Source: an optimization exercise on an open RTL-to-GDS flow (aim: small area and a short achievable clock period). Production flows keep margins and buffers that such runs may drop. Only simulation tests tie the RTL to the original design; equivalence was not proved. The series may have gaps, and a smaller design here may also do less where the tests do not look. Power is estimated from default activity; no workload was simulated.

<file path="run.sh">
#!/bin/bash
# synth_recipe.tcl (not shown) runs the flow's synth.tcl, then flattens the netlist and writes it again
# the make line also repeats each setting of config.mk as NAME=value (left out here)
make -C /OpenROAD-flow-scripts/flow DESIGN_CONFIG=/design/flow/config.mk WORK_HOME=/design/flow/orfs CLKGATE_MAP_FILE= SYNTH_SCRIPT=/design/flow/synth_recipe.tcl finish
</file>
<file path="config.mk">
export PLATFORM = sky130hd
export DESIGN_NAME = compute_in_memory
export DESIGN_NICKNAME = compute_in_memory
export VERILOG_FILES = /design/flow/design.v
export SDC_FILE = /design/flow/constraint.sdc
export NUM_CORES = 4
export LEC_CHECK = 0
export CAP_MARGIN = 20
export CORE_MARGIN = 2
export CORE_UTILIZATION = 40
export SLEW_MARGIN = 20
</file>
<file path="constraint.sdc">
create_clock -name core_clock -period 7.0 [get_ports {clk}]
set_input_delay 1.4000 -clock core_clock [delete_from_list [all_inputs] [get_ports {clk}]]
set_output_delay 1.4000 -clock core_clock [all_outputs]
set_load 0.01 [all_outputs]
</file>
<file path="design.v">
module just_add (a, b, sum);
	parameter numwidth = 16;
	input [numwidth:0] a;
	input [7:0] b;
	output [numwidth:0] sum; 
	wire [numwidth:0] a;
	wire [7:0] b;
	wire [numwidth:0] sum;
	assign sum = 				
						(((a[numwidth] == b[7])) ? 
							{a[numwidth], a[numwidth-1:0] + b[6:0]} : 
							(((a[numwidth-1:0] > b[6:0]) && (a[numwidth] != b[7])) ? 
								{a[numwidth], a[numwidth-1:0] + ~b[6:0] + 1'b1} : 
								(((b[6:0] > a[numwidth-1:0]) && (a[numwidth] != b[7])) ? 
									{b[7], ~a[numwidth-1:0] + b[6:0] + 1'b1} : 
									0)));
endmodule
module compute_in_memory(clk, reset, ld_en, ld_weight, eff_tag, aff_tag, read_en, swap, fifo_empty, busy, req_deq, fired_tag, i_tag, i_out, state_out);
    parameter numwidth = 16;
    parameter tagbits = 4;
    parameter numneurons = 2**tagbits;
    parameter WAIT_TAG = 2'b00;
    parameter FETCH_WEIGHT = 2'b01;
    parameter COMPUTE_I_NEXT = 2'b11;
    parameter SWAP = 2'b10;
    input clk, reset, swap, fifo_empty, read_en, ld_en;
    input [tagbits-1:0] fired_tag, i_tag, eff_tag, aff_tag;
	 input [7:0] ld_weight;
    output req_deq, busy;
    output [1:0] state_out;
    output [numwidth:0] i_out;
    reg [tagbits-1:0] fired_tag_reg, i_tag_reg;
    wire req_deq, busy;
    wire [numwidth:0] i_out;
    wire [1:0] state_out;
    reg [numwidth:0] i_out_reg;
    reg [numwidth:0] i_next [0:numneurons-1];
    reg [numwidth:0] i [0:numneurons-1];
    reg [numwidth:0] j, j2;
    reg [1:0] i_next_state; 
    reg [7:0] eff_syn_reg [0:numneurons-1];
    wire [numwidth:0] i_next_result [0:numneurons-1];
    generate
    genvar k;
    for (k=0; k<numneurons; k=k+1) begin : adders
        just_add k_just_add(
        .a(i_next[k])
        ,.b(eff_syn_reg[k])
        ,.sum(i_next_result[k])
        );
    end
    endgenerate
    assign i_out = i_out_reg;  
    assign req_deq = (i_next_state == FETCH_WEIGHT);
    assign busy = (i_next_state != WAIT_TAG);
    assign state_out = i_next_state;
    reg [7:0] mem [0:numneurons-1][0:numneurons-1];
    always @(posedge clk)
    begin
        if (reset) begin
            i_next_state <= 2'b00;
            for (j=0; j<numneurons; j=j+1)
                    i_next[j][numwidth:0] <= 17'b0_0000_0000_0000_0000;
            for (j=0; j<numneurons; j=j+1)
                    i[j][numwidth:0] <= 17'b0_0000_0000_0000_0000; 
            for (j=0; j<numneurons; j=j+1) begin
					for (j2=0; j2<numneurons; j2=j2+1) begin
						mem[j][j2] <= 17'b0_0000_0000_0000_0000;  
					end
				end
			end else if (ld_en) begin
				mem[eff_tag][aff_tag] <= ld_weight;
			end else begin
            case (i_next_state)
                WAIT_TAG: begin
                    if (!fifo_empty) begin
                        i_next_state <= FETCH_WEIGHT;
                        fired_tag_reg <= fired_tag;
                    end else if (swap) begin
                        i_next_state <= SWAP;
                    end else begin
                        i_next_state <= WAIT_TAG;
                    end
                end
                FETCH_WEIGHT: begin
                    i_next_state <= COMPUTE_I_NEXT;
                    for (j=0; j<numneurons; j=j+1) begin
                        eff_syn_reg[j] <= mem[fired_tag_reg][j];
                    end	
                end
                COMPUTE_I_NEXT: begin
                    if (fifo_empty)
                        i_next_state <= WAIT_TAG;  
                    else begin
                        i_next_state <= FETCH_WEIGHT;  
                        fired_tag_reg <= fired_tag;
                    end
                    for (j=0; j<numneurons; j=j+1) begin
                        i_next[j] <= i_next_result[j];  
                    end
                end
                SWAP: begin
                    i_next_state <= WAIT_TAG;
                    for (j=0; j<numneurons; j=j+1)
            	       i[j][numwidth:0] <= i_next[j][numwidth:0];
                    for (j=0; j<numneurons; j=j+1) begin
                            i_next[j][numwidth-2:0] <= i_next[j][numwidth-1:1];
                            i_next[j][numwidth-1] <= 1'b0;  
	                end
                end
            endcase
	    end
    end 
    always @(posedge clk) begin
		if (reset) begin
			i_tag_reg <= 0;
			i_out_reg <= i[0];
		end else begin
			if (read_en)
				i_tag_reg <= i_tag;  
			i_out_reg <= i[i_tag_reg];
		end   
	 end
endmodule
</file>
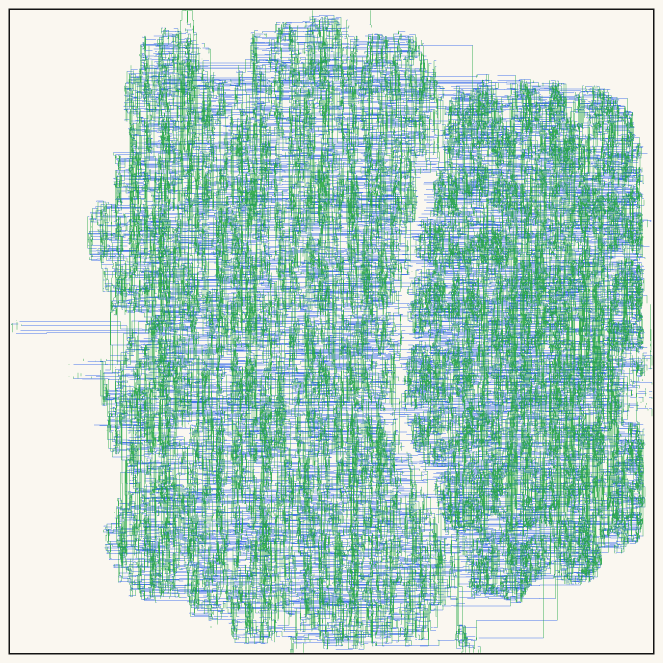
*Routed metal, one color a layer, run 1*
Only two layers are drawn.
Key: metal 1 = blue [wire length 191 mm]; metal 2 = green [wire length 208 mm]

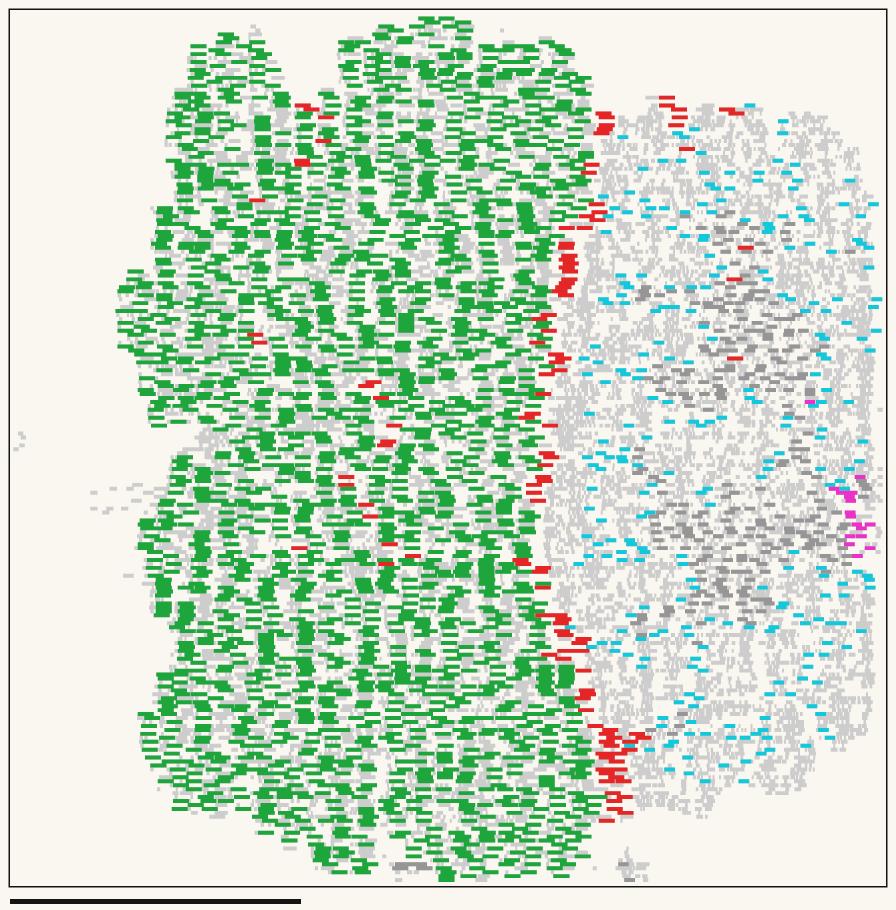
*Where the registers sit, run 1*
Scale bar: 200 µm.
Key: eff_syn_reg = red [sequential cells 128]; mem = green [sequential cells 2048]; i_next = cyan [sequential cells 272]; i_out_reg = magenta [sequential cells 17, where middle right]

==> metrics.csv, run 1 <==
stage,metric,value,unit
grt,grt_use_met3,3.54,%
logic_synthesis,synth_fa_ha_area_share,3.64,%
logic_synthesis,synthMuxAreaShare,10.1,%
logic_synthesis,ys_ff_latch,2747,
finish,fillCellCount,32072,
logic_synthesis,synth_top_family_by_area,simple AND/OR/NAND/NOR gates,
route,drtIter0Drc,13636,
route,ant_nets,0,
setup_path,crit_path_start_kind,input port,
route,firstDrtPassIters,7,
logic_synthesis,synth_cells,12436,
placed_design,portBuffers,50,
finish,syn2layout_area_growth,10.7,%
timing,slew_violations,0,
clock_network,cts_buffer_depth,4,
grt,grt_max_degree,172,
clock_network,post_cts_resized,0,
placed_design,hpwl,302000,µm
clock_network,clock-root-buffer,clkbuf_16,
logic_synthesis,yosys.area_share.simple,17.4,%
logic_synthesis,ys_async_sr_fraction,0,%
finish,top_register,mem,
power_and_ir_drop,worst_ir_drop_vdd,180,µV
logic_synthesis,synth_commonest_cells,"2180 x edfxtp_1, 2078 x and2_1, 979 x nand2_1, 900 x clkbuf_1, 664 x nor2_1",
finish,multi_input_area,61800,µm²
route,vias_per_cell,5.98,
hold_path,holdCritStartpoint,i[7][5],
timing,period_share,65.5,%
timing,final.min_clock_period,4.59,ns
logic_synthesis,synth_compound_area_share,10.8,%
logic_synthesis,yosysTopAreaCell,edfxtp_1,
floorplanning,start_util,40.3,%
grt,met1_usage,34.3,%
timing,fmax,218,MHz
timing,whs,0.455,ns
route,num_vias,101979,
grt,grt_pass1_wl,670000,µm
hold_path,min_path_cells,2,
route,totalWireLength,459000,µm
power_and_ir_drop,finalPower,39200,µW
timing,relSlewSlack,17.7,%
finish,final_cell_mix,"2180 x edfxtp_1, 2078 x and2_1, 969 x nand2_1",
hold_path,hold_end,i[7][5],
clock_network,cts_tree,yes,
setup_path,r2r_start,i_next_state[0],
grt,grt_usage,24.6,%
finish,fin_nets,12468,
placed_design,dp_slack,1.55,ns
clock_network,clock_sinks,2747,
placed_design,place_congestion,0.961,
logic_synthesis,synth_area,143000,µm²
logic_synthesis,synth_top_area_share,45.6,%
power_and_ir_drop,power_density,247,nW/µm²
timing,worst_pin_slew,1.23,ns
hold_path,holdCritPathClass,reg -> reg,
timing,setup_viol,0,
setup_path,path_class,in -> reg,
run_status,status,finished clean,
run,drv_cap,0,
grt,antenna_found_initial,20,
floorplanning,ios,51,
clock_network,htree_levels,5,
route,drc_errors,0,
clock_network,clkTransAtPathRegs,0.06,ns
logic_synthesis,avgSynthCellArea,11.5,µm²
finish,drive_gt1_share,11.9,%
timing,setup_ws,2.41,ns
clock_network,cts_buffers,303,
finish,register_area,76800,µm²
floorplanning,rows,219,
logic_synthesis,synth_edf_count,2180,
route,wl_per_cell,26.9,µm
clock_network,clk-insertion-delay-late,0.93,ns
finish,biggestRegsByFlops,"mem x2048, i x272, i_next x272",
finish,design_area,159000,µm²
finish,final_util,44.5,%
finish,final_common_cell,edfxtp_1,
clock_network,ctsHoldBuffers,0,
setup_path,required,7.53,ns
setup_path,crit_arrival,5.11,ns
logic_synthesis,yosysMostFrequentCell,edfxtp_1,
logic_synthesis,ys_warn_count,7,
setup_path,rrSetupSlack,2.98,ns
floorplanning,core-area,356000,µm²
logic_synthesis,synth_fp_nets,12855,
grt,busiest_layer,met2,
logic_synthesis,synth.area.top_cells,"edfxtp_1 46%, mux4_2 9.8%, and2_1 9.1%",
setup_path,reg2reg_depth,11,
grt,grt_pass1_vias,97827,
timing,timing_hold_violations_final,0,
finish,largest_reg_flops,2048,
floorplanning,die_area,364000,µm²
setup_path,crit_fanout,9,
grt,grt_use_met2,38.4,%
grt,gr-total-overflow,0,
logic_synthesis,yosysSeqAreaShare,53.5,%
logic_synthesis,synth_xor_area_share,0.891,%
power_and_ir_drop,leakagePower,0.0544,µW
placed_design,place_area,149000,µm²
setup_path,end_kind,flip-flop,
timing,skew,0.0669,ns
placed_design,dpl.cell_count,16486,
timing,rsz0062_at_grt,false,
clock_network,post_cts_buffers,0,
setup_path,rr_endpoint,i_next[14][11],
logic_synthesis,ys.flop_type,edfxtp_1,
logic_synthesis,synth.distinct_cells,98,
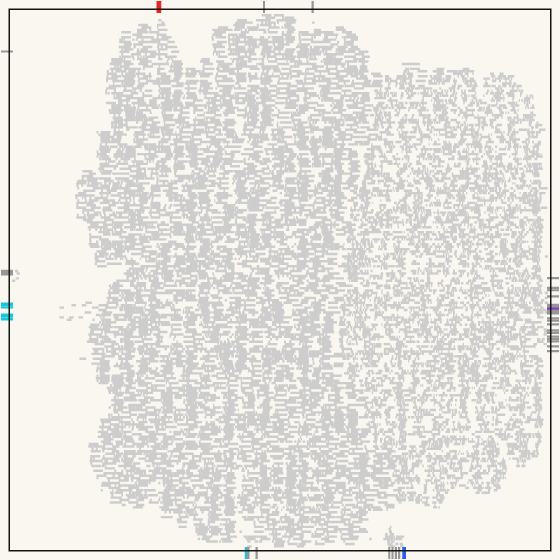
*Pin placement, run 1*
Pins as bars across the die edge, other pins in gray.
Key: ld_weight = cyan [pins 8, direction input, edge 7 left, 1 bottom]; state_out = blue [pins 2, direction output, edge bottom]; aff_tag = red [pins 4, direction input, edge top]; read_en = purple [pins 1, direction input, edge right]
All pins by edge: 22 right, 12 left, 11 bottom, 6 top.
Chip Width: 603 µm
Die H: 603 µm

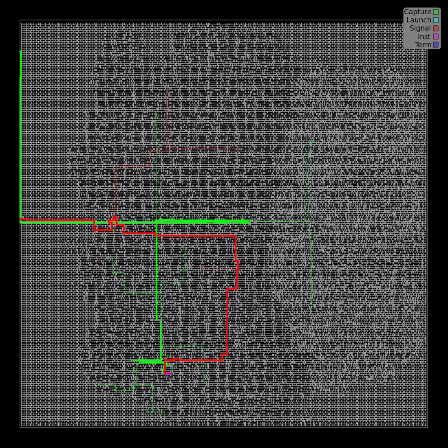
*Worst path highlighted, run 1*
setup TNS: 0 ns
post-route insts no fill: 17056

run 1: worst max-delay path, cell delays in order:
cell and delay [ns]:
clkdlybuf4s50_1 0.86, nor2b_1 0.57, nand2_1 0.87, buf_4 0.51
o21ai_0 0.87
run 1: worst max-delay path by stage:
stage          startpoint  depth (start not counted)                 to
2_1_floorplan       reset                          5  eff_syn_reg[0][0]
3_3_place_gp   aff_tag[1]                          4        mem[136][2]
3_5_place_dp   eff_tag[1]                          5        mem[106][4]
4_1_cts        eff_tag[2]                          5        mem[106][4]
5_1_grt        eff_tag[1]                          5        mem[106][0]
6_report       eff_tag[2]                          5        mem[106][4]
run 1: layout make-up:
class	instances	area share, %
Timing Repair Buffer	311	1.76
Antenna cell	12	0.0189
Multi-Input combinational cell	8319	38.9
Inverter	367	0.874
Sequential cell	2747	48.4
Clock inverter	183	1.23
Clock buffer	366	5.11
Tap cell	4751	3.74
run 1: per-layer routing:
metal	vias to the layer above	wire, µm
met3	858	39100
met5	-	27
met2	5133	208000
met4	4	21400
met1	51202	191000
li1	44782	-
run 1: where the power goes:
group	switching [µW]	internal, µW	leakage (µW)
Clock	6880	9530	0.00489
Sequential	470	18300	0.0252
Combinational	2580	1410	0.0243
==> run 2: changes to the inputs <==
==> design.v (replaced) <==
module just_add (a, b, sum);
    input  [16:0] a;
    input  [7:0]  b;
    output [16:0] sum;
    wire       sa = a[16];
    wire       sw = b[7];
    wire [6:0] m  = b[6:0];
    wire [6:0] al = a[6:0];
    wire [8:0] hi = a[15:7];
    wire [7:0] lo_sum  = {1'b0, al} + {1'b0, m};
    wire [7:0] lo_dif  = {1'b0, al} - {1'b0, m};
    wire [6:0] lo_ndif = m - al;
    wire [8:0] hi_inc  = hi + 9'd1;
    wire [8:0] hi_dec  = hi - 9'd1;
    wire       hi_zero = (hi == 9'd0);
    wire       lo_eq   = (al == m);
    wire same = (sa == sw);
    wire brw  = lo_dif[7];
    reg [16:0] r;
    always @(*) begin
        if (same)
            r = {sa, (lo_sum[7] ? hi_inc : hi), lo_sum[6:0]};
        else if (!hi_zero)
            r = {sa, (brw ? hi_dec : hi), lo_dif[6:0]};
        else if (brw)
            r = {sw, 9'd0, lo_ndif};
        else if (lo_eq)
            r = 17'd0;
        else
            r = {sa, 9'd0, lo_dif[6:0]};
    end
    assign sum = r;
endmodule
module compute_in_memory(clk, reset, ld_en, ld_weight, eff_tag, aff_tag, read_en, swap, fifo_empty, busy, req_deq, fired_tag, i_tag, i_out, state_out);
    input clk, reset, swap, fifo_empty, read_en, ld_en;
    input [3:0] fired_tag, i_tag, eff_tag, aff_tag;
    input [7:0] ld_weight;
    output req_deq, busy;
    output [1:0] state_out;
    output [16:0] i_out;
    localparam WAIT_TAG = 2'b00, FETCH_WEIGHT = 2'b01, COMPUTE_I_NEXT = 2'b11, SWAP = 2'b10;
    reg [1:0]  st;
    reg [15:0] tag_oh;       
    reg [15:0] rd_oh;        
    reg [16:0] i_out_reg;
    reg [16:0] i_next [0:15];
    reg [16:0] i      [0:15];
    reg [7:0]  w      [0:255];
    assign state_out = st;
    assign req_deq   = (st == FETCH_WEIGHT);
    assign busy      = (st != WAIT_TAG);
    assign i_out     = i_out_reg;
    wire go      = !reset && !ld_en;
    wire do_fetch = go && (st == FETCH_WEIGHT);
    wire do_swap  = go && (st == SWAP);
    wire ld_tag  = go && !fifo_empty && (st == WAIT_TAG || st == COMPUTE_I_NEXT);
    always @(posedge clk) begin
        if (reset)
            st <= WAIT_TAG;
        else if (!ld_en) begin
            case (st)
                WAIT_TAG:       st <= !fifo_empty ? FETCH_WEIGHT : (swap ? SWAP : WAIT_TAG);
                FETCH_WEIGHT:   st <= COMPUTE_I_NEXT;
                COMPUTE_I_NEXT: st <= !fifo_empty ? FETCH_WEIGHT : WAIT_TAG;
                SWAP:           st <= WAIT_TAG;
            endcase
        end
    end
    integer t;
    always @(posedge clk) begin
        if (ld_tag)
            for (t = 0; t < 16; t = t + 1)
                tag_oh[t] <= (fired_tag == t);
    end
    wire [7:0] wdata = ld_weight & {8{!reset}};
    genvar r, c;
    generate
        for (r = 0; r < 16; r = r + 1) begin : wrow
            wire row_we = ld_en && (eff_tag == r);
            for (c = 0; c < 16; c = c + 1) begin : wcol
                wire we = reset || (row_we && (aff_tag == c));
                always @(posedge clk)
                    if (we) w[16*r+c] <= wdata;
            end
        end
    endgenerate
    generate
        for (c = 0; c < 16; c = c + 1) begin : col
            reg [7:0] rowv;
            integer k;
            always @(*) begin
                rowv = 8'd0;
                for (k = 0; k < 16; k = k + 1)
                    rowv = rowv | (w[16*k+c] & {8{tag_oh[k]}});
            end
            wire [16:0] acc;
            just_add u_add (.a(i_next[c]), .b(rowv), .sum(acc));
            always @(posedge clk) begin
                if (reset) begin
                    i_next[c] <= 17'd0;
                    i[c]      <= 17'd0;
                end else if (do_fetch) begin
                    i_next[c] <= acc;
                end else if (do_swap) begin
                    i_next[c] <= {i_next[c][16], 1'b0, i_next[c][15:1]};
                    i[c]      <= i_next[c];
                end
            end
        end
    endgenerate
    reg [16:0] iv;
    integer q;
    always @(*) begin
        iv = 17'd0;
        for (q = 0; q < 16; q = q + 1)
            iv = iv | (i[q] & {17{rd_oh[q]}});
    end
    always @(posedge clk) begin
        if (reset) begin
            rd_oh     <= 16'd1;
            i_out_reg <= i[0];
        end else begin
            if (read_en)
                for (q = 0; q < 16; q = q + 1)
                    rd_oh[q] <= (i_tag == q);
            i_out_reg <= iv;
        end
    end
endmodule
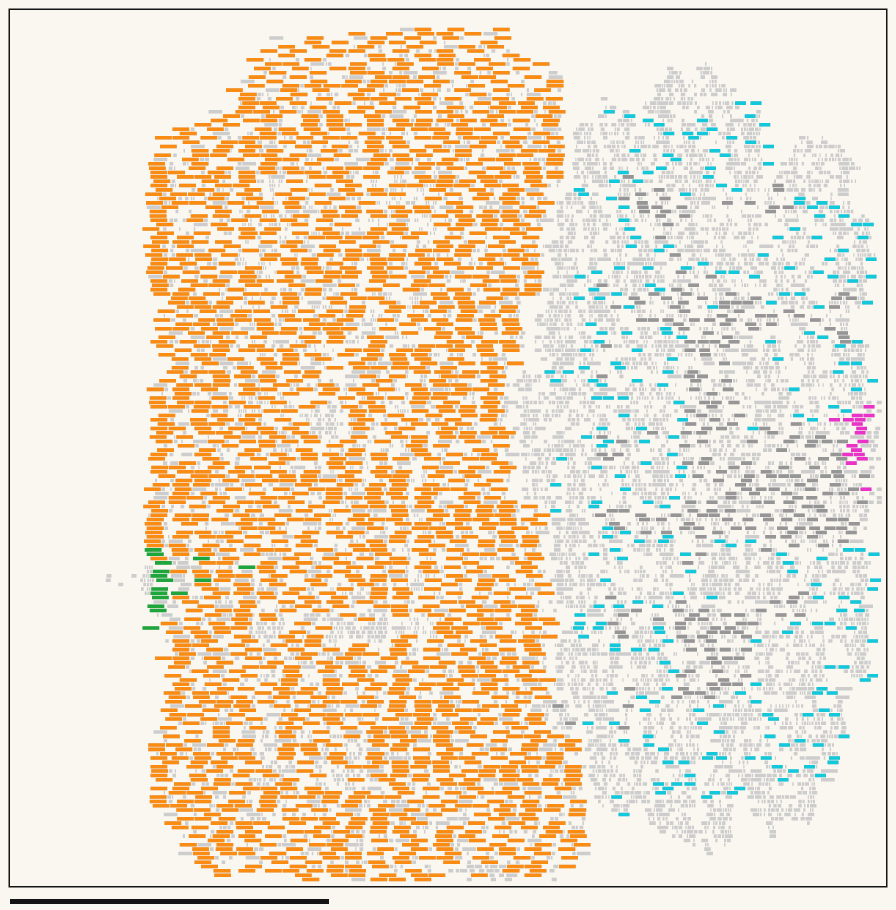
*Where the registers sit, run 2*
Scale bar: 200 µm.
Key: i_out_reg = magenta [sequential cells 17, where middle right]; w = orange [sequential cells 2048]; i_next = cyan [sequential cells 272]; tag_oh = green [sequential cells 16]
Another 290 sequential cells are not colored.

==> run 2 against run 1 <==
Effect of this change:
- sequential cell count shrank 104
- clock-buffer cell count grew 4
- register-to-register slack worse by 1.2 ns
- worst hold slack worse by 0.00086 ns
- combinational power decreased by about 20%
- highest routed layer unchanged
==> metrics.csv, run 2 <==
stage,metric,value,unit,change
hold_path,holdCritStartpoint,i[9][0],,was i[7][5]
finish,final-clk-cell-share,6.70,%,was 6.34%
timing,worst_pin_slew,1.22,ns,was 1.23 ns
clock_network,clkTransAtPathRegs,0.06,ns,about the same
timing,setup_viol,0,,unchanged
logic_synthesis,synth_edf_count,2064,,was 2180
logic_synthesis,yosysSeqAreaShare,61.8,%,was 53.5%
setup_path,r2r_start,tag_oh[11],,was i_next_state[0]
finish,multi_input_area,41200,µm²,was 61800 µm²
setup_path,path_common_cell,o21ai_0,,
logic_synthesis,synth_xor_area_share,1.42,%,was 0.891%
timing,period_share,75.3,%,was 65.5%
clock_network,clock_sinks,2643,,was 2747
power_and_ir_drop,finalPower,36400,µW,was 39200 µW
clock_network,post_cts_resized,0,,unchanged
logic_synthesis,synth_compound_area_share,17.6,%,was 10.8%
hold_path,hold_end,i[9][0],,was i[7][5]
finish,largest_reg_flops,2048,,unchanged
grt,grt_use_met3,4.63,%,was 3.54%
finish,n_all_buffers,310,,was 311
setup_path,critPathSlowestCell,edfxtp_1,,was nand2_1
grt,antenna_found_initial,19,,was 20
finish,drive_gt1_share,7.67,%,was 11.9%
logic_synthesis,synth_top_area_share,52.1,%,was 45.6%
logic_synthesis,synth_commonest_cells,"2064 x edfxtp_1, 1449 x nand2_1, 996 x a22oi_1, 635 x a21oi_1, 579 x dfxtp_1",,"was 2180 x edfxtp_1, 2078 x and2_1, 979 x nand2_1, 900 x clkbuf_1, 664 x nor2_1"
setup_path,required,7.72,ns,was 7.53 ns
timing,slew_violations,0,,unchanged
floorplanning,start_util,40.2,%,was 40.3%
setup_path,slowest_delay,0.82,ns,was 0.87 ns
placed_design,hpwl,253000,µm,was 302000 µm
finish,biggestRegsByFlops,"w x2048, i x272, i_next x272",,"was mem x2048, i x272, i_next x272"
finish,design_area,133000,µm²,was 159000 µm²
placed_design,place_congestion,0.922,,was 0.961
setup_path,path_cells,buf_12 > buf_4 > a22oi_1 > nand2_1 > or4_1 > ha_1 > and2_1 > o211ai_1 > and3_1 > o21ai_0 > o21ai_0 > nand2_1 > o21ai_0 > a221o_1,,was clkdlybuf4s50_1 > nor2b_1 > nand2_1 > buf_4 > o21ai_0
floorplanning,die_h,549,µm,was 603 µm
finish,nMultiInputCombCells,6348,,was 8319
grt,busiest_layer,met2,,unchanged
setup_path,reg2reg_depth,14,,was 11
finish,syn2layout_area_growth,12.0,%,was 10.7%
route,wl_met1,162000,µm,was 191000 µm
setup_path,crit_path_start_kind,flip-flop,,was input port
grt,grt_pass1_vias,82486,,was 97827
logic_synthesis,ys_warn_count,8,,was 7
finish,seqAreaFraction,55.2,%,was 48.4%
route,firstDrtPassIters,7,,unchanged
timing,rsz0062_at_grt,false,,unchanged
finish,final_cell_mix,"2064 x edfxtp_1, 1447 x nand2_1, 996 x a22oi_1",,"was 2180 x edfxtp_1, 2078 x and2_1, 969 x nand2_1"
hold_path,min_path_cells,2,,unchanged
route,drc_errors,0,,unchanged
finish,fillCellCount,26968,,was 32072
finish,multi_input_area_share,30.9,%,was 38.9%
route,drtIter0Drc,12331,,was 13636
floorplanning,ios,51,,unchanged
finish,nonClkBufAreaFrac,2.26,%,was 1.76%
timing,relSlewSlack,18.6,%,was 17.7%
route,vias_per_cell,6.12,,was 5.98
logic_synthesis,synth_top_family_by_area,compound AO/OA/AOI/OAI gates,,was simple AND/OR/NAND/NOR gates
finish,clock_buffers,370,,was 366
clock_network,cts_tree,yes,,unchanged
clock_network,post_cts_buffers,0,,unchanged
finish,fin_nets,10441,,was 12468
logic_synthesis,synth.distinct_cells,107,,was 98
power_and_ir_drop,leakagePower,0.0466,µW,was 0.0544 µW
finish,largest_class,flip-flops and latches,,unchanged
logic_synthesis,synth_cells,10132,,was 12436
grt,grt_use_met2,39.3,%,was 38.4%
grt,grt_max_degree,192,,was 172
grt,met1_usage,35.3,%,was 34.3%
route,wl_met3,37800,µm,was 39100 µm
run,drv_cap,0,,unchanged
grt,gr-total-overflow,0,,unchanged
placed_design,place_area,124000,µm²,was 149000 µm²
clock_network,htree_levels,5,,unchanged
logic_synthesis,ys.flop_type,edfxtp_1,,unchanged
setup_path,rrSetupSlack,1.73,ns,was 2.98 ns
grt,grt_pass1_wl,570000,µm,was 670000 µm
logic_synthesis,synth_area,119000,µm²,was 143000 µm²
timing,skew,0.0693,ns,was 0.0669 ns
setup_path,cp_num_buf_inv,2,,unchanged
setup_path,rr_endpoint,i_next[7][5],,was i_next[14][11]
timing,setup_tns,0,ns,unchanged
finish,seq_cells,2643,,was 2747
floorplanning,core-area,296000,µm²,was 356000 µm²
logic_synthesis,ys_async_sr_fraction,0,%,unchanged
route,met2WireLength,177000,µm,was 208000 µm
logic_synthesis,synthMuxAreaShare,0.357,%,was 10.1%
route,ant_nets,0,,unchanged
finish,final_util,45.0,%,was 44.5%
clock_network,cts_buffers,284,,was 303
logic_synthesis,yosysTopAreaCell,edfxtp_1,,unchanged
clock_network,cts_buffer_depth,4,,unchanged
finish,antenna_cells,9,,was 12
floorplanning,rows,200,,was 219
floorplanning,die_area,302000,µm²,was 364000 µm²
logic_synthesis,ys_ff_latch,2643,,was 2747
logic_synthesis,synth_fa_ha_area_share,4.56,%,was 3.64%
finish,final_common_cell,edfxtp_1,,unchanged
logic_synthesis,yosysMostFrequentCell,edfxtp_1,,unchanged
clock_network,ctsHoldBuffers,0,,unchanged
power_and_ir_drop,worst_ir_drop_vdd,186,µV,was 180 µV
hold_path,holdCritPathClass,reg -> reg,,unchanged
setup_path,critPathTopFamily,compound AO/OA/AOI/OAI gates,,was simple AND/OR/NAND/NOR gates
logic_synthesis,yosys.area_share.simple,10.4,%,was 17.4%
setup_path,crit_arrival,5.99,ns,was 5.11 ns
finish,top_register,w,,was mem
logic_synthesis,synth.area.top_cells,"edfxtp_1 52%, dfxtp_1 9.7%, a22oi_1 6.3%",,"was edfxtp_1 46%, mux4_2 9.8%, and2_1 9.1%"
floorplanning,die_x,549,µm,was 603 µm
power_and_ir_drop,power_density,273,nW/µm²,was 247 nW/µm²
setup_path,crit_fanout,35,,was 9
clock_network,clk-insertion-delay-late,0.89,ns,was 0.93 ns
setup_path,end_kind,flip-flop,,unchanged
logic_synthesis,avgSynthCellArea,11.7,µm²,was 11.5 µm²
timing,final.min_clock_period,5.27,ns,was 4.59 ns
route,top_layer_used,met5,,unchanged
clock_network,clock-root-buffer,clkbuf_16,,unchanged
placed_design,portBuffers,50,,unchanged
setup_path,path_class,reg -> reg,,was in -> reg
timing,timing_hold_violations_final,0,,unchanged
finish,register_area,73600,µm²,was 76800 µm²
timing,fmax,190,MHz,was 218 MHz
run_status,status,finished clean,,unchanged
finish,nNonClkInverters,419,,was 367
floorplanning,tap_cells,3939,,was 4751
logic_synthesis,synth_fp_nets,10567,,was 12855
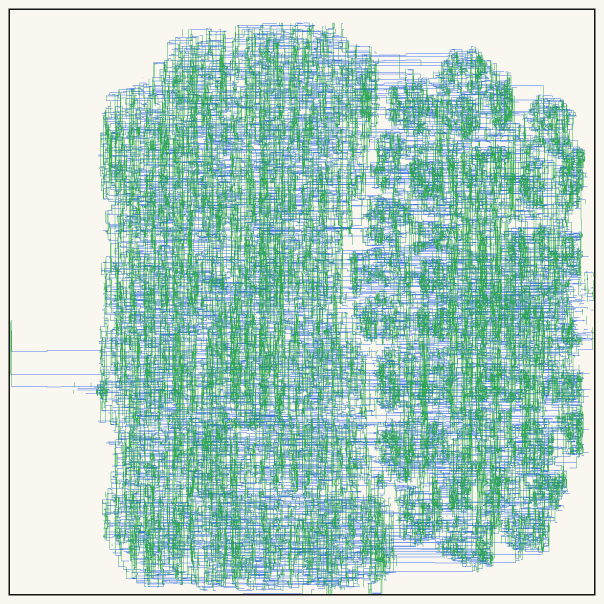
*Routed metal, one color a layer, run 2*
Only two layers are drawn.
Key: metal 1 = blue [wire length 162 mm]; metal 2 = green [wire length 177 mm]
gr usage total: 25.2%
total wire length: 391000 µm
per-cell routed wire length: 27.6 µm
via count: 86669

-- run 2: cell count changes after synthesis, moves of 322 or more --
cell	previous run	this run
a22oi_1	132	996
clkbuf_1	900	578
nand2_1	979	1449
nor2_1	664	322
mux4_2	625	0
and2_1	2078	24
-- run 2: power breakdown --
group / internal (µW) / total [µW] / switching, µW
Combinational: 999 / 3200 / 2200
Clock: 8440 / 14700 / 6240
Sequential: 18100 / 18500 / 423
Total: 27500 / 36400 / 8870
-- run 2: how the worst max path moves through the flow --
stage | end | cells after the start | slack, ns | from
floorplan | w[0][0] | 3 | -2.43 | reset
global placement | w[110][6] | 5 | 1.61 | ld_en
detailed placement | i_next[6][15] | 7 | 1.52 | ld_en
CTS | i_next[12][10] | 13 | 1.83 | tag_oh[4]
global route | i_next[12][12] | 13 | 1.44 | tag_oh[7]
finish | i_next[7][5] | 14 | 1.73 | tag_oh[11]
-- run 2: metrics by stage --
stage	setup slack, ns	hold slack [ns]	std cells
after floorplan	-2.43	0.436	10132
after global placement	1.61	0.442	13657
after detailed placement	1.52	0.448	13659
after CTS	1.83	0.455	14163
after global routing	1.44	0.471	14165
final	1.73	0.454	14172
==> run 3: a larger rewrite; changed files in full <==
==> design.v <==
module just_add (a, b, sum);
    input  [16:0] a;
    input  [7:0]  b;
    output [16:0] sum;
    wire       sa  = a[16];
    wire       sw  = b[7];
    wire       sub = sa ^ sw;
    wire [6:0] m   = b[6:0];
    wire [8:0] hi  = a[15:7];
    wire [6:0] x   = a[6:0] ^ {7{sub}};
    wire [6:0] g = x & m;
    wire [6:0] p = x ^ m;
    reg [6:0] G, P;
    reg       term;
    integer i, j, k;
    always @(*) begin
        for (i = 0; i < 7; i = i + 1) begin
            G[i] = 1'b0;
            P[i] = 1'b1;
            for (k = 0; k <= i; k = k + 1)
                P[i] = P[i] & p[k];
            for (j = 0; j <= i; j = j + 1) begin
                term = g[j];
                for (k = j + 1; k <= i; k = k + 1)
                    term = term & p[k];
                G[i] = G[i] | term;
            end
        end
    end
    wire [6:0] s0 = p ^ {G[5:0], 1'b0};
    wire [6:0] s1 = p ^ {G[5:0] | P[5:0], 1'b1};
    wire       co = G[6];
    wire [8:0] hi_inc = hi + 9'd1;
    wire [8:0] hi_dec = hi - 9'd1;
    wire       hz     = ~|hi;
    wire ltm = sub & hz & co;            
    wire eq  = sub & hz & P[6];          
    wire inc = ~sub & co;
    wire dec = sub & co & ~hz;
    wire [6:0] lo = ~sub ? s0 : (hz & co ? s1 : ~s0);
    wire [8:0] hn = inc ? hi_inc : (dec ? hi_dec : hi);
    wire       s  = ltm ? sw : (sa & ~eq);
    assign sum = {s, hn, lo};
endmodule
module compute_in_memory(clk, reset, ld_en, ld_weight, eff_tag, aff_tag, read_en, swap, fifo_empty, busy, req_deq, fired_tag, i_tag, i_out, state_out);
    input clk, reset, swap, fifo_empty, read_en, ld_en;
    input [3:0] fired_tag, i_tag, eff_tag, aff_tag;
    input [7:0] ld_weight;
    output req_deq, busy;
    output [1:0] state_out;
    output [16:0] i_out;
    localparam WAIT_TAG = 2'b00, FETCH_WEIGHT = 2'b01, COMPUTE_I_NEXT = 2'b11, SWAP = 2'b10;
    reg [1:0]  st;
    reg        acc_e;        
    reg        acc_o;        
    reg [15:0] sel_e;        
    reg [15:0] sel_o;        
    reg        busy_r, req_r;
    reg [15:0] rd_oh;        
    reg [16:0] i_out_reg;
    reg [16:0] i_next [0:15];
    reg [16:0] i      [0:15];
    reg [7:0]  w      [0:255];
    assign state_out = st;
    assign req_deq   = req_r;
    assign busy      = busy_r;
    assign i_out     = i_out_reg;
    wire go       = !reset && !ld_en;
    wire do_even  = go && (st == FETCH_WEIGHT);
    wire do_swap  = go && (st == SWAP);
    wire ld_tag   = go && !fifo_empty && (st == WAIT_TAG || st == COMPUTE_I_NEXT);
    reg [1:0] st_nx;
    always @(*) begin
        st_nx = st;
        if (reset)
            st_nx = WAIT_TAG;
        else if (!ld_en) begin
            case (st)
                WAIT_TAG:       st_nx = !fifo_empty ? FETCH_WEIGHT : (swap ? SWAP : WAIT_TAG);
                FETCH_WEIGHT:   st_nx = COMPUTE_I_NEXT;
                COMPUTE_I_NEXT: st_nx = !fifo_empty ? FETCH_WEIGHT : WAIT_TAG;
                SWAP:           st_nx = WAIT_TAG;
            endcase
        end
    end
    always @(posedge clk) begin
        st     <= st_nx;
        busy_r <= (st_nx != WAIT_TAG);
        req_r  <= (st_nx == FETCH_WEIGHT);
    end
    always @(posedge clk) begin
        acc_e  <= do_even;
        acc_o  <= !reset && acc_e;
    end
    integer t;
    always @(posedge clk) begin
        if (ld_tag) begin
            for (t = 0; t < 16; t = t + 1)
                sel_e[t] <= (fired_tag == t);
        end else if (do_even)
            sel_e <= 16'd0;
        sel_o <= do_even ? sel_e : 16'd0;
    end
    wire [7:0] wdata = ld_weight & {8{!reset}};
    genvar r, c;
    generate
        for (r = 0; r < 16; r = r + 1) begin : wrow
            wire row_we = ld_en && (eff_tag == r);
            for (c = 0; c < 16; c = c + 1) begin : wcol
                wire we = reset || (row_we && (aff_tag == c));
                always @(posedge clk)
                    if (we) w[16*r+c] <= wdata;
            end
        end
    endgenerate
        generate
        for (c = 0; c < 8; c = c + 1) begin : col
            reg [7:0] rowv;
            reg [7:0] row_h;
            integer k;
            always @(*) begin
                rowv = 8'd0;
                for (k = 0; k < 16; k = k + 1)
                    rowv = rowv | (w[16*k+2*c] & {8{sel_e[k]}}) | (w[16*k+2*c+1] & {8{sel_o[k]}});
            end
            always @(posedge clk)
                row_h <= rowv;
            wire [16:0] opnd = acc_o ? i_next[2*c+1] : i_next[2*c];
            wire [16:0] acc;
            just_add u_add (.a(opnd), .b(row_h), .sum(acc));
            always @(posedge clk) begin
                if (reset) begin
                    i_next[2*c]   <= 17'd0;
                    i_next[2*c+1] <= 17'd0;
                    i[2*c]        <= 17'd0;
                    i[2*c+1]      <= 17'd0;
                end else begin
                    if (acc_e)
                        i_next[2*c] <= acc;
                    else if (do_swap)
                        i_next[2*c] <= {i_next[2*c][16], 1'b0, i_next[2*c][15:1]};
                    if (acc_o)
                        i_next[2*c+1] <= acc;
                    else if (do_swap)
                        i_next[2*c+1] <= {i_next[2*c+1][16], 1'b0, i_next[2*c+1][15:1]};
                    if (do_swap) begin
                        i[2*c]   <= i_next[2*c];
                        i[2*c+1] <= i_next[2*c+1];
                    end
                end
            end
        end
    endgenerate
    reg [16:0] iv;
    integer q;
    always @(*) begin
        iv = 17'd0;
        for (q = 0; q < 16; q = q + 1)
            iv = iv | (i[q] & {17{rd_oh[q]}});
    end
    always @(posedge clk) begin
        if (reset) begin
            rd_oh     <= 16'd1;
            i_out_reg <= i[0];
        end else begin
            if (read_en)
                for (q = 0; q < 16; q = q + 1)
                    rd_oh[q] <= (i_tag == q);
            i_out_reg <= iv;
        end
    end
endmodule
==> config.mk <==
export PLATFORM = sky130hd
export DESIGN_NAME = compute_in_memory
export DESIGN_NICKNAME = compute_in_memory
export VERILOG_FILES = /design/flow/design.v
export SDC_FILE = /design/flow/constraint.sdc
export NUM_CORES = 4
export LEC_CHECK = 0
export CAP_MARGIN = 20
export CORE_MARGIN = 2
export CORE_UTILIZATION = 40
export SETUP_SLACK_MARGIN = 4.2
export SLEW_MARGIN = 20
export TNS_END_PERCENT = 20
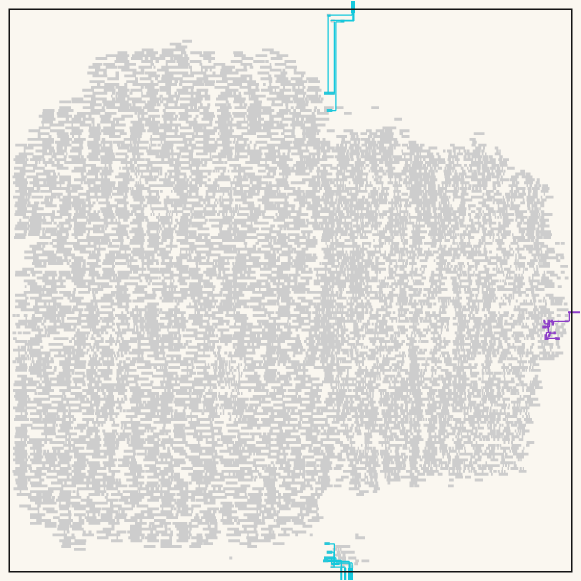
*I/O nets highlighted, run 3*
Key: ld_weight = cyan [bits 8, direction input, end cells 8, buffers 8, wire 495 µm]; read_en = purple [bits 1, direction input, end cells 16, buffers 1, wire 90.2 µm]
PortBufs: 50
IO Pins: 51

==> run 3 against run 2 <==
Effect of this change:
- critical endpoint is now i_next[4][8]
- cell count shrank 10%
- clock skew is 0.020 ns higher
- synthesized cell count down 16%
- maximum frequency grew 45%
- critical path depth rose by 5
- global-route usage increased by 1.6 points
- combinational power increased by 51%
- power rose by 7.5%
- largest cell class unchanged
- worst setup slack better by 1.6 ns
==> metrics.csv, run 3 <==
stage,metric,value,unit,change
run_status,status,finished clean,,unchanged
logic_synthesis,ys.flop_type,edfxtp_1,,unchanged
timing,timing_hold_violations_final,0,,unchanged
grt,grt_use_met2,42.7,%,was 39.3%
logic_synthesis,synth_fp_nets,8687,,was 10567
setup_path,reg2reg_depth,19,,was 14
setup_path,path_class,reg -> reg,,unchanged
hold_path,hold_end,i[5][8],,was i[9][0]
placed_design,place_area,115000,µm²,was 124000 µm²
clock_network,cts_tree,yes,,unchanged
logic_synthesis,ys_ff_latch,2727,,was 2643
logic_synthesis,synth_edf_count,2064,,unchanged
logic_synthesis,synth.distinct_cells,104,,was 107
finish,multi_input_area_share,27.6,%,was 30.9%
grt,grt_use_met3,4.48,%,was 4.63%
floorplanning,rows,192,,was 200
power_and_ir_drop,leakagePower,0.0448,µW,was 0.0466 µW
finish,register_area,75300,µm²,was 73600 µm²
finish,seqAreaFraction,56.8,%,was 55.2%
finish,final-clk-cell-share,7.02,%,was 6.70%
finish,top_register,w,,unchanged
route,num_vias,80290,,was 86669
finish,largest_class,flip-flops and latches,,unchanged
logic_synthesis,ys_async_sr_fraction,0,%,unchanged
grt,grt_max_degree,205,,was 192
logic_synthesis,synth.area.top_cells,"edfxtp_1 56%, dfxtp_1 12%, a22oi_1 5.7%",,"was edfxtp_1 52%, dfxtp_1 9.7%, a22oi_1 6.3%"
finish,final_common_cell,edfxtp_1,,unchanged
floorplanning,core-area,274000,µm²,was 296000 µm²
route,vias_per_cell,6.32,,was 6.12
clock_network,cts_buffer_depth,4,,unchanged
logic_synthesis,synth_area,110000,µm²,was 119000 µm²
setup_path,rrSetupSlack,3.36,ns,was 1.73 ns
finish,nMultiInputCombCells,5120,,was 6348
clock_network,clkTransAtPathRegs,0.07,ns,was 0.06 ns
grt,grt_pass1_wl,548000,µm,was 570000 µm
finish,n_all_buffers,651,,was 310
floorplanning,tap_cells,3589,,was 3939
grt,grt_pass1_vias,75573,,was 82486
placed_design,dp_slack,1.77,ns,was 1.52 ns
setup_path,required,7.73,ns,was 7.72 ns
logic_synthesis,synth_commonest_cells,"2064 x edfxtp_1, 1322 x nand2_1, 842 x a22oi_1, 663 x dfxtp_1, 520 x a21oi_1",,"was 2064 x edfxtp_1, 1449 x nand2_1, 996 x a22oi_1, 635 x a21oi_1, 579 x dfxtp_1"
power_and_ir_drop,power_density,295,nW/µm²,was 273 nW/µm²
setup_path,critPathSlowestCell,a221o_1,,was edfxtp_1
timing,setup_viol,0,,unchanged
route,wl_per_cell,30.8,µm,was 27.6 µm
setup_path,crit_arrival,4.36,ns,was 5.99 ns
clock_network,htree_levels,5,,unchanged
route,totalWireLength,391000,µm,about the same
setup_path,path_cells,buf_6 > buf_16 > buf_12 > mux2i_4 > xnor2_2 > buf_12 > buf_6 > xnor2_1 > ha_1 > buf_6 > a21oi_4 > a21oi_4 > buf_12 > buf_6 > or2_4 > nand2_1 > mux2i_1 > a221o_1 > a221oi_2,,was buf_12 > buf_4 > a22oi_1 > nand2_1 > or4_1 > ha_1 > and2_1 > o211ai_1 > and3_1 > o21ai_0 > o21ai_0 > nand2_1 > o21ai_0 > a221o_1
finish,biggestRegsByFlops,"w x2048, i x272, i_next x272",,unchanged
route,drc_errors,0,,unchanged
setup_path,path_common_cell,buf_6,,was o21ai_0
logic_synthesis,yosysMostFrequentCell,edfxtp_1,,unchanged
clock_network,clock-root-buffer,clkbuf_16,,unchanged
setup_path,r2r_start,acc_o,,was tag_oh[11]
clock_network,clk-insertion-delay-late,0.91,ns,was 0.89 ns
finish,largest_reg_flops,2048,,unchanged
timing,whs,0.450,ns,was 0.454 ns
route,ant_nets,0,,unchanged
timing,period_share,52.0,%,was 75.3%
timing,worst_pin_slew,1.40,ns,was 1.22 ns
setup_path,end_kind,flip-flop,,unchanged
setup_path,rr_endpoint,i_next[4][8],,was i_next[7][5]
timing,fmax,275,MHz,was 190 MHz
power_and_ir_drop,worst_ir_drop_vdd,223,µV,was 186 µV
hold_path,holdCritStartpoint,i[5][8],,was i[9][0]
route,wl_met3,41200,µm,was 37800 µm
hold_path,min_path_cells,1,,was 2
grt,antenna_found_initial,21,,was 19
finish,final_cell_mix,"2064 x edfxtp_1, 1247 x nand2_1, 837 x a22oi_1",,"was 2064 x edfxtp_1, 1447 x nand2_1, 996 x a22oi_1"
clock_network,ctsHoldBuffers,0,,unchanged
setup_path,critPathLaunch,acc_o,,was tag_oh[11]
finish,fin_nets,9009,,was 10441
floorplanning,die_x,529,µm,was 549 µm
finish,syn2layout_area_growth,20.5,%,was 12.0%
finish,design_area,133000,µm²,about the same
grt,busiest_layer,met2,,unchanged
route,firstDrtPassIters,7,,unchanged
placed_design,dpl.cell_count,11808,,was 13659
logic_synthesis,avgSynthCellArea,12.9,µm²,was 11.7 µm²
route,drtIter0Drc,11360,,was 12331
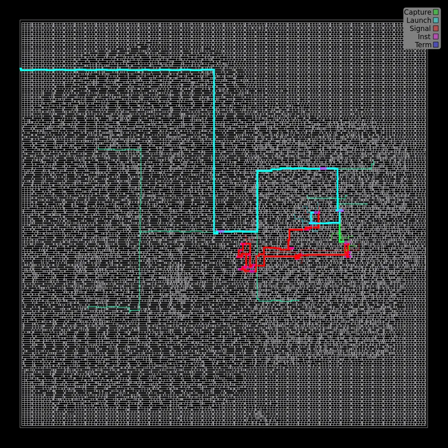
*Worst path highlighted, run 3*
minimum clock period: 3.64 ns
Finished Core Util: 48.5%
fin worst setup slack: 3.36 ns
post-route insts no fill: 12706

[run 3: cell count changes after synthesis, moves of 116 or more]
| cell | before | now |
|---|---|---|
| inv_1 | 416 | 85 |
| ha_1 | 357 | 92 |
| a22oi_1 | 996 | 842 |
| nor2_1 | 322 | 190 |
| nand2_1 | 1449 | 1322 |
| nand3_1 | 132 | 253 |
| o21ai_0 | 330 | 214 |
[run 3: cells by family (layout without fill, tap and decap cells)]
kind of cell | Yosys count | in the layout | synth area share, %
compound gates | 2344 | 2344 | 14.9
xor+xnor | 207 | 207 | 1.71
fa+ha+maj | 100 | 100 | 1.19
buf+inv | 713 | 1256 | 2.62
flops | 2727 | 2727 | 68.4
mux | 172 | 172 | 1.73
other cells | 0 | 14 | 0
simple gates | 2294 | 2297 | 9.44
[run 3: what timing repair did]
| action | in CTS | in global routing |
|---|---|---|
| pin swaps | 377 | 244 |
| cloned | 16 | 1 |
| setup endpoints to repair | 3085 | 2708 |
| gates resized for setup | 629 | 407 |
| buffers inserted | 240 | 110 |
[run 3: power by group]
group          total (µW)  switching [µW]  internal (µW)
clock               15300            6500           8810
sequential          19000             404          18600
combinational        4830            2890           1950
==> run 4: changes to the inputs <==
--- a/design.v
+++ b/design.v
@@ -33,12 +33,11 @@
     wire [8:0] hi_inc = hi + 9'd1;
     wire [8:0] hi_dec = hi - 9'd1;
     wire       hz     = ~|hi;
-    wire ltm = sub & hz & co;            
-    wire eq  = sub & hz & P[6];          
-    wire inc = ~sub & co;
-    wire dec = sub & co & ~hz;
-    wire [6:0] lo = ~sub ? s0 : (hz & co ? s1 : ~s0);
-    wire [8:0] hn = inc ? hi_inc : (dec ? hi_dec : hi);
+    wire       ltm    = sub & hz & co;                        
+    wire       eq     = sub & hz & P[6];                      
+    wire [8:0] hi_co  = sub ? (hz ? hi : hi_dec) : hi_inc;    
+    wire [6:0] lo = ltm ? s1 : (s0 ^ {7{sub}});
+    wire [8:0] hn = co ? hi_co : hi;
     wire       s  = ltm ? sw : (sa & ~eq);
     assign sum = {s, hn, lo};
 endmodule
@@ -125,28 +124,22 @@
             end
             always @(posedge clk)
                 row_h <= rowv;
-            wire [16:0] opnd = acc_o ? i_next[2*c+1] : i_next[2*c];
             wire [16:0] acc;
-            just_add u_add (.a(opnd), .b(row_h), .sum(acc));
+            just_add u_add (.a(i_next[2*c]), .b(row_h), .sum(acc));
             always @(posedge clk) begin
                 if (reset) begin
                     i_next[2*c]   <= 17'd0;
                     i_next[2*c+1] <= 17'd0;
                     i[2*c]        <= 17'd0;
                     i[2*c+1]      <= 17'd0;
-                end else begin
-                    if (acc_e)
-                        i_next[2*c] <= acc;
-                    else if (do_swap)
-                        i_next[2*c] <= {i_next[2*c][16], 1'b0, i_next[2*c][15:1]};
-                    if (acc_o)
-                        i_next[2*c+1] <= acc;
-                    else if (do_swap)
-                        i_next[2*c+1] <= {i_next[2*c+1][16], 1'b0, i_next[2*c+1][15:1]};
-                    if (do_swap) begin
-                        i[2*c]   <= i_next[2*c];
-                        i[2*c+1] <= i_next[2*c+1];
-                    end
+                end else if (acc_e || acc_o) begin
+                    i_next[2*c]   <= i_next[2*c+1];
+                    i_next[2*c+1] <= acc;
+                end else if (do_swap) begin
+                    i_next[2*c]   <= {i_next[2*c][16], 1'b0, i_next[2*c][15:1]};
+                    i_next[2*c+1] <= {i_next[2*c+1][16], 1'b0, i_next[2*c+1][15:1]};
+                    i[2*c]        <= i_next[2*c];
+                    i[2*c+1]      <= i_next[2*c+1];
                 end
             end
         end
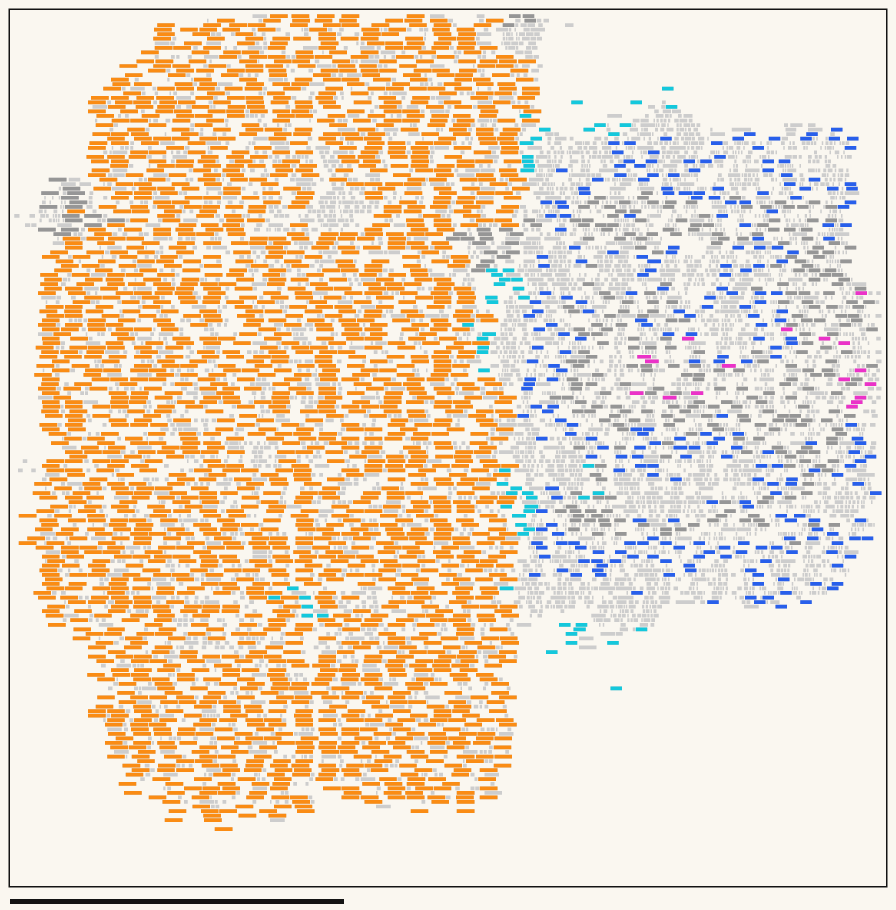
*Where the registers sit, run 4*
Scale bar: 200 µm.
Key: i_next = blue [sequential cells 272]; col.row_h = cyan [sequential cells 64]; w = orange [sequential cells 2048]; i_out_reg = magenta [sequential cells 17, where middle right]
Finished Core Util: 46.3%
Reg area: 75400 µm²
sequential power: 19100 µW

==> run 4 against run 3 <==
Effect of this change:
- critical path depth fell by 15
- final area fell by 5.7%
- still clean
- global-route usage down 1.1 points
- non-clock buffer count shrank 299
- worst setup slack better by 0.67 ns
- highest routed layer unchanged
- die area decreased by 1.5%
- cell count down 5.0%
- worst hold slack improved by 0.0022 ns
- critical endpoint is now w[197][0]
- sequential share of layout area is 3.5 points higher
- via count is 5.5% lower
==> metrics.csv, run 4 <==
stage,metric,value,unit,change
setup_path,critPathTopFamily,buffers and inverters,,unchanged
logic_synthesis,ys_async_sr_fraction,0,%,unchanged
finish,multi_input_area_share,25.8,%,was 27.6%
timing,relSlewSlack,20.2,%,was 6.53%
finish,design_area,125000,µm²,was 133000 µm²
logic_synthesis,ys_ff_latch,2727,,unchanged
placed_design,dp_slack,1.64,ns,was 1.77 ns
grt,gr-total-overflow,0,,unchanged
setup_path,crit_fanout,99,,was 6
finish,biggestRegsByFlops,"w x2048, i x272, i_next x272",,unchanged
finish,fin_cells,12069,,was 12706
finish,largest_class,flip-flops and latches,,unchanged
timing,setup_ws,4.04,ns,was 3.36 ns
setup_path,reg2reg_depth,5,,was 19
logic_synthesis,synth.area.top_cells,"edfxtp_1 57%, dfxtp_1 12%, a22oi_1 5.7%",,"was edfxtp_1 56%, dfxtp_1 12%, a22oi_1 5.7%"
placed_design,dpl.cell_count,11395,,was 11808
logic_synthesis,yosysTopAreaCell,edfxtp_1,,unchanged
hold_path,holdCritStartpoint,i_next[7][16],,was i[5][8]
finish,fillCellCount,23615,,was 23272
power_and_ir_drop,power_density,299,nW/µm²,was 295 nW/µm²
route,firstDrtPassIters,6,,was 7
setup_path,rr_endpoint,col[6].row_h[1],,was i_next[4][8]
finish,final_cell_mix,"2064 x edfxtp_1, 1130 x nand2_1, 826 x a22oi_1",,"was 2064 x edfxtp_1, 1247 x nand2_1, 837 x a22oi_1"
setup_path,end_kind,flip-flop,,unchanged
logic_synthesis,synth_fp_nets,8395,,was 8687
timing,fmax,337,MHz,was 275 MHz
floorplanning,die_h,524,µm,was 529 µm
timing,timing_hold_violations_final,0,,unchanged
setup_path,required,7.56,ns,was 7.73 ns
grt,busiest_layer,met2,,unchanged
power_and_ir_drop,leakagePower,0.0420,µW,was 0.0448 µW
route,drc_errors,0,,unchanged
run_status,status,finished clean,,unchanged
finish,largest_reg_flops,2048,,unchanged
logic_synthesis,synth_top_family_by_area,compound AO/OA/AOI/OAI gates,,unchanged
finish,top_register,w,,unchanged
grt,grt_max_degree,205,,unchanged
finish,multi_input_area,32200,µm²,was 36500 µm²
placed_design,place_area,113000,µm²,was 115000 µm²
finish,clock_buffers,398,,was 365
timing,slew_violations,0,,unchanged
logic_synthesis,synth_area,108000,µm²,was 110000 µm²
logic_synthesis,synth_compound_area_share,15.7,%,was 14.9%
finish,final_common_cell,edfxtp_1,,unchanged
setup_path,rrSetupSlack,4.04,ns,was 3.36 ns
logic_synthesis,ys_warn_count,8,,was 5
timing,setup_tns,0,ns,unchanged
setup_path,crit_arrival,3.52,ns,was 4.36 ns
grt,grt_pass1_wl,519000,µm,was 548000 µm
floorplanning,start_util,40.1,%,was 40.2%
route,vias_per_cell,6.28,,was 6.32
setup_path,crit_path_start_kind,input port,,was flip-flop
finish,fin_nets,8410,,was 9009
placed_design,place_congestion,0.879,,was 0.916
placed_design,portBuffers,50,,unchanged
floorplanning,ios,51,,unchanged
timing,period_share,42.3,%,was 52.0%
setup_path,path_class,in -> reg,,was reg -> reg
finish,seqAreaFraction,60.3,%,was 56.8%
clock_network,clock_sinks,2727,,unchanged
grt,grt_use_met2,39.9,%,was 42.7%
logic_synthesis,synthMuxAreaShare,0.468,%,was 1.73%
finish,nNonClkInverters,86,,was 88
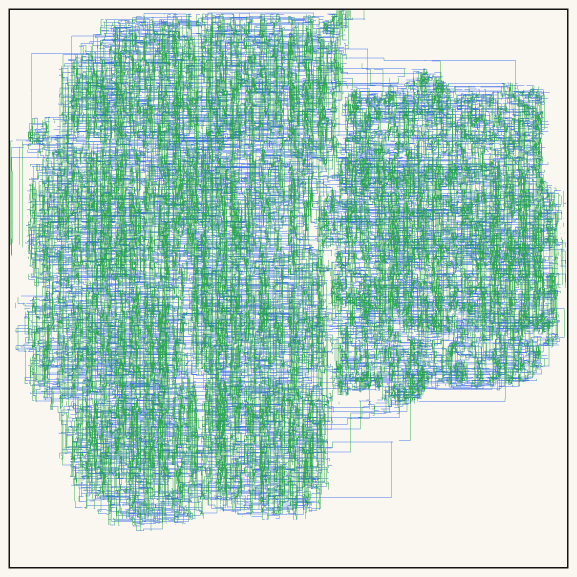
*Routed metal, one color a layer, run 4*
Only two layers are drawn.
Key: metal 2 = green [wire length 167 mm]; metal 1 = blue [wire length 145 mm]
per-cell routed wire length: 30.6 µm
via count: 75836
gr usage total: 25.7%
total wire length: 369000 µm

run 4: cell types whose count changed in the layout (fill, tap and decap cells not counted), moves of 63 or more:
cell and change:
nand2_1 -117, nor2_1 +83, buf_6 -94, a21o_2 +198, mux2i_1 -76, buf_4 -180
a311oi_1 +161, o21ai_0 -103, xnor2_1 +63
run 4: repair_timing:
item,CTS,global route
buffers inserted,92,50
gates resized for setup,392,196
setup endpoints to repair,2783,2314
pin swaps,62,65
cloned,12,1
run 4: worst max path at each step:
stage / end / startpoint / depth (start not counted) / slack (ns)
3_3_place_gp: i[15][0] / ld_en / 7 / 1.76
4_1_cts: w[149][3] / eff_tag[1] / 5 / 4.02
2_1_floorplan: w[0][0] / reset / 4 / 2.46
5_1_grt: col[6].row_h[1] / sel_o[9] / 5 / 4.01
6_report: w[197][0] / reset / 4 / 4.04
3_5_place_dp: i[15][4] / ld_en / 7 / 1.64
run 4: power by group:
part	switching, µW	internal [µW]
clock	6290	8450
combinational	2250	1270
sequential	475	18600
total	9010	28300
run 4: per-layer routing:
layer	wire length [µm]	part of all wire, %
met1	145000	39
met2	167000	45
met3	40900	11
met4	16000	4.3
met5	40	0.011
==> run 5: changes to the inputs <==
--- a/design.v
+++ b/design.v
@@ -1,10 +1,10 @@
-module just_add (a, b, sum);
+module just_add (a, b, sub, sum);
     input  [16:0] a;
     input  [7:0]  b;
+    input         sub;
     output [16:0] sum;
     wire       sa  = a[16];
     wire       sw  = b[7];
-    wire       sub = sa ^ sw;
     wire [6:0] m   = b[6:0];
     wire [8:0] hi  = a[15:7];
     wire [6:0] x   = a[6:0] ^ {7{sub}};
@@ -100,32 +100,50 @@
             sel_e <= 16'd0;
         sel_o <= do_even ? sel_e : 16'd0;
     end
-    wire [7:0] wdata = ld_weight & {8{!reset}};
+    reg        p_rst;
+    reg [15:0] p_row, p_col;
+    reg [7:0]  p_d;
+    integer u;
+    always @(posedge clk) begin
+        p_rst <= reset;
+        for (u = 0; u < 16; u = u + 1) begin
+            p_row[u] <= !reset && ld_en && (eff_tag == u);
+            p_col[u] <= (aff_tag == u);
+        end
+        p_d   <= ld_weight & {8{!reset}};
+    end
     genvar r, c;
     generate
         for (r = 0; r < 16; r = r + 1) begin : wrow
-            wire row_we = ld_en && (eff_tag == r);
             for (c = 0; c < 16; c = c + 1) begin : wcol
-                wire we = reset || (row_we && (aff_tag == c));
+                wire we = p_rst || (p_row[r] && p_col[c]);
                 always @(posedge clk)
-                    if (we) w[16*r+c] <= wdata;
+                    if (we) w[16*r+c] <= p_d;
             end
         end
     endgenerate
-        generate
+    wire p_row_hit = |(sel_e & p_row);
+    wire rot = acc_e || acc_o;      
+    generate
         for (c = 0; c < 8; c = c + 1) begin : col
             reg [7:0] rowv;
             reg [7:0] row_h;
+            reg       sub_h;
             integer k;
             always @(*) begin
                 rowv = 8'd0;
                 for (k = 0; k < 16; k = k + 1)
                     rowv = rowv | (w[16*k+2*c] & {8{sel_e[k]}}) | (w[16*k+2*c+1] & {8{sel_o[k]}});
+                if (p_row_hit && p_col[2*c])
+                    rowv = p_d;
             end
-            always @(posedge clk)
+            wire sa_nx = rot ? i_next[2*c+1][16] : i_next[2*c][16];
+            always @(posedge clk) begin
                 row_h <= rowv;
+                sub_h <= sa_nx ^ rowv[7];
+            end
             wire [16:0] acc;
-            just_add u_add (.a(i_next[2*c]), .b(row_h), .sum(acc));
+            just_add u_add (.a(i_next[2*c]), .b(row_h), .sub(sub_h), .sum(acc));
             always @(posedge clk) begin
                 if (reset) begin
                     i_next[2*c]   <= 17'd0;
--- a/config.mk
+++ b/config.mk
@@ -7,7 +7,9 @@
 export LEC_CHECK = 0
 export CAP_MARGIN = 20
 export CORE_MARGIN = 2
-export CORE_UTILIZATION = 40
-export SETUP_SLACK_MARGIN = 4.2
+export CORE_UTILIZATION = 65
+export CTS_CLUSTER_DIAMETER = 80
+export CTS_CLUSTER_SIZE = 25
+export SETUP_SLACK_MARGIN = 4.35
 export SLEW_MARGIN = 20
-export TNS_END_PERCENT = 20
+export TNS_END_PERCENT = 100
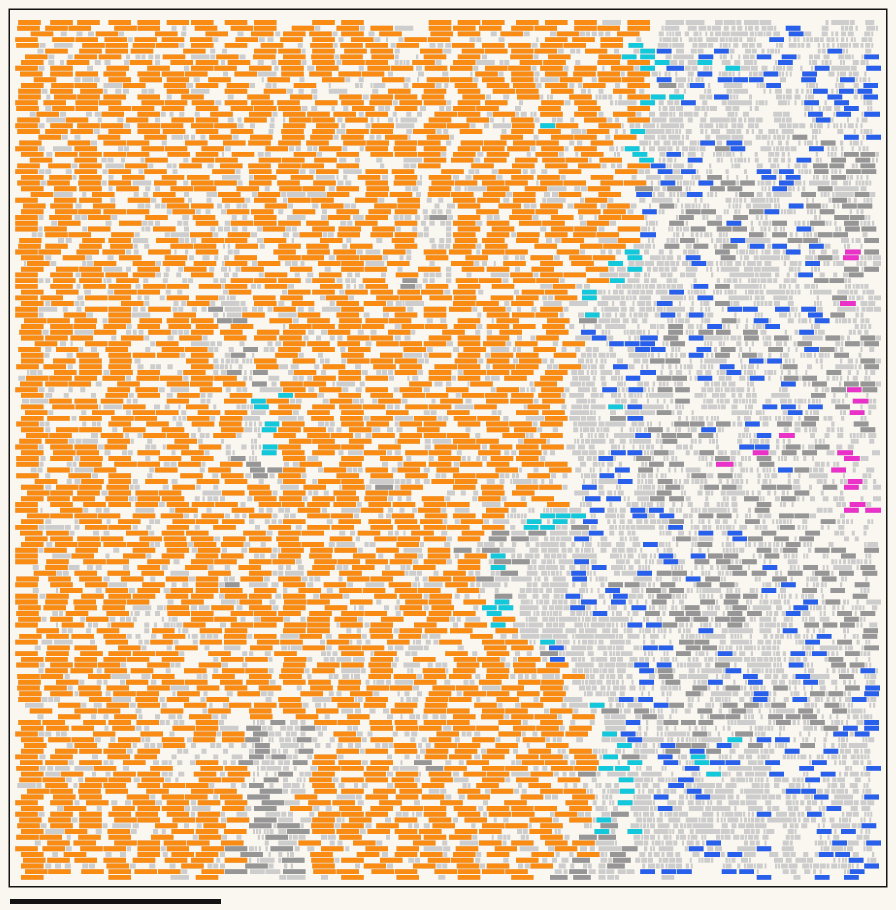
*Where the registers sit, run 5*
Scale bar: 100 µm.
Key: i_out_reg = magenta [sequential cells 17, where middle right]; w = orange [sequential cells 2048]; col.row_h = cyan [sequential cells 64]; i_next = blue [sequential cells 272]
Reg area: 76400 µm²
sequential power: 19400 µW

==> run 5 against run 4 <==
Effect of this change:
- clock-buffer cell count decreased by 201
- largest cell class unchanged
- core utilization increased by 26 points
- still clean
- synthesized area increased by 1.4%
- clock power decreased by 36%
- first-iteration DRC count increased by 9.6%
- worst hold slack improved by 0.0073 ns
- combinational power decreased by 1%
- clock skew decreased by 0.060 ns
- register-to-register slack improved by 0.26 ns
- critical path type is now reg -> out
- worst setup slack improved by 0.18 ns
- via count increased by 1.8%
==> metrics.csv, run 5 <==
stage,metric,value,unit,change
logic_synthesis,synth_fp_nets,8530,,was 8395
power_and_ir_drop,power_density,268,nW/µm²,was 299 nW/µm²
route,wl_per_cell,35.2,µm,was 30.6 µm
logic_synthesis,synth.area.top_cells,"edfxtp_1 56%, dfxtp_1 13%, a22oi_1 4.5%",,"was edfxtp_1 57%, dfxtp_1 12%, a22oi_1 5.7%"
floorplanning,start_util,65.6,%,was 40.1%
hold_path,hold_end,i[8][14],,was i[7][16]
setup_path,critPathTopFamily,flip-flops,,was buffers and inverters
logic_synthesis,ys.flop_type,edfxtp_1,,unchanged
placed_design,place_congestion,0.907,,was 0.879
clock_network,clock-root-buffer,clkbuf_16,,unchanged
run,drv_cap,0,,unchanged
grt,grt_pass1_vias,70991,,was 70315
placed_design,hpwl,212000,µm,was 213000 µm
logic_synthesis,synth_commonest_cells,"2064 x edfxtp_1, 1090 x nand2_1, 712 x dfxtp_1, 662 x a22oi_1, 552 x clkbuf_1",,"was 2064 x edfxtp_1, 1134 x nand2_1, 826 x a22oi_1, 663 x dfxtp_1, 525 x clkbuf_1"
finish,fillCellCount,11222,,was 23615
finish,syn2layout_area_growth,9.57,%,was 15.3%
power_and_ir_drop,internal_power,24200,µW,was 28300 µW
clock_network,htree_levels,4,,was 5
setup_path,end_kind,output port,,was flip-flop
clock_network,post_cts_buffers,64,,was 92
finish,biggestRegsByFlops,"w x2048, i x272, i_next x272",,unchanged
power_and_ir_drop,switchingPower,8150,µW,was 9010 µW
setup_path,critical_path_depth,1,,was 4
timing,final.min_clock_period,2.78,ns,was 2.96 ns
setup_path,r2r_start,col[5].sub_h,,was sel_o[9]
floorplanning,core-area,168000,µm²,was 270000 µm²
finish,final_cell_mix,"2064 x edfxtp_1, 1077 x nand2_1, 659 x a22oi_1",,"was 2064 x edfxtp_1, 1130 x nand2_1, 826 x a22oi_1"
finish,final_common_cell,edfxtp_1,,unchanged
setup_path,path_cells,buf_6,,was buf_8 > buf_16 > buf_8 > a21o_1
grt,grt_max_degree,199,,was 205
placed_design,dp_slack,2.28,ns,was 1.64 ns
floorplanning,die_h,415,µm,was 524 µm
setup_path,slowest_delay,0.43,ns,was 0.53 ns
setup_path,path_class,reg -> out,,was in -> reg
timing,rsz0062_at_grt,true,,unchanged
clock_network,post_cts_resized,317,,was 392
route,ant_nets,0,,unchanged
finish,top_register,w,,unchanged
clock_network,cts_buffer_depth,3,,was 4
timing,timing_hold_violations_final,0,,unchanged
setup_path,crit_arrival,1.38,ns,was 3.52 ns
timing,slew_violations,0,,unchanged
clock_network,cts_buffers,140,,was 297
setup_path,reg2reg_depth,12,,was 5
power_and_ir_drop,finalPower,32300,µW,was 37300 µW
clock_network,cts_tree,yes,,unchanged
logic_synthesis,yosysSeqAreaShare,69.3,%,was 69.4%
power_and_ir_drop,power_leader,registers,,unchanged
run_status,status,finished clean,,unchanged
timing,setup_tns,0,ns,unchanged
logic_synthesis,ys_ff_latch,2776,,was 2727
hold_path,holdCritPathClass,reg -> reg,,unchanged
setup_path,cp_num_buf_inv,1,,was 3
route,totalWireLength,370000,µm,was 369000 µm
power_and_ir_drop,pg_comb,3470,µW,was 3520 µW
power_and_ir_drop,leakagePower,0.0409,µW,was 0.0420 µW
logic_synthesis,yosysMostFrequentCell,edfxtp_1,,unchanged
setup_path,critPathLaunch,st[1],,was reset
setup_path,critPathSlowestCell,dfxtp_4,,was a21o_1
logic_synthesis,ys_warn_count,8,,unchanged
setup_path,crit_fanout,2,,was 99
finish,fin_cells,10510,,was 12069
route,drc_errors,0,,unchanged
placed_design,dpl.cell_count,10099,,was 11395
clock_network,ctsHoldBuffers,0,,unchanged
logic_synthesis,synth_cells,8400,,was 8265
logic_synthesis,avgSynthCellArea,13.1,µm²,about the same
setup_path,required,5.60,ns,was 7.56 ns
power_and_ir_drop,power_clock,9440,µW,was 14700 µW
power_and_ir_drop,worst_ir_drop_vdd,294,µV,was 211 µV
timing,skew,0.0349,ns,was 0.0946 ns
clock_network,clkTransAtPathRegs,0.10,ns,was 0.06 ns
logic_synthesis,ys_async_sr_fraction,0,%,unchanged
timing,relSlewSlack,13.3,%,was 20.2%
logic_synthesis,synth_edf_count,2064,,unchanged
finish,fin_nets,8325,,was 8410
placed_design,portBuffers,50,,unchanged
timing,fmax,359,MHz,was 337 MHz
grt,antenna_found_initial,11,,was 13
power_and_ir_drop,clockPowerShare,29.2,%,was 39.5%
setup_path,rrSetupSlack,4.30,ns,was 4.04 ns
logic_synthesis,yosysTopAreaCell,edfxtp_1,,unchanged
floorplanning,ios,51,,unchanged
power_and_ir_drop,p_sw_share,25.2,%,was 24.1%
floorplanning,rows,150,,was 191
grt,gr-total-overflow,0,,unchanged
logic_synthesis,synth_area,110000,µm²,was 108000 µm²
route,vias_per_cell,7.34,,was 6.28
setup_path,endpoint,state_out[1],,was w[197][0]
setup_path,crit_path_start_kind,flip-flop,,was input port
power_and_ir_drop,pwr-share-comb,10.7,%,was 9.4%
grt,grt_usage,42.1,%,was 25.7%
logic_synthesis,synth_top_area_share,56.4,%,was 57.2%
route,drtIter0Drc,12714,,was 11602
timing,worst_pin_slew,1.30,ns,was 1.20 ns
hold_path,min_path_cells,2,,unchanged
power_and_ir_drop,pwr-share-seq,60.1,%,was 51.1%
timing,setup_ws,4.22,ns,was 4.04 ns
clock_network,clk-insertion-delay-late,0.86,ns,was 0.96 ns
grt,grt_pass1_wl,520000,µm,was 519000 µm
timing,setup_viol,0,,unchanged
floorplanning,die_x,415,µm,was 524 µm
route,num_vias,77190,,was 75836
timing,period_share,39.7,%,was 42.3%
logic_synthesis,synth.distinct_cells,80,,was 91
route,firstDrtPassIters,10,,was 6
finish,largest_reg_flops,2048,,unchanged
hold_path,holdCritStartpoint,i[8][14],,was i_next[7][16]
setup_path,rr_endpoint,i_next[11][6],,was col[6].row_h[1]
floorplanning,die_area,172000,µm²,was 275000 µm²
finish,drive_gt1_share,10.5,%,was 14.3%
clock_network,clock_sinks,2776,,was 2727
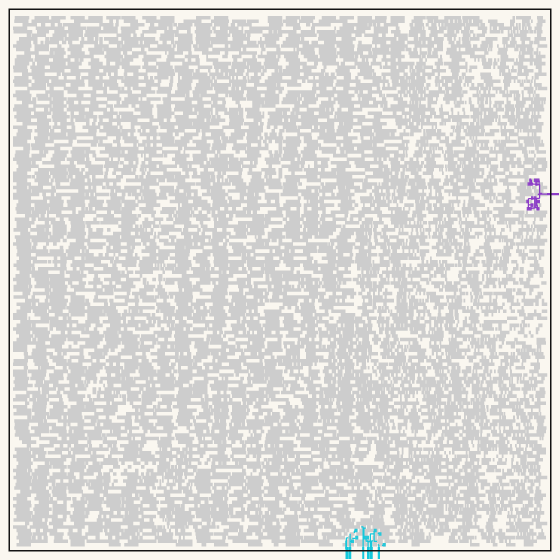
*I/O nets highlighted, run 5*
Key: read_en = purple [bits 1, direction input, end cells 16, buffers 1, wire 81.6 µm]; ld_weight = cyan [bits 8, direction input, end cells 8, buffers 8, wire 115 µm]

-- run 5: layout make-up --
class / count / area (µm²) / share of cell area, %
Multi-Input combinational cell: 4835 / 32600 / 27.0
Sequential cell: 2776 / 76400 / 63.4
Antenna cell: 9 / 22.5 / 0.0187
Clock buffer: 197 / 3760 / 3.12
Inverter: 101 / 379 / 0.315
Timing Repair Buffer: 341 / 3940 / 3.27
Clock inverter: 47 / 612 / 0.508
Tap cell: 2204 / 2760 / 2.29
-- run 5: kinds of logic after synthesis --
family	count (synthesis)	synth area share (%)
compound gates	2386	16.0
xor+xnor	181	1.44
fa+ha+maj	100	1.19
buf+inv	795	2.75
flops	2776	69.3
mux	68	0.624
simple gates	2094	8.63
-- run 5: routing by layer --
layer	up-vias	track usage, %	wire length (µm)
li1	31925	-	-
met1	38158	56.2	129000
met2	5973	64.2	167000
met3	1126	10.1	49600
met4	8	23.4	25300
met5	-	0	80
-- run 5: per-stage QoR --
step	hold WS (ns)	cell area (µm²)	utilization, %
5_1_grt	0.479	120000	71.9
3_5_place_dp	0.447	112000	67.0
6_report	0.459	120000	71.9
4_1_cts	0.458	119000	71.0
2_1_floorplan	0.436	111000	-
3_3_place_gp	0.442	112000	67.0
==> run 6: changes to the inputs <==
--- a/design.v
+++ b/design.v
@@ -1,8 +1,10 @@
-module just_add (a, b, sub, sum);
+module just_add (a, b, sub, take, other, d);
     input  [16:0] a;
     input  [7:0]  b;
     input         sub;
-    output [16:0] sum;
+    input         take;
+    input  [16:0] other;
+    output [16:0] d;
     wire       sa  = a[16];
     wire       sw  = b[7];
     wire [6:0] m   = b[6:0];
@@ -36,10 +38,24 @@
     wire       ltm    = sub & hz & co;                        
     wire       eq     = sub & hz & P[6];                      
     wire [8:0] hi_co  = sub ? (hz ? hi : hi_dec) : hi_inc;    
-    wire [6:0] lo = ltm ? s1 : (s0 ^ {7{sub}});
-    wire [8:0] hn = co ? hi_co : hi;
-    wire       s  = ltm ? sw : (sa & ~eq);
-    assign sum = {s, hn, lo};
+    wire [6:0] q  = a[6:0] ^ m;
+    wire [6:0] cl = ltm ? ~({G[5:0] | P[5:0], 1'b1}) : {G[5:0], 1'b0};
+    wire [6:0] lo_1 = take ? ~q : other[6:0];
+    wire [6:0] lo_0 = take ?  q : other[6:0];
+    wire [6:0] lo;
+    genvar n;
+    generate
+        for (n = 0; n < 7; n = n + 1) begin : lsel
+            assign lo[n] = cl[n] ? lo_1[n] : lo_0[n];
+        end
+    endgenerate
+    wire [8:0] hn_1 = take ? hi_co : other[15:7];
+    wire [8:0] hn_0 = take ? hi    : other[15:7];
+    wire [8:0] hn   = co ? hn_1 : hn_0;
+    wire       s_1 = take ? sw : other[16];
+    wire       s_0 = take ? (sa & ~eq) : other[16];
+    wire       s   = ltm ? s_1 : s_0;
+    assign d = {s, hn, lo};
 endmodule
 module compute_in_memory(clk, reset, ld_en, ld_weight, eff_tag, aff_tag, read_en, swap, fifo_empty, busy, req_deq, fired_tag, i_tag, i_out, state_out);
     input clk, reset, swap, fifo_empty, read_en, ld_en;
@@ -142,20 +158,22 @@
                 row_h <= rowv;
                 sub_h <= sa_nx ^ rowv[7];
             end
-            wire [16:0] acc;
-            just_add u_add (.a(i_next[2*c]), .b(row_h), .sub(sub_h), .sum(acc));
+            wire        take  = !reset && (acc_e || acc_o);
+            wire [16:0] r1_ot = (reset || acc_e || acc_o) ? 17'd0 :
+                                do_swap ? {i_next[2*c+1][16], 1'b0, i_next[2*c+1][15:1]} :
+                                          i_next[2*c+1];
+            wire [16:0] r1_d;
+            just_add u_add (.a(i_next[2*c]), .b(row_h), .sub(sub_h), .take(take), .other(r1_ot), .d(r1_d));
             always @(posedge clk) begin
+                i_next[2*c+1] <= r1_d;
                 if (reset) begin
                     i_next[2*c]   <= 17'd0;
-                    i_next[2*c+1] <= 17'd0;
                     i[2*c]        <= 17'd0;
                     i[2*c+1]      <= 17'd0;
                 end else if (acc_e || acc_o) begin
                     i_next[2*c]   <= i_next[2*c+1];
-                    i_next[2*c+1] <= acc;
                 end else if (do_swap) begin
                     i_next[2*c]   <= {i_next[2*c][16], 1'b0, i_next[2*c][15:1]};
-                    i_next[2*c+1] <= {i_next[2*c+1][16], 1'b0, i_next[2*c+1][15:1]};
                     i[2*c]        <= i_next[2*c];
                     i[2*c+1]      <= i_next[2*c+1];
                 end
--- a/config.mk
+++ b/config.mk
@@ -7,7 +7,7 @@
 export LEC_CHECK = 0
 export CAP_MARGIN = 20
 export CORE_MARGIN = 2
-export CORE_UTILIZATION = 65
+export CORE_UTILIZATION = 75
 export CTS_CLUSTER_DIAMETER = 80
 export CTS_CLUSTER_SIZE = 25
 export SETUP_SLACK_MARGIN = 4.35
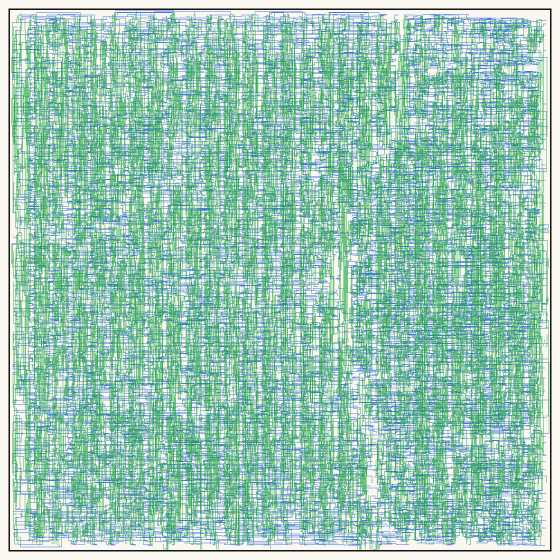
*Routed metal, one color a layer, run 6*
Only two layers are drawn.
Key: metal 2 = green [wire length 159 mm]; metal 1 = blue [wire length 112 mm]

==> run 6 against run 5 <==
Effect of this change:
- final area down 2.7%
- worst hold slack hardly changed
- synthesized cell count down 1.0%
- via count increased by 0.97%
- critical path depth is 5 higher
- cell count down 4.6%
- worst setup slack improved by 0.047 ns
- sequential share of layout area up 1.7 points
- critical path type is now reg -> reg
- power fell by 2.7%
- combinational power is 16% lower
- largest cell class unchanged
- clock skew is 0.00056 ns higher
- critical endpoint is now col[6].row_h[1]
==> metrics.csv, run 6 <==
stage,metric,value,unit,change
run_status,status,finished clean,,unchanged
setup_path,critPathTopFamily,buffers and inverters,,was flip-flops
setup_path,crit_fanout,34,,was 2
setup_path,critPathSlowestCell,buf_6,,was dfxtp_4
logic_synthesis,synth_compound_area_share,15.9,%,was 16.0%
logic_synthesis,yosys.area_share.simple,8.42,%,was 8.63%
power_and_ir_drop,leakagePower,0.0395,µW,was 0.0409 µW
logic_synthesis,synth_xor_area_share,1.58,%,was 1.44%
floorplanning,die_area,149000,µm²,was 172000 µm²
route,wl_met3,59600,µm,was 49600 µm
logic_synthesis,synth.distinct_cells,88,,was 80
grt,antenna_found_initial,14,,was 11
clock_network,clkTransAtPathRegs,0.10,ns,about the same
clock_network,htree_levels,4,,unchanged
setup_path,end_kind,flip-flop,,was output port
logic_synthesis,synth_edf_count,2064,,unchanged
setup_path,slowest_delay,0.53,ns,was 0.43 ns
placed_design,place_area,111000,µm²,was 112000 µm²
route,totalWireLength,362000,µm,was 370000 µm
clock_network,cts_buffer_depth,3,,unchanged
power_and_ir_drop,finalPower,31500,µW,was 32300 µW
clock_network,cts_buffers,136,,was 140
timing,worst_pin_slew,1.26,ns,was 1.30 ns
grt,grt_pass1_wl,504000,µm,was 520000 µm
timing,period_share,39.1,%,was 39.7%
placed_design,portBuffers,50,,unchanged
timing,relSlewSlack,15.8,%,was 13.3%
logic_synthesis,synth_fa_ha_area_share,0.960,%,was 1.19%
finish,fin_cells,10031,,was 10510
finish,biggestRegsByFlops,"w x2048, i x272, i_next x272",,unchanged
finish,design_area,117000,µm²,was 120000 µm²
logic_synthesis,avgSynthCellArea,13.2,µm²,was 13.1 µm²
route,met2WireLength,159000,µm,was 167000 µm
hold_path,holdCritPathClass,reg -> reg,,unchanged
setup_path,cp_num_buf_inv,2,,was 1
route,num_vias,77942,,was 77190
logic_synthesis,ys.flop_type,edfxtp_1,,unchanged
logic_synthesis,synth_top_family_by_area,compound AO/OA/AOI/OAI gates,,unchanged
finish,drive_gt1_share,7.87,%,was 10.5%
clock_network,post_cts_buffers,24,,was 64
finish,final_common_cell,edfxtp_1,,unchanged
setup_path,reg2reg_depth,6,,was 12
route,drtIter0Drc,14224,,was 12714
clock_network,cts_tree,yes,,unchanged
logic_synthesis,ys_async_sr_fraction,0,%,unchanged
setup_path,r2r_start,sel_e[0],,was col[5].sub_h
finish,fin_nets,8132,,was 8325
grt,grt_pass1_vias,72634,,was 70991
floorplanning,die_x,386,µm,was 415 µm
logic_synthesis,synth_area,109000,µm²,was 110000 µm²
finish,syn2layout_area_growth,7.16,%,was 9.57%
timing,rsz0062_at_grt,true,,unchanged
hold_path,hold_end,i[4][15],,was i[8][14]
logic_synthesis,yosysMostFrequentCell,edfxtp_1,,unchanged
setup_path,rr_endpoint,col[6].row_h[1],,was i_next[11][6]
route,vias_per_cell,7.77,,was 7.34
timing,setup_ws,4.27,ns,was 4.22 ns
finish,final_cell_mix,"2064 x edfxtp_1, 1054 x nand2_1, 659 x a22oi_1",,"was 2064 x edfxtp_1, 1077 x nand2_1, 659 x a22oi_1"
setup_path,crit_arrival,3.38,ns,was 1.38 ns
timing,whs,0.459,ns,about the same
route,firstDrtPassIters,10,,unchanged
floorplanning,die_h,386,µm,was 415 µm
finish,final_util,80.7,%,was 71.9%
finish,largest_reg_flops,2048,,unchanged
logic_synthesis,synth_fp_nets,8428,,was 8530
route,top_layer_used,met5,,unchanged
route,drc_errors,0,,unchanged
timing,slew_violations,0,,unchanged
floorplanning,start_util,75.4,%,was 65.6%
logic_synthesis,synth_commonest_cells,"2064 x edfxtp_1, 1064 x nand2_1, 712 x dfxtp_1, 660 x a22oi_1, 536 x clkbuf_1",,"was 2064 x edfxtp_1, 1090 x nand2_1, 712 x dfxtp_1, 662 x a22oi_1, 552 x clkbuf_1"
setup_path,path_cells,buf_6 > buf_8 > a221oi_1 > nand4_1 > nor3_1 > a21oi_2,,was buf_6
placed_design,dpl.cell_count,9739,,was 10099
clock_network,post_cts_resized,255,,was 317
logic_synthesis,ys_warn_count,8,,unchanged
hold_path,min_path_cells,2,,unchanged
hold_path,holdCritStartpoint,i[4][15],,was i[8][14]
clock_network,ctsHoldBuffers,0,,unchanged
timing,setup_viol,0,,unchanged
finish,top_register,w,,unchanged
timing,fmax,366,MHz,was 359 MHz
logic_synthesis,synth.area.top_cells,"edfxtp_1 57%, dfxtp_1 13%, a22oi_1 4.5%",,"was edfxtp_1 56%, dfxtp_1 13%, a22oi_1 4.5%"
clock_network,clk-insertion-delay-late,0.81,ns,was 0.86 ns
grt,grt_max_degree,231,,was 199
logic_synthesis,ys_ff_latch,2776,,unchanged
timing,timing_hold_violations_final,0,,unchanged
grt,grt_use_met3,15.8,%,was 10.1%
grt,gr-total-overflow,0,,unchanged
route,ant_nets,0,,unchanged
logic_synthesis,yosysTopAreaCell,edfxtp_1,,unchanged
timing,skew,0.0355,ns,was 0.0349 ns
setup_path,rrSetupSlack,4.27,ns,was 4.30 ns
clock_network,clock_sinks,2776,,unchanged
floorplanning,ios,51,,unchanged
floorplanning,core-area,145000,µm²,was 168000 µm²
route,wl_per_cell,36.1,µm,was 35.2 µm
placed_design,dp_slack,2.54,ns,was 2.28 ns
setup_path,required,7.64,ns,was 5.60 ns
logic_synthesis,synth_cells,8314,,was 8400
logic_synthesis,yosysSeqAreaShare,69.7,%,was 69.3%
power_and_ir_drop,power_density,268,nW/µm²,about the same
placed_design,hpwl,208000,µm,was 212000 µm
clock_network,clock-root-buffer,clkbuf_16,,unchanged
power_and_ir_drop,worst_ir_drop_vdd,307,µV,was 294 µV
grt,met1_usage,59.7,%,was 56.2%
grt,grt_use_met2,71.3,%,was 64.2%
route,wl_met1,112000,µm,was 129000 µm
placed_design,place_congestion,0.946,,was 0.907
floorplanning,rows,140,,was 150
timing,setup_tns,0,ns,unchanged
timing,final.min_clock_period,2.73,ns,was 2.78 ns
grt,busiest_layer,met2,,unchanged
run,drv_cap,0,,unchanged
grt,grt_usage,47.7,%,was 42.1%
setup_path,crit_path_start_kind,flip-flop,,unchanged
logic_synthesis,synth_top_area_share,56.6,%,was 56.4%
logic_synthesis,synthMuxAreaShare,0.834,%,was 0.624%
setup_path,path_class,reg -> reg,,was reg -> out
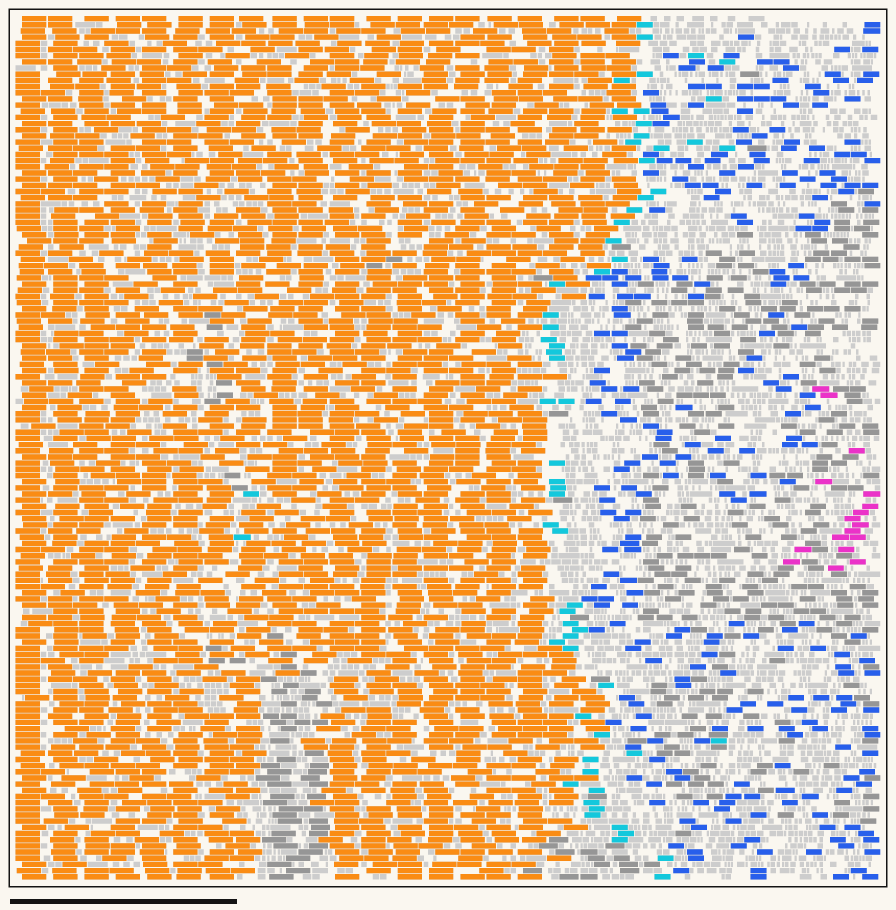
*Where the registers sit, run 6*
Scale bar: 100 µm.
Key: i_next = blue [sequential cells 272]; i_out_reg = magenta [sequential cells 17, where middle right]; col.row_h = cyan [sequential cells 64]; w = orange [sequential cells 2048]
Another 375 sequential cells are not colored.

[run 6: cell count changes in the layout (fill, tap and decap cells not counted), moves of 22 or more]
cell     delta
buf_4      -76
ha_1       +25
xnor2_1    +25
nand2_1    -23
inv_1      -22
[run 6: worst max-delay path by stage]
| stage | startpoint | end | slack, ns | cells after the start |
|---|---|---|---|---|
| 6_report | sel_e[0] | col[6].row_h[1] | 4.27 | 6 |
| 5_1_grt | sel_e[0] | col[6].row_h[1] | 4.28 | 6 |
| 4_1_cts | col[6].sub_h | i_next[13][1] | 4.28 | 8 |
| 3_5_place_dp | ld_en | i[8][2] | 2.54 | 9 |
| 3_3_place_gp | ld_en | i[10][13] | 2.62 | 9 |
| 2_1_floorplan | ld_en | i_next[13][1] | 4.33 | 7 |
[run 6: cell type report]
cell class / instances / area [µm²]
inverter: 78 / 293
multi-input combinational: 4791 / 31300
sequential: 2776 / 76400
fill: 7917 / 28000
clock buffer: 200 / 3820
timing repair buffer: 235 / 2690
tap: 1917 / 2400
antenna: 3 / 7.51
clock inverter: 31 / 343
[run 6: power breakdown]
part	switching (µW)	internal (µW)
logic	1950	985
registers	625	18900
clock network	5090	3970
==> run 7: changes to the inputs <==
--- a/design.v
+++ b/design.v
@@ -116,15 +116,13 @@
             sel_e <= 16'd0;
         sel_o <= do_even ? sel_e : 16'd0;
     end
-    reg        p_rst;
     reg [15:0] p_row, p_col;
     reg [7:0]  p_d;
     integer u;
     always @(posedge clk) begin
-        p_rst <= reset;
         for (u = 0; u < 16; u = u + 1) begin
-            p_row[u] <= !reset && ld_en && (eff_tag == u);
-            p_col[u] <= (aff_tag == u);
+            p_row[u] <= reset || (ld_en && (eff_tag == u));
+            p_col[u] <= reset || (aff_tag == u);
         end
         p_d   <= ld_weight & {8{!reset}};
     end
@@ -132,14 +130,16 @@
     generate
         for (r = 0; r < 16; r = r + 1) begin : wrow
             for (c = 0; c < 16; c = c + 1) begin : wcol
-                wire we = p_rst || (p_row[r] && p_col[c]);
                 always @(posedge clk)
-                    if (we) w[16*r+c] <= p_d;
+                    if (p_row[r] && p_col[c]) w[16*r+c] <= p_d;
             end
         end
     endgenerate
     wire p_row_hit = |(sel_e & p_row);
     wire rot = acc_e || acc_o;      
+    wire sw_nr    = do_swap && !rot;
+    wire hold_nr  = !reset && !rot && !do_swap;
+    wire ihold_nr = !reset && !(do_swap && !rot);
     generate
         for (c = 0; c < 8; c = c + 1) begin : col
             reg [7:0] rowv;
@@ -166,17 +166,11 @@
             just_add u_add (.a(i_next[2*c]), .b(row_h), .sub(sub_h), .take(take), .other(r1_ot), .d(r1_d));
             always @(posedge clk) begin
                 i_next[2*c+1] <= r1_d;
-                if (reset) begin
-                    i_next[2*c]   <= 17'd0;
-                    i[2*c]        <= 17'd0;
-                    i[2*c+1]      <= 17'd0;
-                end else if (acc_e || acc_o) begin
-                    i_next[2*c]   <= i_next[2*c+1];
-                end else if (do_swap) begin
-                    i_next[2*c]   <= {i_next[2*c][16], 1'b0, i_next[2*c][15:1]};
-                    i[2*c]        <= i_next[2*c];
-                    i[2*c+1]      <= i_next[2*c+1];
-                end
+                i_next[2*c]   <= ({17{take}} & i_next[2*c+1]) |
+                                 ({17{sw_nr}} & {i_next[2*c][16], 1'b0, i_next[2*c][15:1]}) |
+                                 ({17{hold_nr}} & i_next[2*c]);
+                i[2*c]        <= ({17{sw_nr}} & i_next[2*c])   | ({17{ihold_nr}} & i[2*c]);
+                i[2*c+1]      <= ({17{sw_nr}} & i_next[2*c+1]) | ({17{ihold_nr}} & i[2*c+1]);
             end
         end
     endgenerate
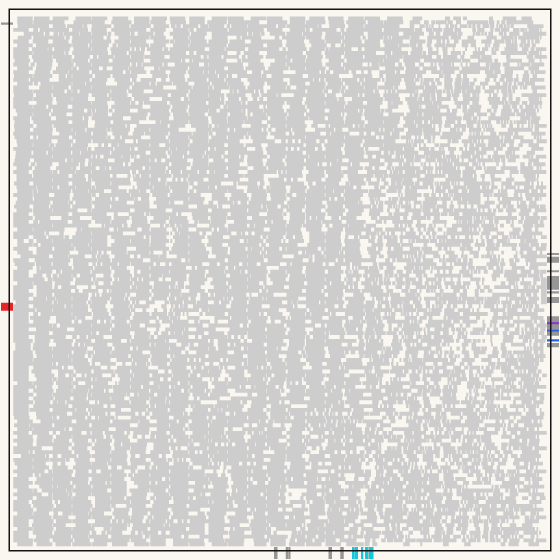
*Pin placement, run 7*
Pins as bars across the die edge, other pins in gray.
Key: read_en = purple [pins 1, direction input, edge right]; aff_tag = red [pins 4, direction input, edge left]; state_out = blue [pins 2, direction output, edge right]; ld_weight = cyan [pins 8, direction input, edge bottom]
Die H: 383 µm
Chip Width: 383 µm

==> run 7 against run 6 <==
Effect of this change:
- now fails the layout checks on max-capacitance violations
- core utilization grew 0.24 points
- via count down 3.1%
- combinational power down 5%
- clock skew is essentially flat
- critical path type unchanged
==> metrics.csv, run 7 <==
stage,metric,value,unit,change
logic_synthesis,synth_edf_count,2064,,unchanged
timing,whs,0.447,ns,was 0.459 ns
power_and_ir_drop,p_sw_share,24.4,%,was 24.3%
logic_synthesis,synth_top_family_by_area,compound AO/OA/AOI/OAI gates,,unchanged
finish,fillCellCount,7714,,was 7917
route,wl_met1,110000,µm,was 112000 µm
timing,setup_tns,0,ns,unchanged
grt,grt_use_met3,15.4,%,was 15.8%
route,met2WireLength,157000,µm,was 159000 µm
clock_network,cts_buffers,131,,was 136
hold_path,holdCritPathClass,reg -> reg,,unchanged
grt,grt_pass1_wl,500000,µm,was 504000 µm
clock_network,cts_tree,yes,,unchanged
floorplanning,die_area,146000,µm²,was 149000 µm²
clock_network,clk-insertion-delay-late,0.82,ns,was 0.81 ns
grt,grt_max_degree,196,,was 231
grt,grt_use_met2,71.7,%,was 71.3%
floorplanning,start_util,75.8,%,was 75.4%
finish,top_register,w,,unchanged
run,drv_cap,1,,was 0
logic_synthesis,synth.area.top_cells,"edfxtp_1 58%, dfxtp_1 13%, a22oi_1 5.4%",,"was edfxtp_1 57%, dfxtp_1 13%, a22oi_1 4.5%"
setup_path,critPathTopFamily,buffers and inverters,,unchanged
setup_path,crit_arrival,3.62,ns,was 3.38 ns
finish,biggestRegsByFlops,"w x2048, i x272, i_next x272",,unchanged
logic_synthesis,ys_warn_count,8,,unchanged
logic_synthesis,ys_ff_latch,2775,,was 2776
route,ant_nets,0,,unchanged
timing,worst_pin_slew,1.49,ns,was 1.26 ns
clock_network,htree_levels,4,,unchanged
power_and_ir_drop,power_leader,registers,,unchanged
setup_path,crit_fanout,66,,was 34
timing,relSlewSlack,0.705,%,was 15.8%
clock_network,clock_sinks,2775,,was 2776
clock_network,ctsHoldBuffers,0,,unchanged
timing,period_share,41.4,%,was 39.1%
placed_design,place_area,110000,µm²,was 111000 µm²
route,drc_errors,0,,unchanged
floorplanning,ios,51,,unchanged
setup_path,critPathLaunch,sel_e[12],,was sel_e[0]
power_and_ir_drop,pwr-share-seq,62.8,%,was 61.9%
route,firstDrtPassIters,9,,was 10
power_and_ir_drop,internal_power,23400,µW,was 23800 µW
timing,slew_violations,0,,unchanged
logic_synthesis,ys_async_sr_fraction,0,%,unchanged
finish,drive_gt1_share,6.93,%,was 7.87%
logic_synthesis,yosysTopAreaCell,edfxtp_1,,unchanged
setup_path,path_cells,buf_12 > a22o_1 > a221oi_1 > nand4_1 > buf_4 > nand2_2 > mux2i_2 > xnor2_1,,was buf_6 > buf_8 > a221oi_1 > nand4_1 > nor3_1 > a21oi_2
clock_network,cts_buffer_depth,3,,unchanged
logic_synthesis,synth_xor_area_share,1.79,%,was 1.58%
logic_synthesis,synthMuxAreaShare,1.08,%,was 0.834%
setup_path,required,7.72,ns,was 7.64 ns
setup_path,critPathSlowestCell,mux2i_2,,was buf_6
logic_synthesis,yosysMostFrequentCell,edfxtp_1,,unchanged
finish,fin_cells,9738,,was 10031
run_status,status,"complete, but fails checks",,was finished clean
logic_synthesis,synth.distinct_cells,87,,was 88
clock_network,clkTransAtPathRegs,0.10,ns,about the same
power_and_ir_drop,clockPowerShare,28.2,%,was 28.8%
timing,rsz0062_at_grt,true,,unchanged
power_and_ir_drop,switchingPower,7530,µW,was 7660 µW
power_and_ir_drop,power_clock,8730,µW,was 9060 µW
grt,grt_pass1_vias,71175,,was 72634
run_status,failed_checks,max-capacitance violations,,
finish,final_cell_mix,"2064 x edfxtp_1, 973 x nand2_1, 780 x a22oi_1",,"was 2064 x edfxtp_1, 1054 x nand2_1, 659 x a22oi_1"
finish,largest_reg_flops,2048,,unchanged
logic_synthesis,ys.flop_type,edfxtp_1,,unchanged
placed_design,place_congestion,0.969,,was 0.946
finish,syn2layout_area_growth,6.86,%,was 7.16%
timing,final.min_clock_period,2.90,ns,was 2.73 ns
finish,design_area,115000,µm²,was 117000 µm²
floorplanning,core-area,142000,µm²,was 145000 µm²
timing,setup_viol,0,,unchanged
logic_synthesis,synth_fp_nets,8063,,was 8428
logic_synthesis,synth_compound_area_share,13.7,%,was 15.9%
power_and_ir_drop,pg_comb,2780,µW,was 2930 µW
setup_path,reg2reg_depth,8,,was 6
grt,busiest_layer,met2,,unchanged
route,top_layer_used,met5,,unchanged
logic_synthesis,synth_fa_ha_area_share,0.977,%,was 0.960%
power_and_ir_drop,worst_ir_drop_vdd,331,µV,was 307 µV
grt,antenna_found_initial,21,,was 14
setup_path,cp_num_buf_inv,2,,unchanged
setup_path,r2r_start,sel_e[12],,was sel_e[0]
route,drtIter0Drc,14457,,was 14224
placed_design,portBuffers,50,,unchanged
timing,fmax,345,MHz,was 366 MHz
route,wl_per_cell,36.4,µm,was 36.1 µm
hold_path,holdCritStartpoint,i[14][14],,was i[4][15]
power_and_ir_drop,powerSeq,19400,µW,was 19500 µW
logic_synthesis,synth_area,108000,µm²,was 109000 µm²
logic_synthesis,avgSynthCellArea,13.5,µm²,was 13.2 µm²
clock_network,clock-root-buffer,clkbuf_16,,unchanged
grt,grt_usage,48.1,%,was 47.7%
setup_path,end_kind,flip-flop,,unchanged
route,totalWireLength,355000,µm,was 362000 µm
power_and_ir_drop,leakagePower,0.0374,µW,was 0.0395 µW
hold_path,min_path_cells,2,,unchanged
setup_path,slowest_delay,0.51,ns,was 0.53 ns
finish,final_common_cell,edfxtp_1,,unchanged
logic_synthesis,synth_cells,7949,,was 8314
grt,met1_usage,59.8,%,was 59.7%
power_and_ir_drop,pwr-share-comb,9.0,%,was 9.3%
setup_path,crit_path_start_kind,flip-flop,,unchanged
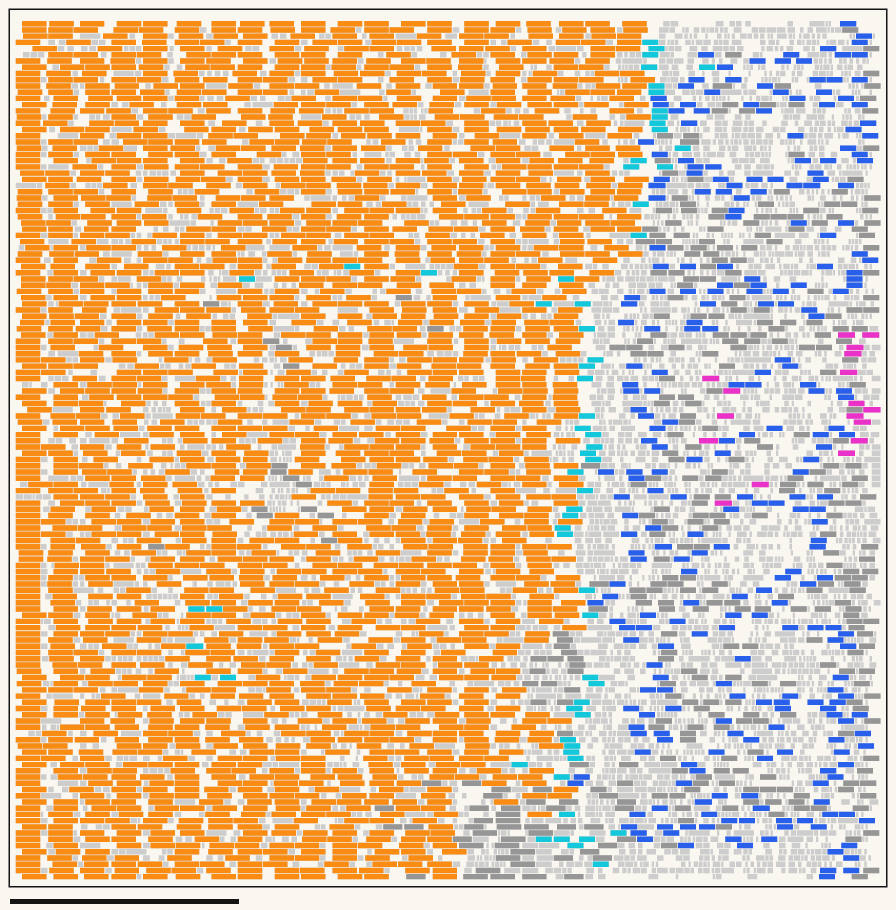
*Where the registers sit, run 7*
Scale bar: 100 µm.
Key: col.row_h = cyan [sequential cells 64]; w = orange [sequential cells 2048]; i_out_reg = magenta [sequential cells 17, where middle right]; i_next = blue [sequential cells 272, where a column on the right]
Another 374 sequential cells are not colored.
Seq area share: 66.5%
Finished Core Util: 81.0%
Reg area: 76400 µm²

==> run 7: cell types whose count changed in the layout (fill, tap and decap cells not counted), moves of 29 or more <==
| cell | delta |
|---|---|
| o21ai_0 | +273 |
| a21oi_1 | -265 |
| and2_1 | +256 |
| a21o_1 | -247 |
| nor2_1 | -166 |
| a311oi_1 | -136 |
| a22oi_1 | +121 |
| nand2_1 | -81 |
| nand3_1 | +46 |
| a31o_2 | -29 |
==> run 7: repair_timing <==
action                                  4_1_cts  5_1_grt
gates cloned                                  5        0
resized for setup                           237       99
pin swaps                                     9        7
endpoints found under the setup margin      709      283
buffers inserted                             18       17
==> run 7: worst paths after layout <==
kind	to	slack, ns
worst max register to register	col[3].sub_h	4.10
worst max-delay path	col[3].sub_h	4.10
worst min register to register	i[14][14]	0.45
worst min-delay path	i[14][14]	0.45
==> run 7: area by class of cell <==
cell class                      count  area [µm²]  area share, %
Antenna cell                       29        72.6         0.0631
Inverter                           65         260          0.226
Multi-Input combinational cell   4551       29700           25.8
Clock inverter                     21         263          0.229
Timing Repair Buffer              213        2330           2.03
Sequential cell                  2775       76400           66.5
Tap cell                         1890        2360           2.06
Clock buffer                      194        3590           3.12
==> run 8: changes to the inputs <==
--- a/design.v
+++ b/design.v
@@ -109,11 +109,8 @@
     end
     integer t;
     always @(posedge clk) begin
-        if (ld_tag) begin
-            for (t = 0; t < 16; t = t + 1)
-                sel_e[t] <= (fired_tag == t);
-        end else if (do_even)
-            sel_e <= 16'd0;
+        for (t = 0; t < 16; t = t + 1)
+            sel_e[t] <= (ld_tag && fired_tag == t) || (!ld_tag && !do_even && sel_e[t]);
         sel_o <= do_even ? sel_e : 16'd0;
     end
     reg [15:0] p_row, p_col;
@@ -150,8 +147,8 @@
                 rowv = 8'd0;
                 for (k = 0; k < 16; k = k + 1)
                     rowv = rowv | (w[16*k+2*c] & {8{sel_e[k]}}) | (w[16*k+2*c+1] & {8{sel_o[k]}});
-                if (p_row_hit && p_col[2*c])
-                    rowv = p_d;
+                rowv = (rowv & {8{!(p_row_hit && p_col[2*c])}}) |
+                       (p_d  & {8{p_row_hit && p_col[2*c]}});
             end
             wire sa_nx = rot ? i_next[2*c+1][16] : i_next[2*c][16];
             always @(posedge clk) begin
@@ -159,9 +156,8 @@
                 sub_h <= sa_nx ^ rowv[7];
             end
             wire        take  = !reset && (acc_e || acc_o);
-            wire [16:0] r1_ot = (reset || acc_e || acc_o) ? 17'd0 :
-                                do_swap ? {i_next[2*c+1][16], 1'b0, i_next[2*c+1][15:1]} :
-                                          i_next[2*c+1];
+            wire [16:0] r1_ot = ({17{sw_nr}} & {i_next[2*c+1][16], 1'b0, i_next[2*c+1][15:1]}) |
+                                ({17{hold_nr}} & i_next[2*c+1]);
             wire [16:0] r1_d;
             just_add u_add (.a(i_next[2*c]), .b(row_h), .sub(sub_h), .take(take), .other(r1_ot), .d(r1_d));
             always @(posedge clk) begin
@@ -174,22 +170,20 @@
             end
         end
     endgenerate
+    wire [15:0] rsel = reset ? 16'd1 : rd_oh;
     reg [16:0] iv;
     integer q;
     always @(*) begin
         iv = 17'd0;
         for (q = 0; q < 16; q = q + 1)
-            iv = iv | (i[q] & {17{rd_oh[q]}});
+            iv = iv | (i[q] & {17{rsel[q]}});
     end
     always @(posedge clk) begin
-        if (reset) begin
-            rd_oh     <= 16'd1;
-            i_out_reg <= i[0];
-        end else begin
-            if (read_en)
-                for (q = 0; q < 16; q = q + 1)
-                    rd_oh[q] <= (i_tag == q);
-            i_out_reg <= iv;
-        end
+        i_out_reg <= iv;
+        if (reset)
+            rd_oh <= 16'd1;
+        else if (read_en)
+            for (q = 0; q < 16; q = q + 1)
+                rd_oh[q] <= (i_tag == q);
     end
 endmodule
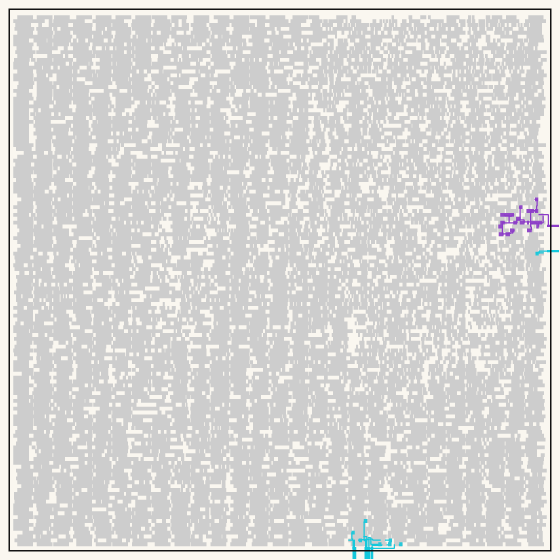
*I/O nets highlighted, run 8*
Key: ld_weight = cyan [bits 8, direction input, end cells 8, buffers 8, wire 145 µm]; read_en = purple [bits 1, direction input, end cells 24, buffers 1, wire 132 µm]

==> run 8 against run 7 <==
Effect of this change:
- now clean on timing, DRC and antenna
- critical path type unchanged
- routed wire length shrank 6.3%
- largest cell class unchanged
- first-iteration DRC count shrank 0.61%
- die area shrank 1.9%
- synthesized area shrank 1.9%
- sequential power grew 3%
- non-clock buffer count grew 13
==> metrics.csv, run 8 <==
stage,metric,value,unit,change
run_status,status,finished clean,,"was complete, but fails checks"
setup_path,end_kind,flip-flop,,unchanged
logic_synthesis,synth_xor_area_share,1.88,%,was 1.79%
clock_network,ctsHoldBuffers,0,,unchanged
hold_path,min_path_cells,2,,unchanged
setup_path,path_common_cell,buf_6,,
logic_synthesis,ys.flop_type,edfxtp_1,,unchanged
grt,grt_pass1_wl,461000,µm,was 500000 µm
logic_synthesis,synth_compound_area_share,15.8,%,was 13.7%
logic_synthesis,ys_ff_latch,2775,,unchanged
logic_synthesis,yosysMostFrequentCell,edfxtp_1,,unchanged
timing,period_share,39.2,%,was 41.4%
finish,top_register,w,,unchanged
finish,drive_gt1_share,8.20,%,was 6.93%
setup_path,critPathSlowestCell,buf_6,,was mux2i_2
logic_synthesis,synth_fp_nets,7296,,was 8063
timing,whs,0.480,ns,was 0.447 ns
logic_synthesis,synth_area,105000,µm²,was 108000 µm²
timing,timing_hold_violations_final,0,,unchanged
logic_synthesis,synth_top_area_share,58.3,%,was 57.6%
route,drtIter0Drc,14369,,was 14457
setup_path,path_cells,buf_6 > buf_6 > a22o_1 > a221oi_1 > nand4_1 > nor3_1 > a21oi_1,,was buf_12 > a22o_1 > a221oi_1 > nand4_1 > buf_4 > nand2_2 > mux2i_2 > xnor2_1
route,wl_met3,54900,µm,was 56500 µm
grt,gr-total-overflow,0,,unchanged
finish,largest_reg_flops,2048,,unchanged
setup_path,path_class,reg -> reg,,unchanged
route,wl_met1,111000,µm,was 110000 µm
setup_path,required,7.64,ns,was 7.72 ns
timing,fmax,364,MHz,was 345 MHz
clock_network,htree_levels,4,,unchanged
setup_path,rr_endpoint,col[0].row_h[3],,was col[3].sub_h
placed_design,place_congestion,0.939,,was 0.969
clock_network,clk-insertion-delay-late,0.83,ns,was 0.82 ns
hold_path,hold_end,i[6][16],,was i[14][14]
setup_path,critPathTopFamily,buffers and inverters,,unchanged
clock_network,clock-root-buffer,clkbuf_16,,unchanged
setup_path,r2r_start,sel_e[15],,was sel_e[12]
power_and_ir_drop,leakagePower,0.0372,µW,was 0.0374 µW
placed_design,portBuffers,50,,unchanged
grt,grt_use_met3,14.0,%,was 15.4%
route,ant_nets,0,,unchanged
finish,final_cell_mix,"2048 x edfxtp_1, 758 x a22oi_1, 645 x dfxtp_1",,"was 2064 x edfxtp_1, 973 x nand2_1, 780 x a22oi_1"
grt,grt_max_degree,188,,was 196
clock_network,clock_sinks,2775,,unchanged
setup_path,reg2reg_depth,7,,was 8
floorplanning,die_area,144000,µm²,was 146000 µm²
finish,final_common_cell,edfxtp_1,,unchanged
route,firstDrtPassIters,14,,was 9
timing,skew,0.0358,ns,was 0.0357 ns
floorplanning,die_x,379,µm,was 383 µm
route,totalWireLength,332000,µm,was 355000 µm
hold_path,holdCritStartpoint,i[6][16],,was i[14][14]
grt,busiest_layer,met2,,unchanged
floorplanning,die_h,379,µm,was 383 µm
logic_synthesis,synth_commonest_cells,"2048 x edfxtp_1, 758 x a22oi_1, 727 x dfxtp_1, 514 x a22o_1, 373 x clkbuf_1",,"was 2064 x edfxtp_1, 988 x nand2_1, 780 x a22oi_1, 711 x dfxtp_1, 420 x clkbuf_1"
power_and_ir_drop,power_density,309,nW/µm²,was 269 nW/µm²
run,drv_cap,0,,was 1
timing,slew_violations,0,,unchanged
route,met2WireLength,144000,µm,was 157000 µm
logic_synthesis,synth.distinct_cells,90,,was 87
logic_synthesis,synth_edf_count,2048,,was 2064
logic_synthesis,synth.area.top_cells,"edfxtp_1 58%, dfxtp_1 14%, a22oi_1 5.4%",,"was edfxtp_1 58%, dfxtp_1 13%, a22oi_1 5.4%"
logic_synthesis,ys_async_sr_fraction,0,%,unchanged
power_and_ir_drop,finalPower,35000,µW,was 30900 µW
clock_network,post_cts_buffers,28,,was 18
power_and_ir_drop,worst_ir_drop_vdd,321,µV,was 331 µV
grt,grt_pass1_vias,65260,,was 71175
logic_synthesis,synthMuxAreaShare,0.419,%,was 1.08%
route,wl_per_cell,36.9,µm,was 36.4 µm
clock_network,cts_buffers,134,,was 131
clock_network,clkTransAtPathRegs,0.09,ns,was 0.10 ns
floorplanning,start_util,75.6,%,was 75.8%
placed_design,hpwl,192000,µm,was 206000 µm
floorplanning,ios,51,,unchanged
setup_path,crit_arrival,3.39,ns,was 3.62 ns
route,top_layer_used,met5,,unchanged
logic_synthesis,synth_top_family_by_area,compound AO/OA/AOI/OAI gates,,unchanged
floorplanning,core-area,140000,µm²,was 142000 µm²
hold_path,holdCritPathClass,reg -> reg,,unchanged
logic_synthesis,synth_fa_ha_area_share,0.996,%,was 0.977%
logic_synthesis,yosysTopAreaCell,edfxtp_1,,unchanged
finish,syn2layout_area_growth,7.35,%,was 6.86%
finish,biggestRegsByFlops,"w x2048, i x272, i_next x272",,unchanged
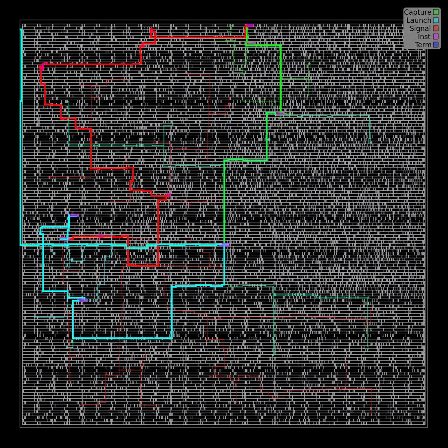
*Worst path highlighted, run 8*
minimum clock period: 2.74 ns
post-route insts no fill: 9005
fin worst setup slack: 4.26 ns

run 8: cell types whose count changed after synthesis, moves of 56 or more:
cell      change
mux2i_1      -69
a22o_1      +249
o22ai_1      -56
a222oi_1    +131
nand2_1     -799
inv_1       +133
nand3_1      -63
o21ai_0     -129
run 8: stage by stage:
stage / std cells / cell area [µm²] / utilization [%]
3_5_place_dp: 8681 / 107000 / 77.0
3_3_place_gp: 8680 / 107000 / 77.0
5_1_grt: 8991 / 113000 / 81.1
6_report: 9005 / 113000 / 81.2
4_1_cts: 8947 / 112000 / 80.5
2_1_floorplan: 7182 / 106000 / -
run 8: report_power, final:
part	leakage, µW	switching, µW	internal (µW)
Sequential	0.0240	845	19000
Clock	0.00197	5080	3890
Combinational	0.0112	3880	2270
Total	0.0372	9810	25200
run 8: area by class of cell:
class	count	area, µm²
diodes	21	52.6
clock buffers	198	3720
clock inverters	31	354
fillers	7514	26300
inverters	196	743
multi-input cells	3682	27200
flip-flops and latches	2775	76300
well taps	1876	2350
repair buffers	226	2510
==> run 9: changes to the inputs <==
--- a/config.mk
+++ b/config.mk
@@ -5,7 +5,7 @@
 export SDC_FILE = /design/flow/constraint.sdc
 export NUM_CORES = 4
 export LEC_CHECK = 0
-export CAP_MARGIN = 20
+export CAP_MARGIN = 30
 export CORE_MARGIN = 2
 export CORE_UTILIZATION = 75
 export CTS_CLUSTER_DIAMETER = 80
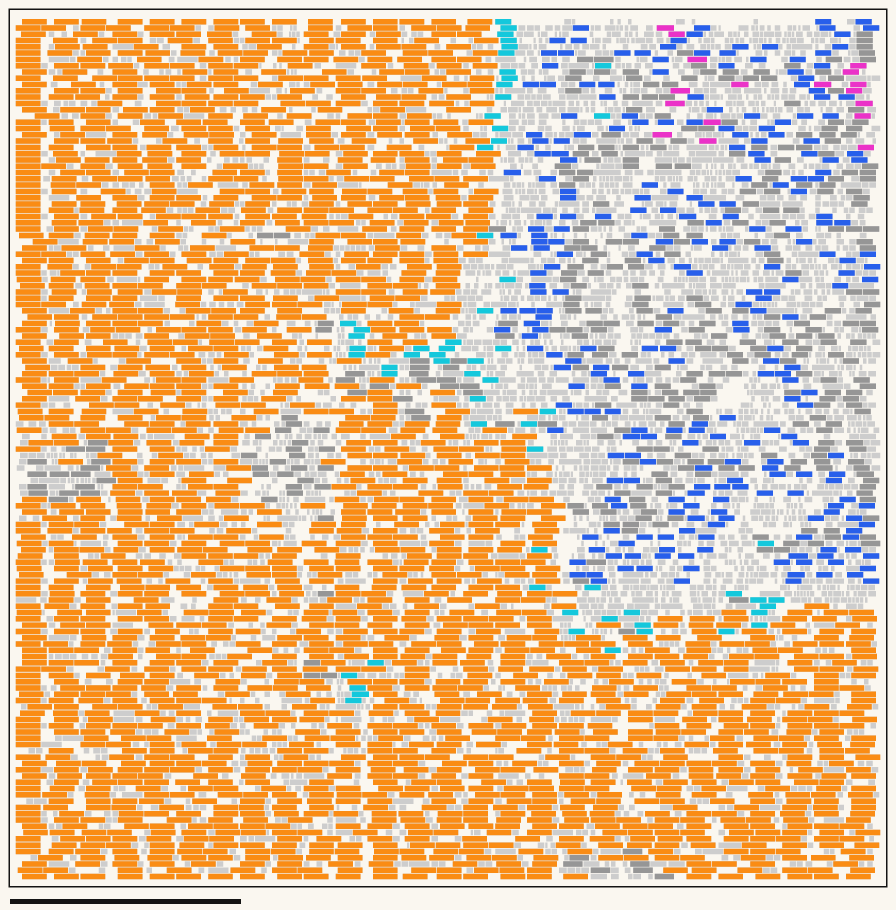
*Where the registers sit, run 9*
Scale bar: 100 µm.
Key: i_next = blue [sequential cells 272]; col.row_h = cyan [sequential cells 64]; w = orange [sequential cells 2048, where all over the die]; i_out_reg = magenta [sequential cells 17, where upper right]

==> run 9 against run 8 <==
Effect of this change:
- critical path depth is 1 lower
- sequential power hardly changed
- clock power is 0.9% lower
- non-clock buffer count is 3 lower
- critical endpoint is now col[2].row_h[1]
- largest power group unchanged
==> metrics.csv, run 9 <==
stage,metric,value,unit,change
route,wl_per_cell,36.9,µm,about the same
hold_path,holdCritPathClass,reg -> reg,,unchanged
route,vias_per_cell,7.88,,about the same
setup_path,path_class,reg -> reg,,unchanged
timing,setup_tns,0,ns,unchanged
clock_network,ctsHoldBuffers,0,,unchanged
power_and_ir_drop,pwr-share-comb,17.7,%,was 17.6%
clock_network,post_cts_resized,220,,was 227
run,drv_cap,0,,unchanged
clock_network,clk-insertion-delay-late,0.82,ns,was 0.83 ns
floorplanning,die_x,379,µm,unchanged
logic_synthesis,avgSynthCellArea,14.7,µm²,unchanged
floorplanning,core-area,140000,µm²,unchanged
finish,drive_gt1_share,8.03,%,was 8.20%
route,firstDrtPassIters,11,,was 14
logic_synthesis,synth_top_area_share,58.3,%,unchanged
floorplanning,start_util,75.6,%,unchanged
finish,fillCellCount,7540,,was 7514
finish,final-clk-cell-share,3.51,%,was 3.60%
finish,clock_buffers,192,,was 198
clock_network,cts_buffers,133,,was 134
timing,slew_violations,0,,unchanged
setup_path,critPathSlowestCell,nor3_1,,was buf_6
finish,antenna_cells,15,,was 21
timing,timing_hold_violations_final,0,,unchanged
route,drc_errors,0,,unchanged
power_and_ir_drop,internal_power,25100,µW,was 25200 µW
setup_path,crit_fanout,24,,was 43
route,totalWireLength,332000,µm,about the same
setup_path,end_kind,flip-flop,,unchanged
power_and_ir_drop,leakagePower,0.0372,µW,about the same
run_status,status,finished clean,,unchanged
grt,antenna_found_initial,19,,was 18
logic_synthesis,ys.flop_type,edfxtp_1,,unchanged
finish,biggestRegsByFlops,"w x2048, i x272, i_next x272",,unchanged
floorplanning,tap_cells,1876,,unchanged
power_and_ir_drop,pg_comb,6210,µW,was 6160 µW
finish,final_common_cell,edfxtp_1,,unchanged
finish,syn2layout_area_growth,7.33,%,was 7.35%
timing,period_share,39.9,%,was 39.2%
grt,grt_pass1_wl,461000,µm,about the same
route,drtIter0Drc,14626,,was 14369
timing,setup_viol,0,,unchanged
finish,top_register,w,,unchanged
finish,seqAreaFraction,67.4,%,about the same
placed_design,portBuffers,50,,unchanged
logic_synthesis,synth_compound_area_share,15.8,%,unchanged
clock_network,post_cts_buffers,28,,unchanged
setup_path,crit_arrival,3.45,ns,was 3.39 ns
logic_synthesis,yosysTopAreaCell,edfxtp_1,,unchanged
placed_design,place_area,107000,µm²,about the same
floorplanning,die_h,379,µm,unchanged
power_and_ir_drop,pwr-share-seq,56.8,%,about the same
timing,worst_pin_slew,1.15,ns,was 1.20 ns
grt,grt_pass1_vias,65225,,was 65260
finish,n_all_buffers,223,,was 226
power_and_ir_drop,power_leader,registers,,unchanged
power_and_ir_drop,power_density,309,nW/µm²,about the same
timing,skew,0.0381,ns,was 0.0358 ns
floorplanning,ios,51,,unchanged
logic_synthesis,synth.area.top_cells,"edfxtp_1 58%, dfxtp_1 14%, a22oi_1 5.4%",,unchanged
logic_synthesis,yosysSeqAreaShare,72.1,%,unchanged
route,num_vias,70833,,was 70956
clock_network,clkTransAtPathRegs,0.09,ns,about the same
grt,gr-total-overflow,0,,unchanged
logic_synthesis,synth_commonest_cells,"2048 x edfxtp_1, 758 x a22oi_1, 727 x dfxtp_1, 514 x a22o_1, 373 x clkbuf_1",,unchanged
logic_synthesis,synth_cells,7182,,unchanged
logic_synthesis,ys_warn_count,8,,unchanged
timing,fmax,358,MHz,was 364 MHz
grt,grt_usage,45.4,%,about the same
logic_synthesis,synthMuxAreaShare,0.419,%,unchanged
power_and_ir_drop,p_sw_share,28.2,%,was 28.0%
timing,rsz0062_at_grt,true,,unchanged
finish,multi_input_area_share,24.1,%,was 24.0%
setup_path,crit_path_start_kind,flip-flop,,unchanged
finish,final_cell_mix,"2048 x edfxtp_1, 758 x a22oi_1, 648 x dfxtp_1",,"was 2048 x edfxtp_1, 758 x a22oi_1, 645 x dfxtp_1"
power_and_ir_drop,power_clock,8890,µW,was 8970 µW
finish,largest_class,flip-flops and latches,,unchanged
logic_synthesis,synth_fp_nets,7296,,unchanged
finish,largest_reg_flops,2048,,unchanged
finish,register_area,76300,µm²,about the same
finish,seq_cells,2775,,unchanged
finish,nMultiInputCombCells,3681,,was 3682
logic_synthesis,ys_ff_latch,2775,,unchanged
setup_path,slowest_delay,0.51,ns,was 0.59 ns
finish,nonClkBufAreaFrac,2.26,%,was 2.21%
logic_synthesis,synth_xor_area_share,1.88,%,unchanged
power_and_ir_drop,switchingPower,9850,µW,was 9810 µW
clock_network,htree_levels,4,,unchanged
power_and_ir_drop,powerSeq,19900,µW,about the same
setup_path,path_cells,buf_4 > a22o_1 > a221oi_2 > nand4_1 > nor3_1 > a21oi_1,,was buf_6 > buf_6 > a22o_1 > a221oi_1 > nand4_1 > nor3_1 > a21oi_1
logic_synthesis,yosys.area_share.simple,6.12,%,unchanged
finish,multi_input_area,27300,µm²,was 27200 µm²
floorplanning,rows,137,,unchanged
timing,relSlewSlack,23.5,%,was 20.2%
logic_synthesis,synth_top_family_by_area,compound AO/OA/AOI/OAI gates,,unchanged
clock_network,clock_sinks,2775,,unchanged
logic_synthesis,synth_area,105000,µm²,unchanged
finish,design_area,113000,µm²,about the same
logic_synthesis,synth_edf_count,2048,,unchanged
logic_synthesis,yosysMostFrequentCell,edfxtp_1,,unchanged
finish,fin_nets,7124,,was 7129
placed_design,place_congestion,0.939,,unchanged
timing,setup_ws,4.21,ns,was 4.26 ns
clock_network,cts_buffer_depth,3,,unchanged
power_and_ir_drop,clockPowerShare,25.4,%,was 25.6%
placed_design,hpwl,192000,µm,about the same
grt,grt_max_degree,188,,unchanged
floorplanning,die_area,144000,µm²,unchanged
placed_design,dp_slack,2.15,ns,was 2.14 ns
logic_synthesis,synth.distinct_cells,90,,unchanged
logic_synthesis,synth_fa_ha_area_share,0.996,%,unchanged
clock_network,cts_tree,yes,,unchanged
clock_network,clock-root-buffer,clkbuf_16,,unchanged
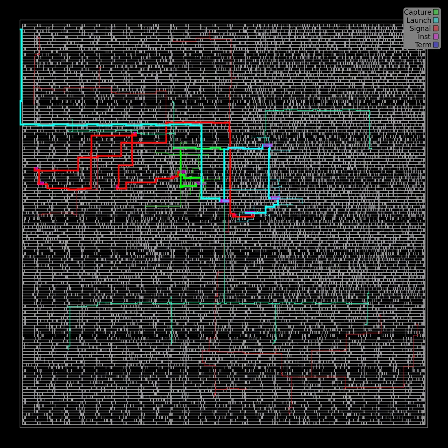
*Worst path highlighted, run 9*
Finished Core Util: 81.1%
minimum clock period: 2.79 ns

run 9: final timing paths:
kind             start               to  slack (ns)  cells past startpoint
max          sel_o[14]  col[2].row_h[1]        4.21                      6
min           i[0][16]         i[0][16]        0.48                      2
max reg2reg  sel_o[14]  col[2].row_h[1]        4.21                      6
min reg2reg   i[0][16]         i[0][16]        0.48                      2
run 9: per-stage QoR:
stage / std cells / hold slack (ns) / total power (µW)
2_1_floorplan: 7182 / 0.440 / 23600
3_3_place_gp: 8680 / 0.454 / 25300
3_5_place_dp: 8684 / 0.455 / 25400
4_1_cts: 8941 / 0.478 / 34200
5_1_grt: 8975 / 0.488 / 35800
6_report: 8985 / 0.477 / 35000
run 9: layer usage:
metal  part of all wire, %  vias to the layer above  routed length (µm)  track usage [%]
met5                 0.049                        -                 162                0
met4                   6.8                       18               22600             25.9
met3                    17                     1280               54900             14.2
met2                    43                     6999              144000             65.5
met1                    33                    34295              110000             61.8
li1                      -                    28241                   -                -
run 9: critical path, delay by kind of cell (launching register included):
family | cells | cell delay (ns)
flops | 1 | 0.49
compound gates | 3 | 0.92
simple gates | 2 | 0.81
buf+inv | 1 | 0.40
==> run 10: changes to the inputs <==
--- a/config.mk
+++ b/config.mk
@@ -7,7 +7,7 @@
 export LEC_CHECK = 0
 export CAP_MARGIN = 30
 export CORE_MARGIN = 2
-export CORE_UTILIZATION = 75
+export CORE_UTILIZATION = 65
 export CTS_CLUSTER_DIAMETER = 80
 export CTS_CLUSTER_SIZE = 25
 export SETUP_SLACK_MARGIN = 4.35
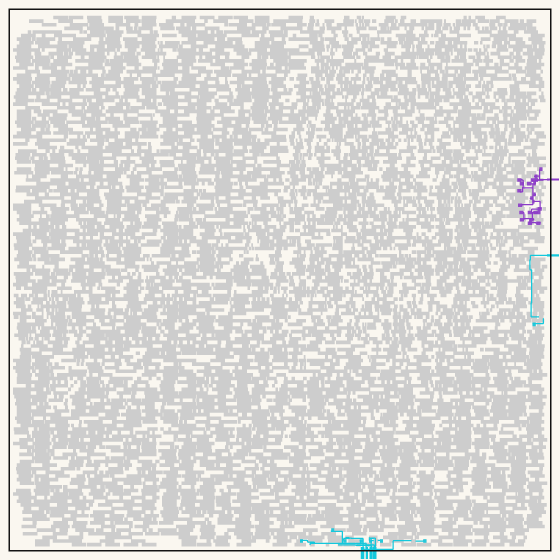
*I/O nets highlighted, run 10*
Key: ld_weight = cyan [bits 8, direction input, end cells 8, buffers 8, wire 317 µm]; read_en = purple [bits 1, direction input, end cells 24, buffers 1, wire 146 µm]

==> run 10 against run 9 <==
Effect of this change:
- first-iteration DRC count fell by 6.3%
- critical path type unchanged
- still clean
- die area rose by 15%
- core utilization fell by 10 points
==> metrics.csv, run 10 <==
stage,metric,value,unit,change
run_status,status,finished clean,,unchanged
route,firstDrtPassIters,9,,was 11
setup_path,crit_path_start_kind,flip-flop,,unchanged
finish,fillCellCount,10539,,was 7540
finish,final_cell_mix,"2048 x edfxtp_1, 757 x a22oi_1, 645 x dfxtp_1",,"was 2048 x edfxtp_1, 758 x a22oi_1, 648 x dfxtp_1"
floorplanning,ios,51,,unchanged
route,drtIter0Drc,13710,,was 14626
logic_synthesis,ys_ff_latch,2775,,unchanged
clock_network,cts_tree,yes,,unchanged
power_and_ir_drop,clockPowerShare,26.1,%,was 25.4%
logic_synthesis,yosysSeqAreaShare,72.1,%,unchanged
timing,timing_hold_violations_final,0,,unchanged
setup_path,critPathTopFamily,compound AO/OA/AOI/OAI gates,,unchanged
placed_design,place_congestion,0.891,,was 0.939
power_and_ir_drop,internal_power,25400,µW,was 25100 µW
finish,biggestRegsByFlops,"w x2048, i x272, i_next x272",,unchanged
logic_synthesis,synth_edf_count,2048,,unchanged
placed_design,hpwl,197000,µm,was 192000 µm
route,drc_errors,0,,unchanged
power_and_ir_drop,power_leader,registers,,unchanged
route,met2WireLength,153000,µm,was 144000 µm
timing,slew_violations,0,,unchanged
logic_synthesis,yosysMostFrequentCell,edfxtp_1,,unchanged
clock_network,htree_levels,4,,unchanged
finish,final_common_cell,edfxtp_1,,unchanged
setup_path,r2r_start,col[1].sub_h,,was sel_o[14]
logic_synthesis,ys_async_sr_fraction,0,%,unchanged
grt,grt_pass1_wl,475000,µm,was 461000 µm
timing,fmax,362,MHz,was 358 MHz
logic_synthesis,synth.area.top_cells,"edfxtp_1 58%, dfxtp_1 14%, a22oi_1 5.4%",,unchanged
power_and_ir_drop,power_density,310,nW/µm²,was 309 nW/µm²
grt,met1_usage,57.2,%,was 61.8%
logic_synthesis,synth_cells,7182,,unchanged
power_and_ir_drop,worst_ir_drop_vdd,285,µV,was 326 µV
setup_path,reg2reg_depth,9,,was 6
setup_path,required,7.67,ns,was 7.66 ns
clock_network,clk-insertion-delay-late,0.83,ns,was 0.82 ns
route,wl_per_cell,36.8,µm,was 36.9 µm
grt,grt_pass1_vias,64259,,was 65225
logic_synthesis,synth_xor_area_share,1.88,%,unchanged
clock_network,cts_buffers,136,,was 133
grt,grt_use_met2,60.4,%,was 65.5%
grt,busiest_layer,met2,,unchanged
grt,gr-total-overflow,0,,unchanged
power_and_ir_drop,leakagePower,0.0375,µW,was 0.0372 µW
grt,antenna_found_initial,19,,unchanged
timing,skew,0.0411,ns,was 0.0381 ns
timing,worst_pin_slew,1.11,ns,was 1.15 ns
route,wl_met1,125000,µm,was 110000 µm
logic_synthesis,avgSynthCellArea,14.7,µm²,unchanged
finish,fin_cells,9320,,was 8985
floorplanning,die_x,407,µm,was 379 µm
power_and_ir_drop,pwr-share-comb,18.0,%,was 17.7%
finish,design_area,114000,µm²,was 113000 µm²
route,num_vias,69780,,was 70833
logic_synthesis,synth_fa_ha_area_share,0.996,%,unchanged
finish,register_area,76300,µm²,about the same
timing,period_share,39.5,%,was 39.9%
setup_path,path_cells,xor2_2 > ha_1 > a21o_1 > a221o_1 > o31ai_4 > or4_4 > mux2i_1 > xnor2_1 > o21ai_1,,was buf_4 > a22o_1 > a221oi_2 > nand4_1 > nor3_1 > a21oi_1
placed_design,dp_slack,2.50,ns,was 2.15 ns
setup_path,rrSetupSlack,4.23,ns,was 4.21 ns
route,totalWireLength,343000,µm,was 332000 µm
setup_path,slowest_delay,0.42,ns,was 0.51 ns
setup_path,critPathSlowestCell,dfxtp_4,,was nor3_1
hold_path,holdCritStartpoint,i_next[6][16],,was i[0][16]
logic_synthesis,synthMuxAreaShare,0.419,%,unchanged
floorplanning,die_h,407,µm,was 379 µm
floorplanning,core-area,161000,µm²,was 140000 µm²
setup_path,crit_arrival,3.44,ns,was 3.45 ns
setup_path,crit_fanout,6,,was 24
route,ant_nets,0,,unchanged
clock_network,clock_sinks,2775,,unchanged
grt,grt_max_degree,199,,was 188
hold_path,holdCritPathClass,reg -> reg,,unchanged
logic_synthesis,synth_area,105000,µm²,unchanged
floorplanning,rows,147,,was 137
timing,relSlewSlack,26.0,%,was 23.5%
route,top_layer_used,met5,,unchanged
finish,top_register,w,,unchanged
route,vias_per_cell,7.49,,was 7.88
timing,setup_tns,0,ns,unchanged
clock_network,clkTransAtPathRegs,0.10,ns,was 0.09 ns
logic_synthesis,ys_warn_count,8,,unchanged
floorplanning,start_util,65.6,%,was 75.6%
timing,setup_ws,4.23,ns,was 4.21 ns
logic_synthesis,synth_fp_nets,7296,,unchanged
run,drv_cap,0,,unchanged
finish,multi_input_area,27300,µm²,about the same
clock_network,clock-root-buffer,clkbuf_16,,unchanged
power_and_ir_drop,p_sw_share,28.2,%,about the same
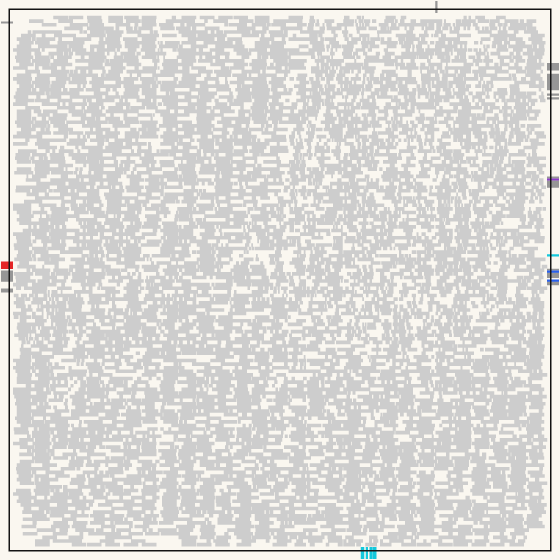
*Pin placement, run 10*
Pins as bars across the die edge, other pins in gray.
Key: read_en = purple [pins 1, direction input, edge right]; state_out = blue [pins 2, direction output, edge right]; aff_tag = red [pins 4, direction input, edge left]; ld_weight = cyan [pins 8, direction input, edge 7 bottom, 1 right]
All pins by edge: 30 right, 13 left, 7 bottom, 1 top.

==> run 10: how the worst max path moves through the flow <==
stage | cells after the start | start | end
floorplan | 8 | reset | i[2][14]
global placement | 8 | ld_en | i_next[12][11]
detailed placement | 8 | ld_en | i_next[13][5]
CTS | 9 | col[1].sub_h | i_next[3][3]
global route | 9 | col[1].sub_h | i_next[3][3]
finish | 9 | col[1].sub_h | i_next[3][3]
==> run 10: layout make-up <==
type                    count  share of cell area [%]
diodes                     37                  0.0810
clock buffers             188                    3.38
clock inverters            32                   0.336
inverters                 196                   0.648
multi-input cells        3678                    23.9
flip-flops and latches   2775                    66.7
well taps                2160                    2.36
repair buffers            254                    2.58
==> run 10: kinds of logic (layout without fill, tap and decap cells) <==
kind of cell,count (synthesis),after routing
buffers and inverters,732,670
XOR/XNOR,226,226
flip-flops,2775,2775
AND/OR/NAND/NOR,1171,1173
multiplexers,44,44
adder cells (fa/ha/maj),84,84
other,0,37
AO/OA/AOI/OAI,2150,2151
==> run 10: repair_timing <==
item / CTS / global route
cloned: 12 / 12
buffers inserted: 35 / 28
pin swaps: 18 / 32
resized for setup: 233 / 108
endpoints found under the setup margin: 576 / 437

## static timing again, ports no longer ideal
No port has a modelled driver above. Below, the same layouts with a new extraction and two added sets of constraints. Step 1 assumes that a clkbuf_16 drives the clock port and a buf_2 every other input. Step 2, shift: input delay + t, output delay - t, t = (earliest + latest rising clock arrival at the registers) / 2. This alone moves slack from input paths to output paths. a / b / c = no drivers / after step 1 / after step 2; a / b = the first two.
| run | shift t [ns] | setup WS [ns] |
|---|---|---|
| run 1 | 1.004 | 2.412 / 2.494 / 1.491 |
| run 2 | 0.949 | 1.732 / 1.732 / 1.392 |
| run 3 | 0.958 | 3.362 / 3.362 / 2.836 |
| run 4 | 1.017 | 4.037 / 3.867 / 2.850 |
| run 5 | 0.938 | 4.218 / 4.121 / 3.497 |
| run 6 | 0.882 | 4.265 / 4.261 / 3.532 |
| run 7 | 0.888 | 4.100 / 4.100 / 3.505 |
| run 8 | 0.903 | 4.256 / 4.197 / 3.528 |
| run 9 | 0.892 | 4.207 / 4.199 / 3.554 |
| run 10 | 0.897 | 4.234 / 4.199 / 3.543 |
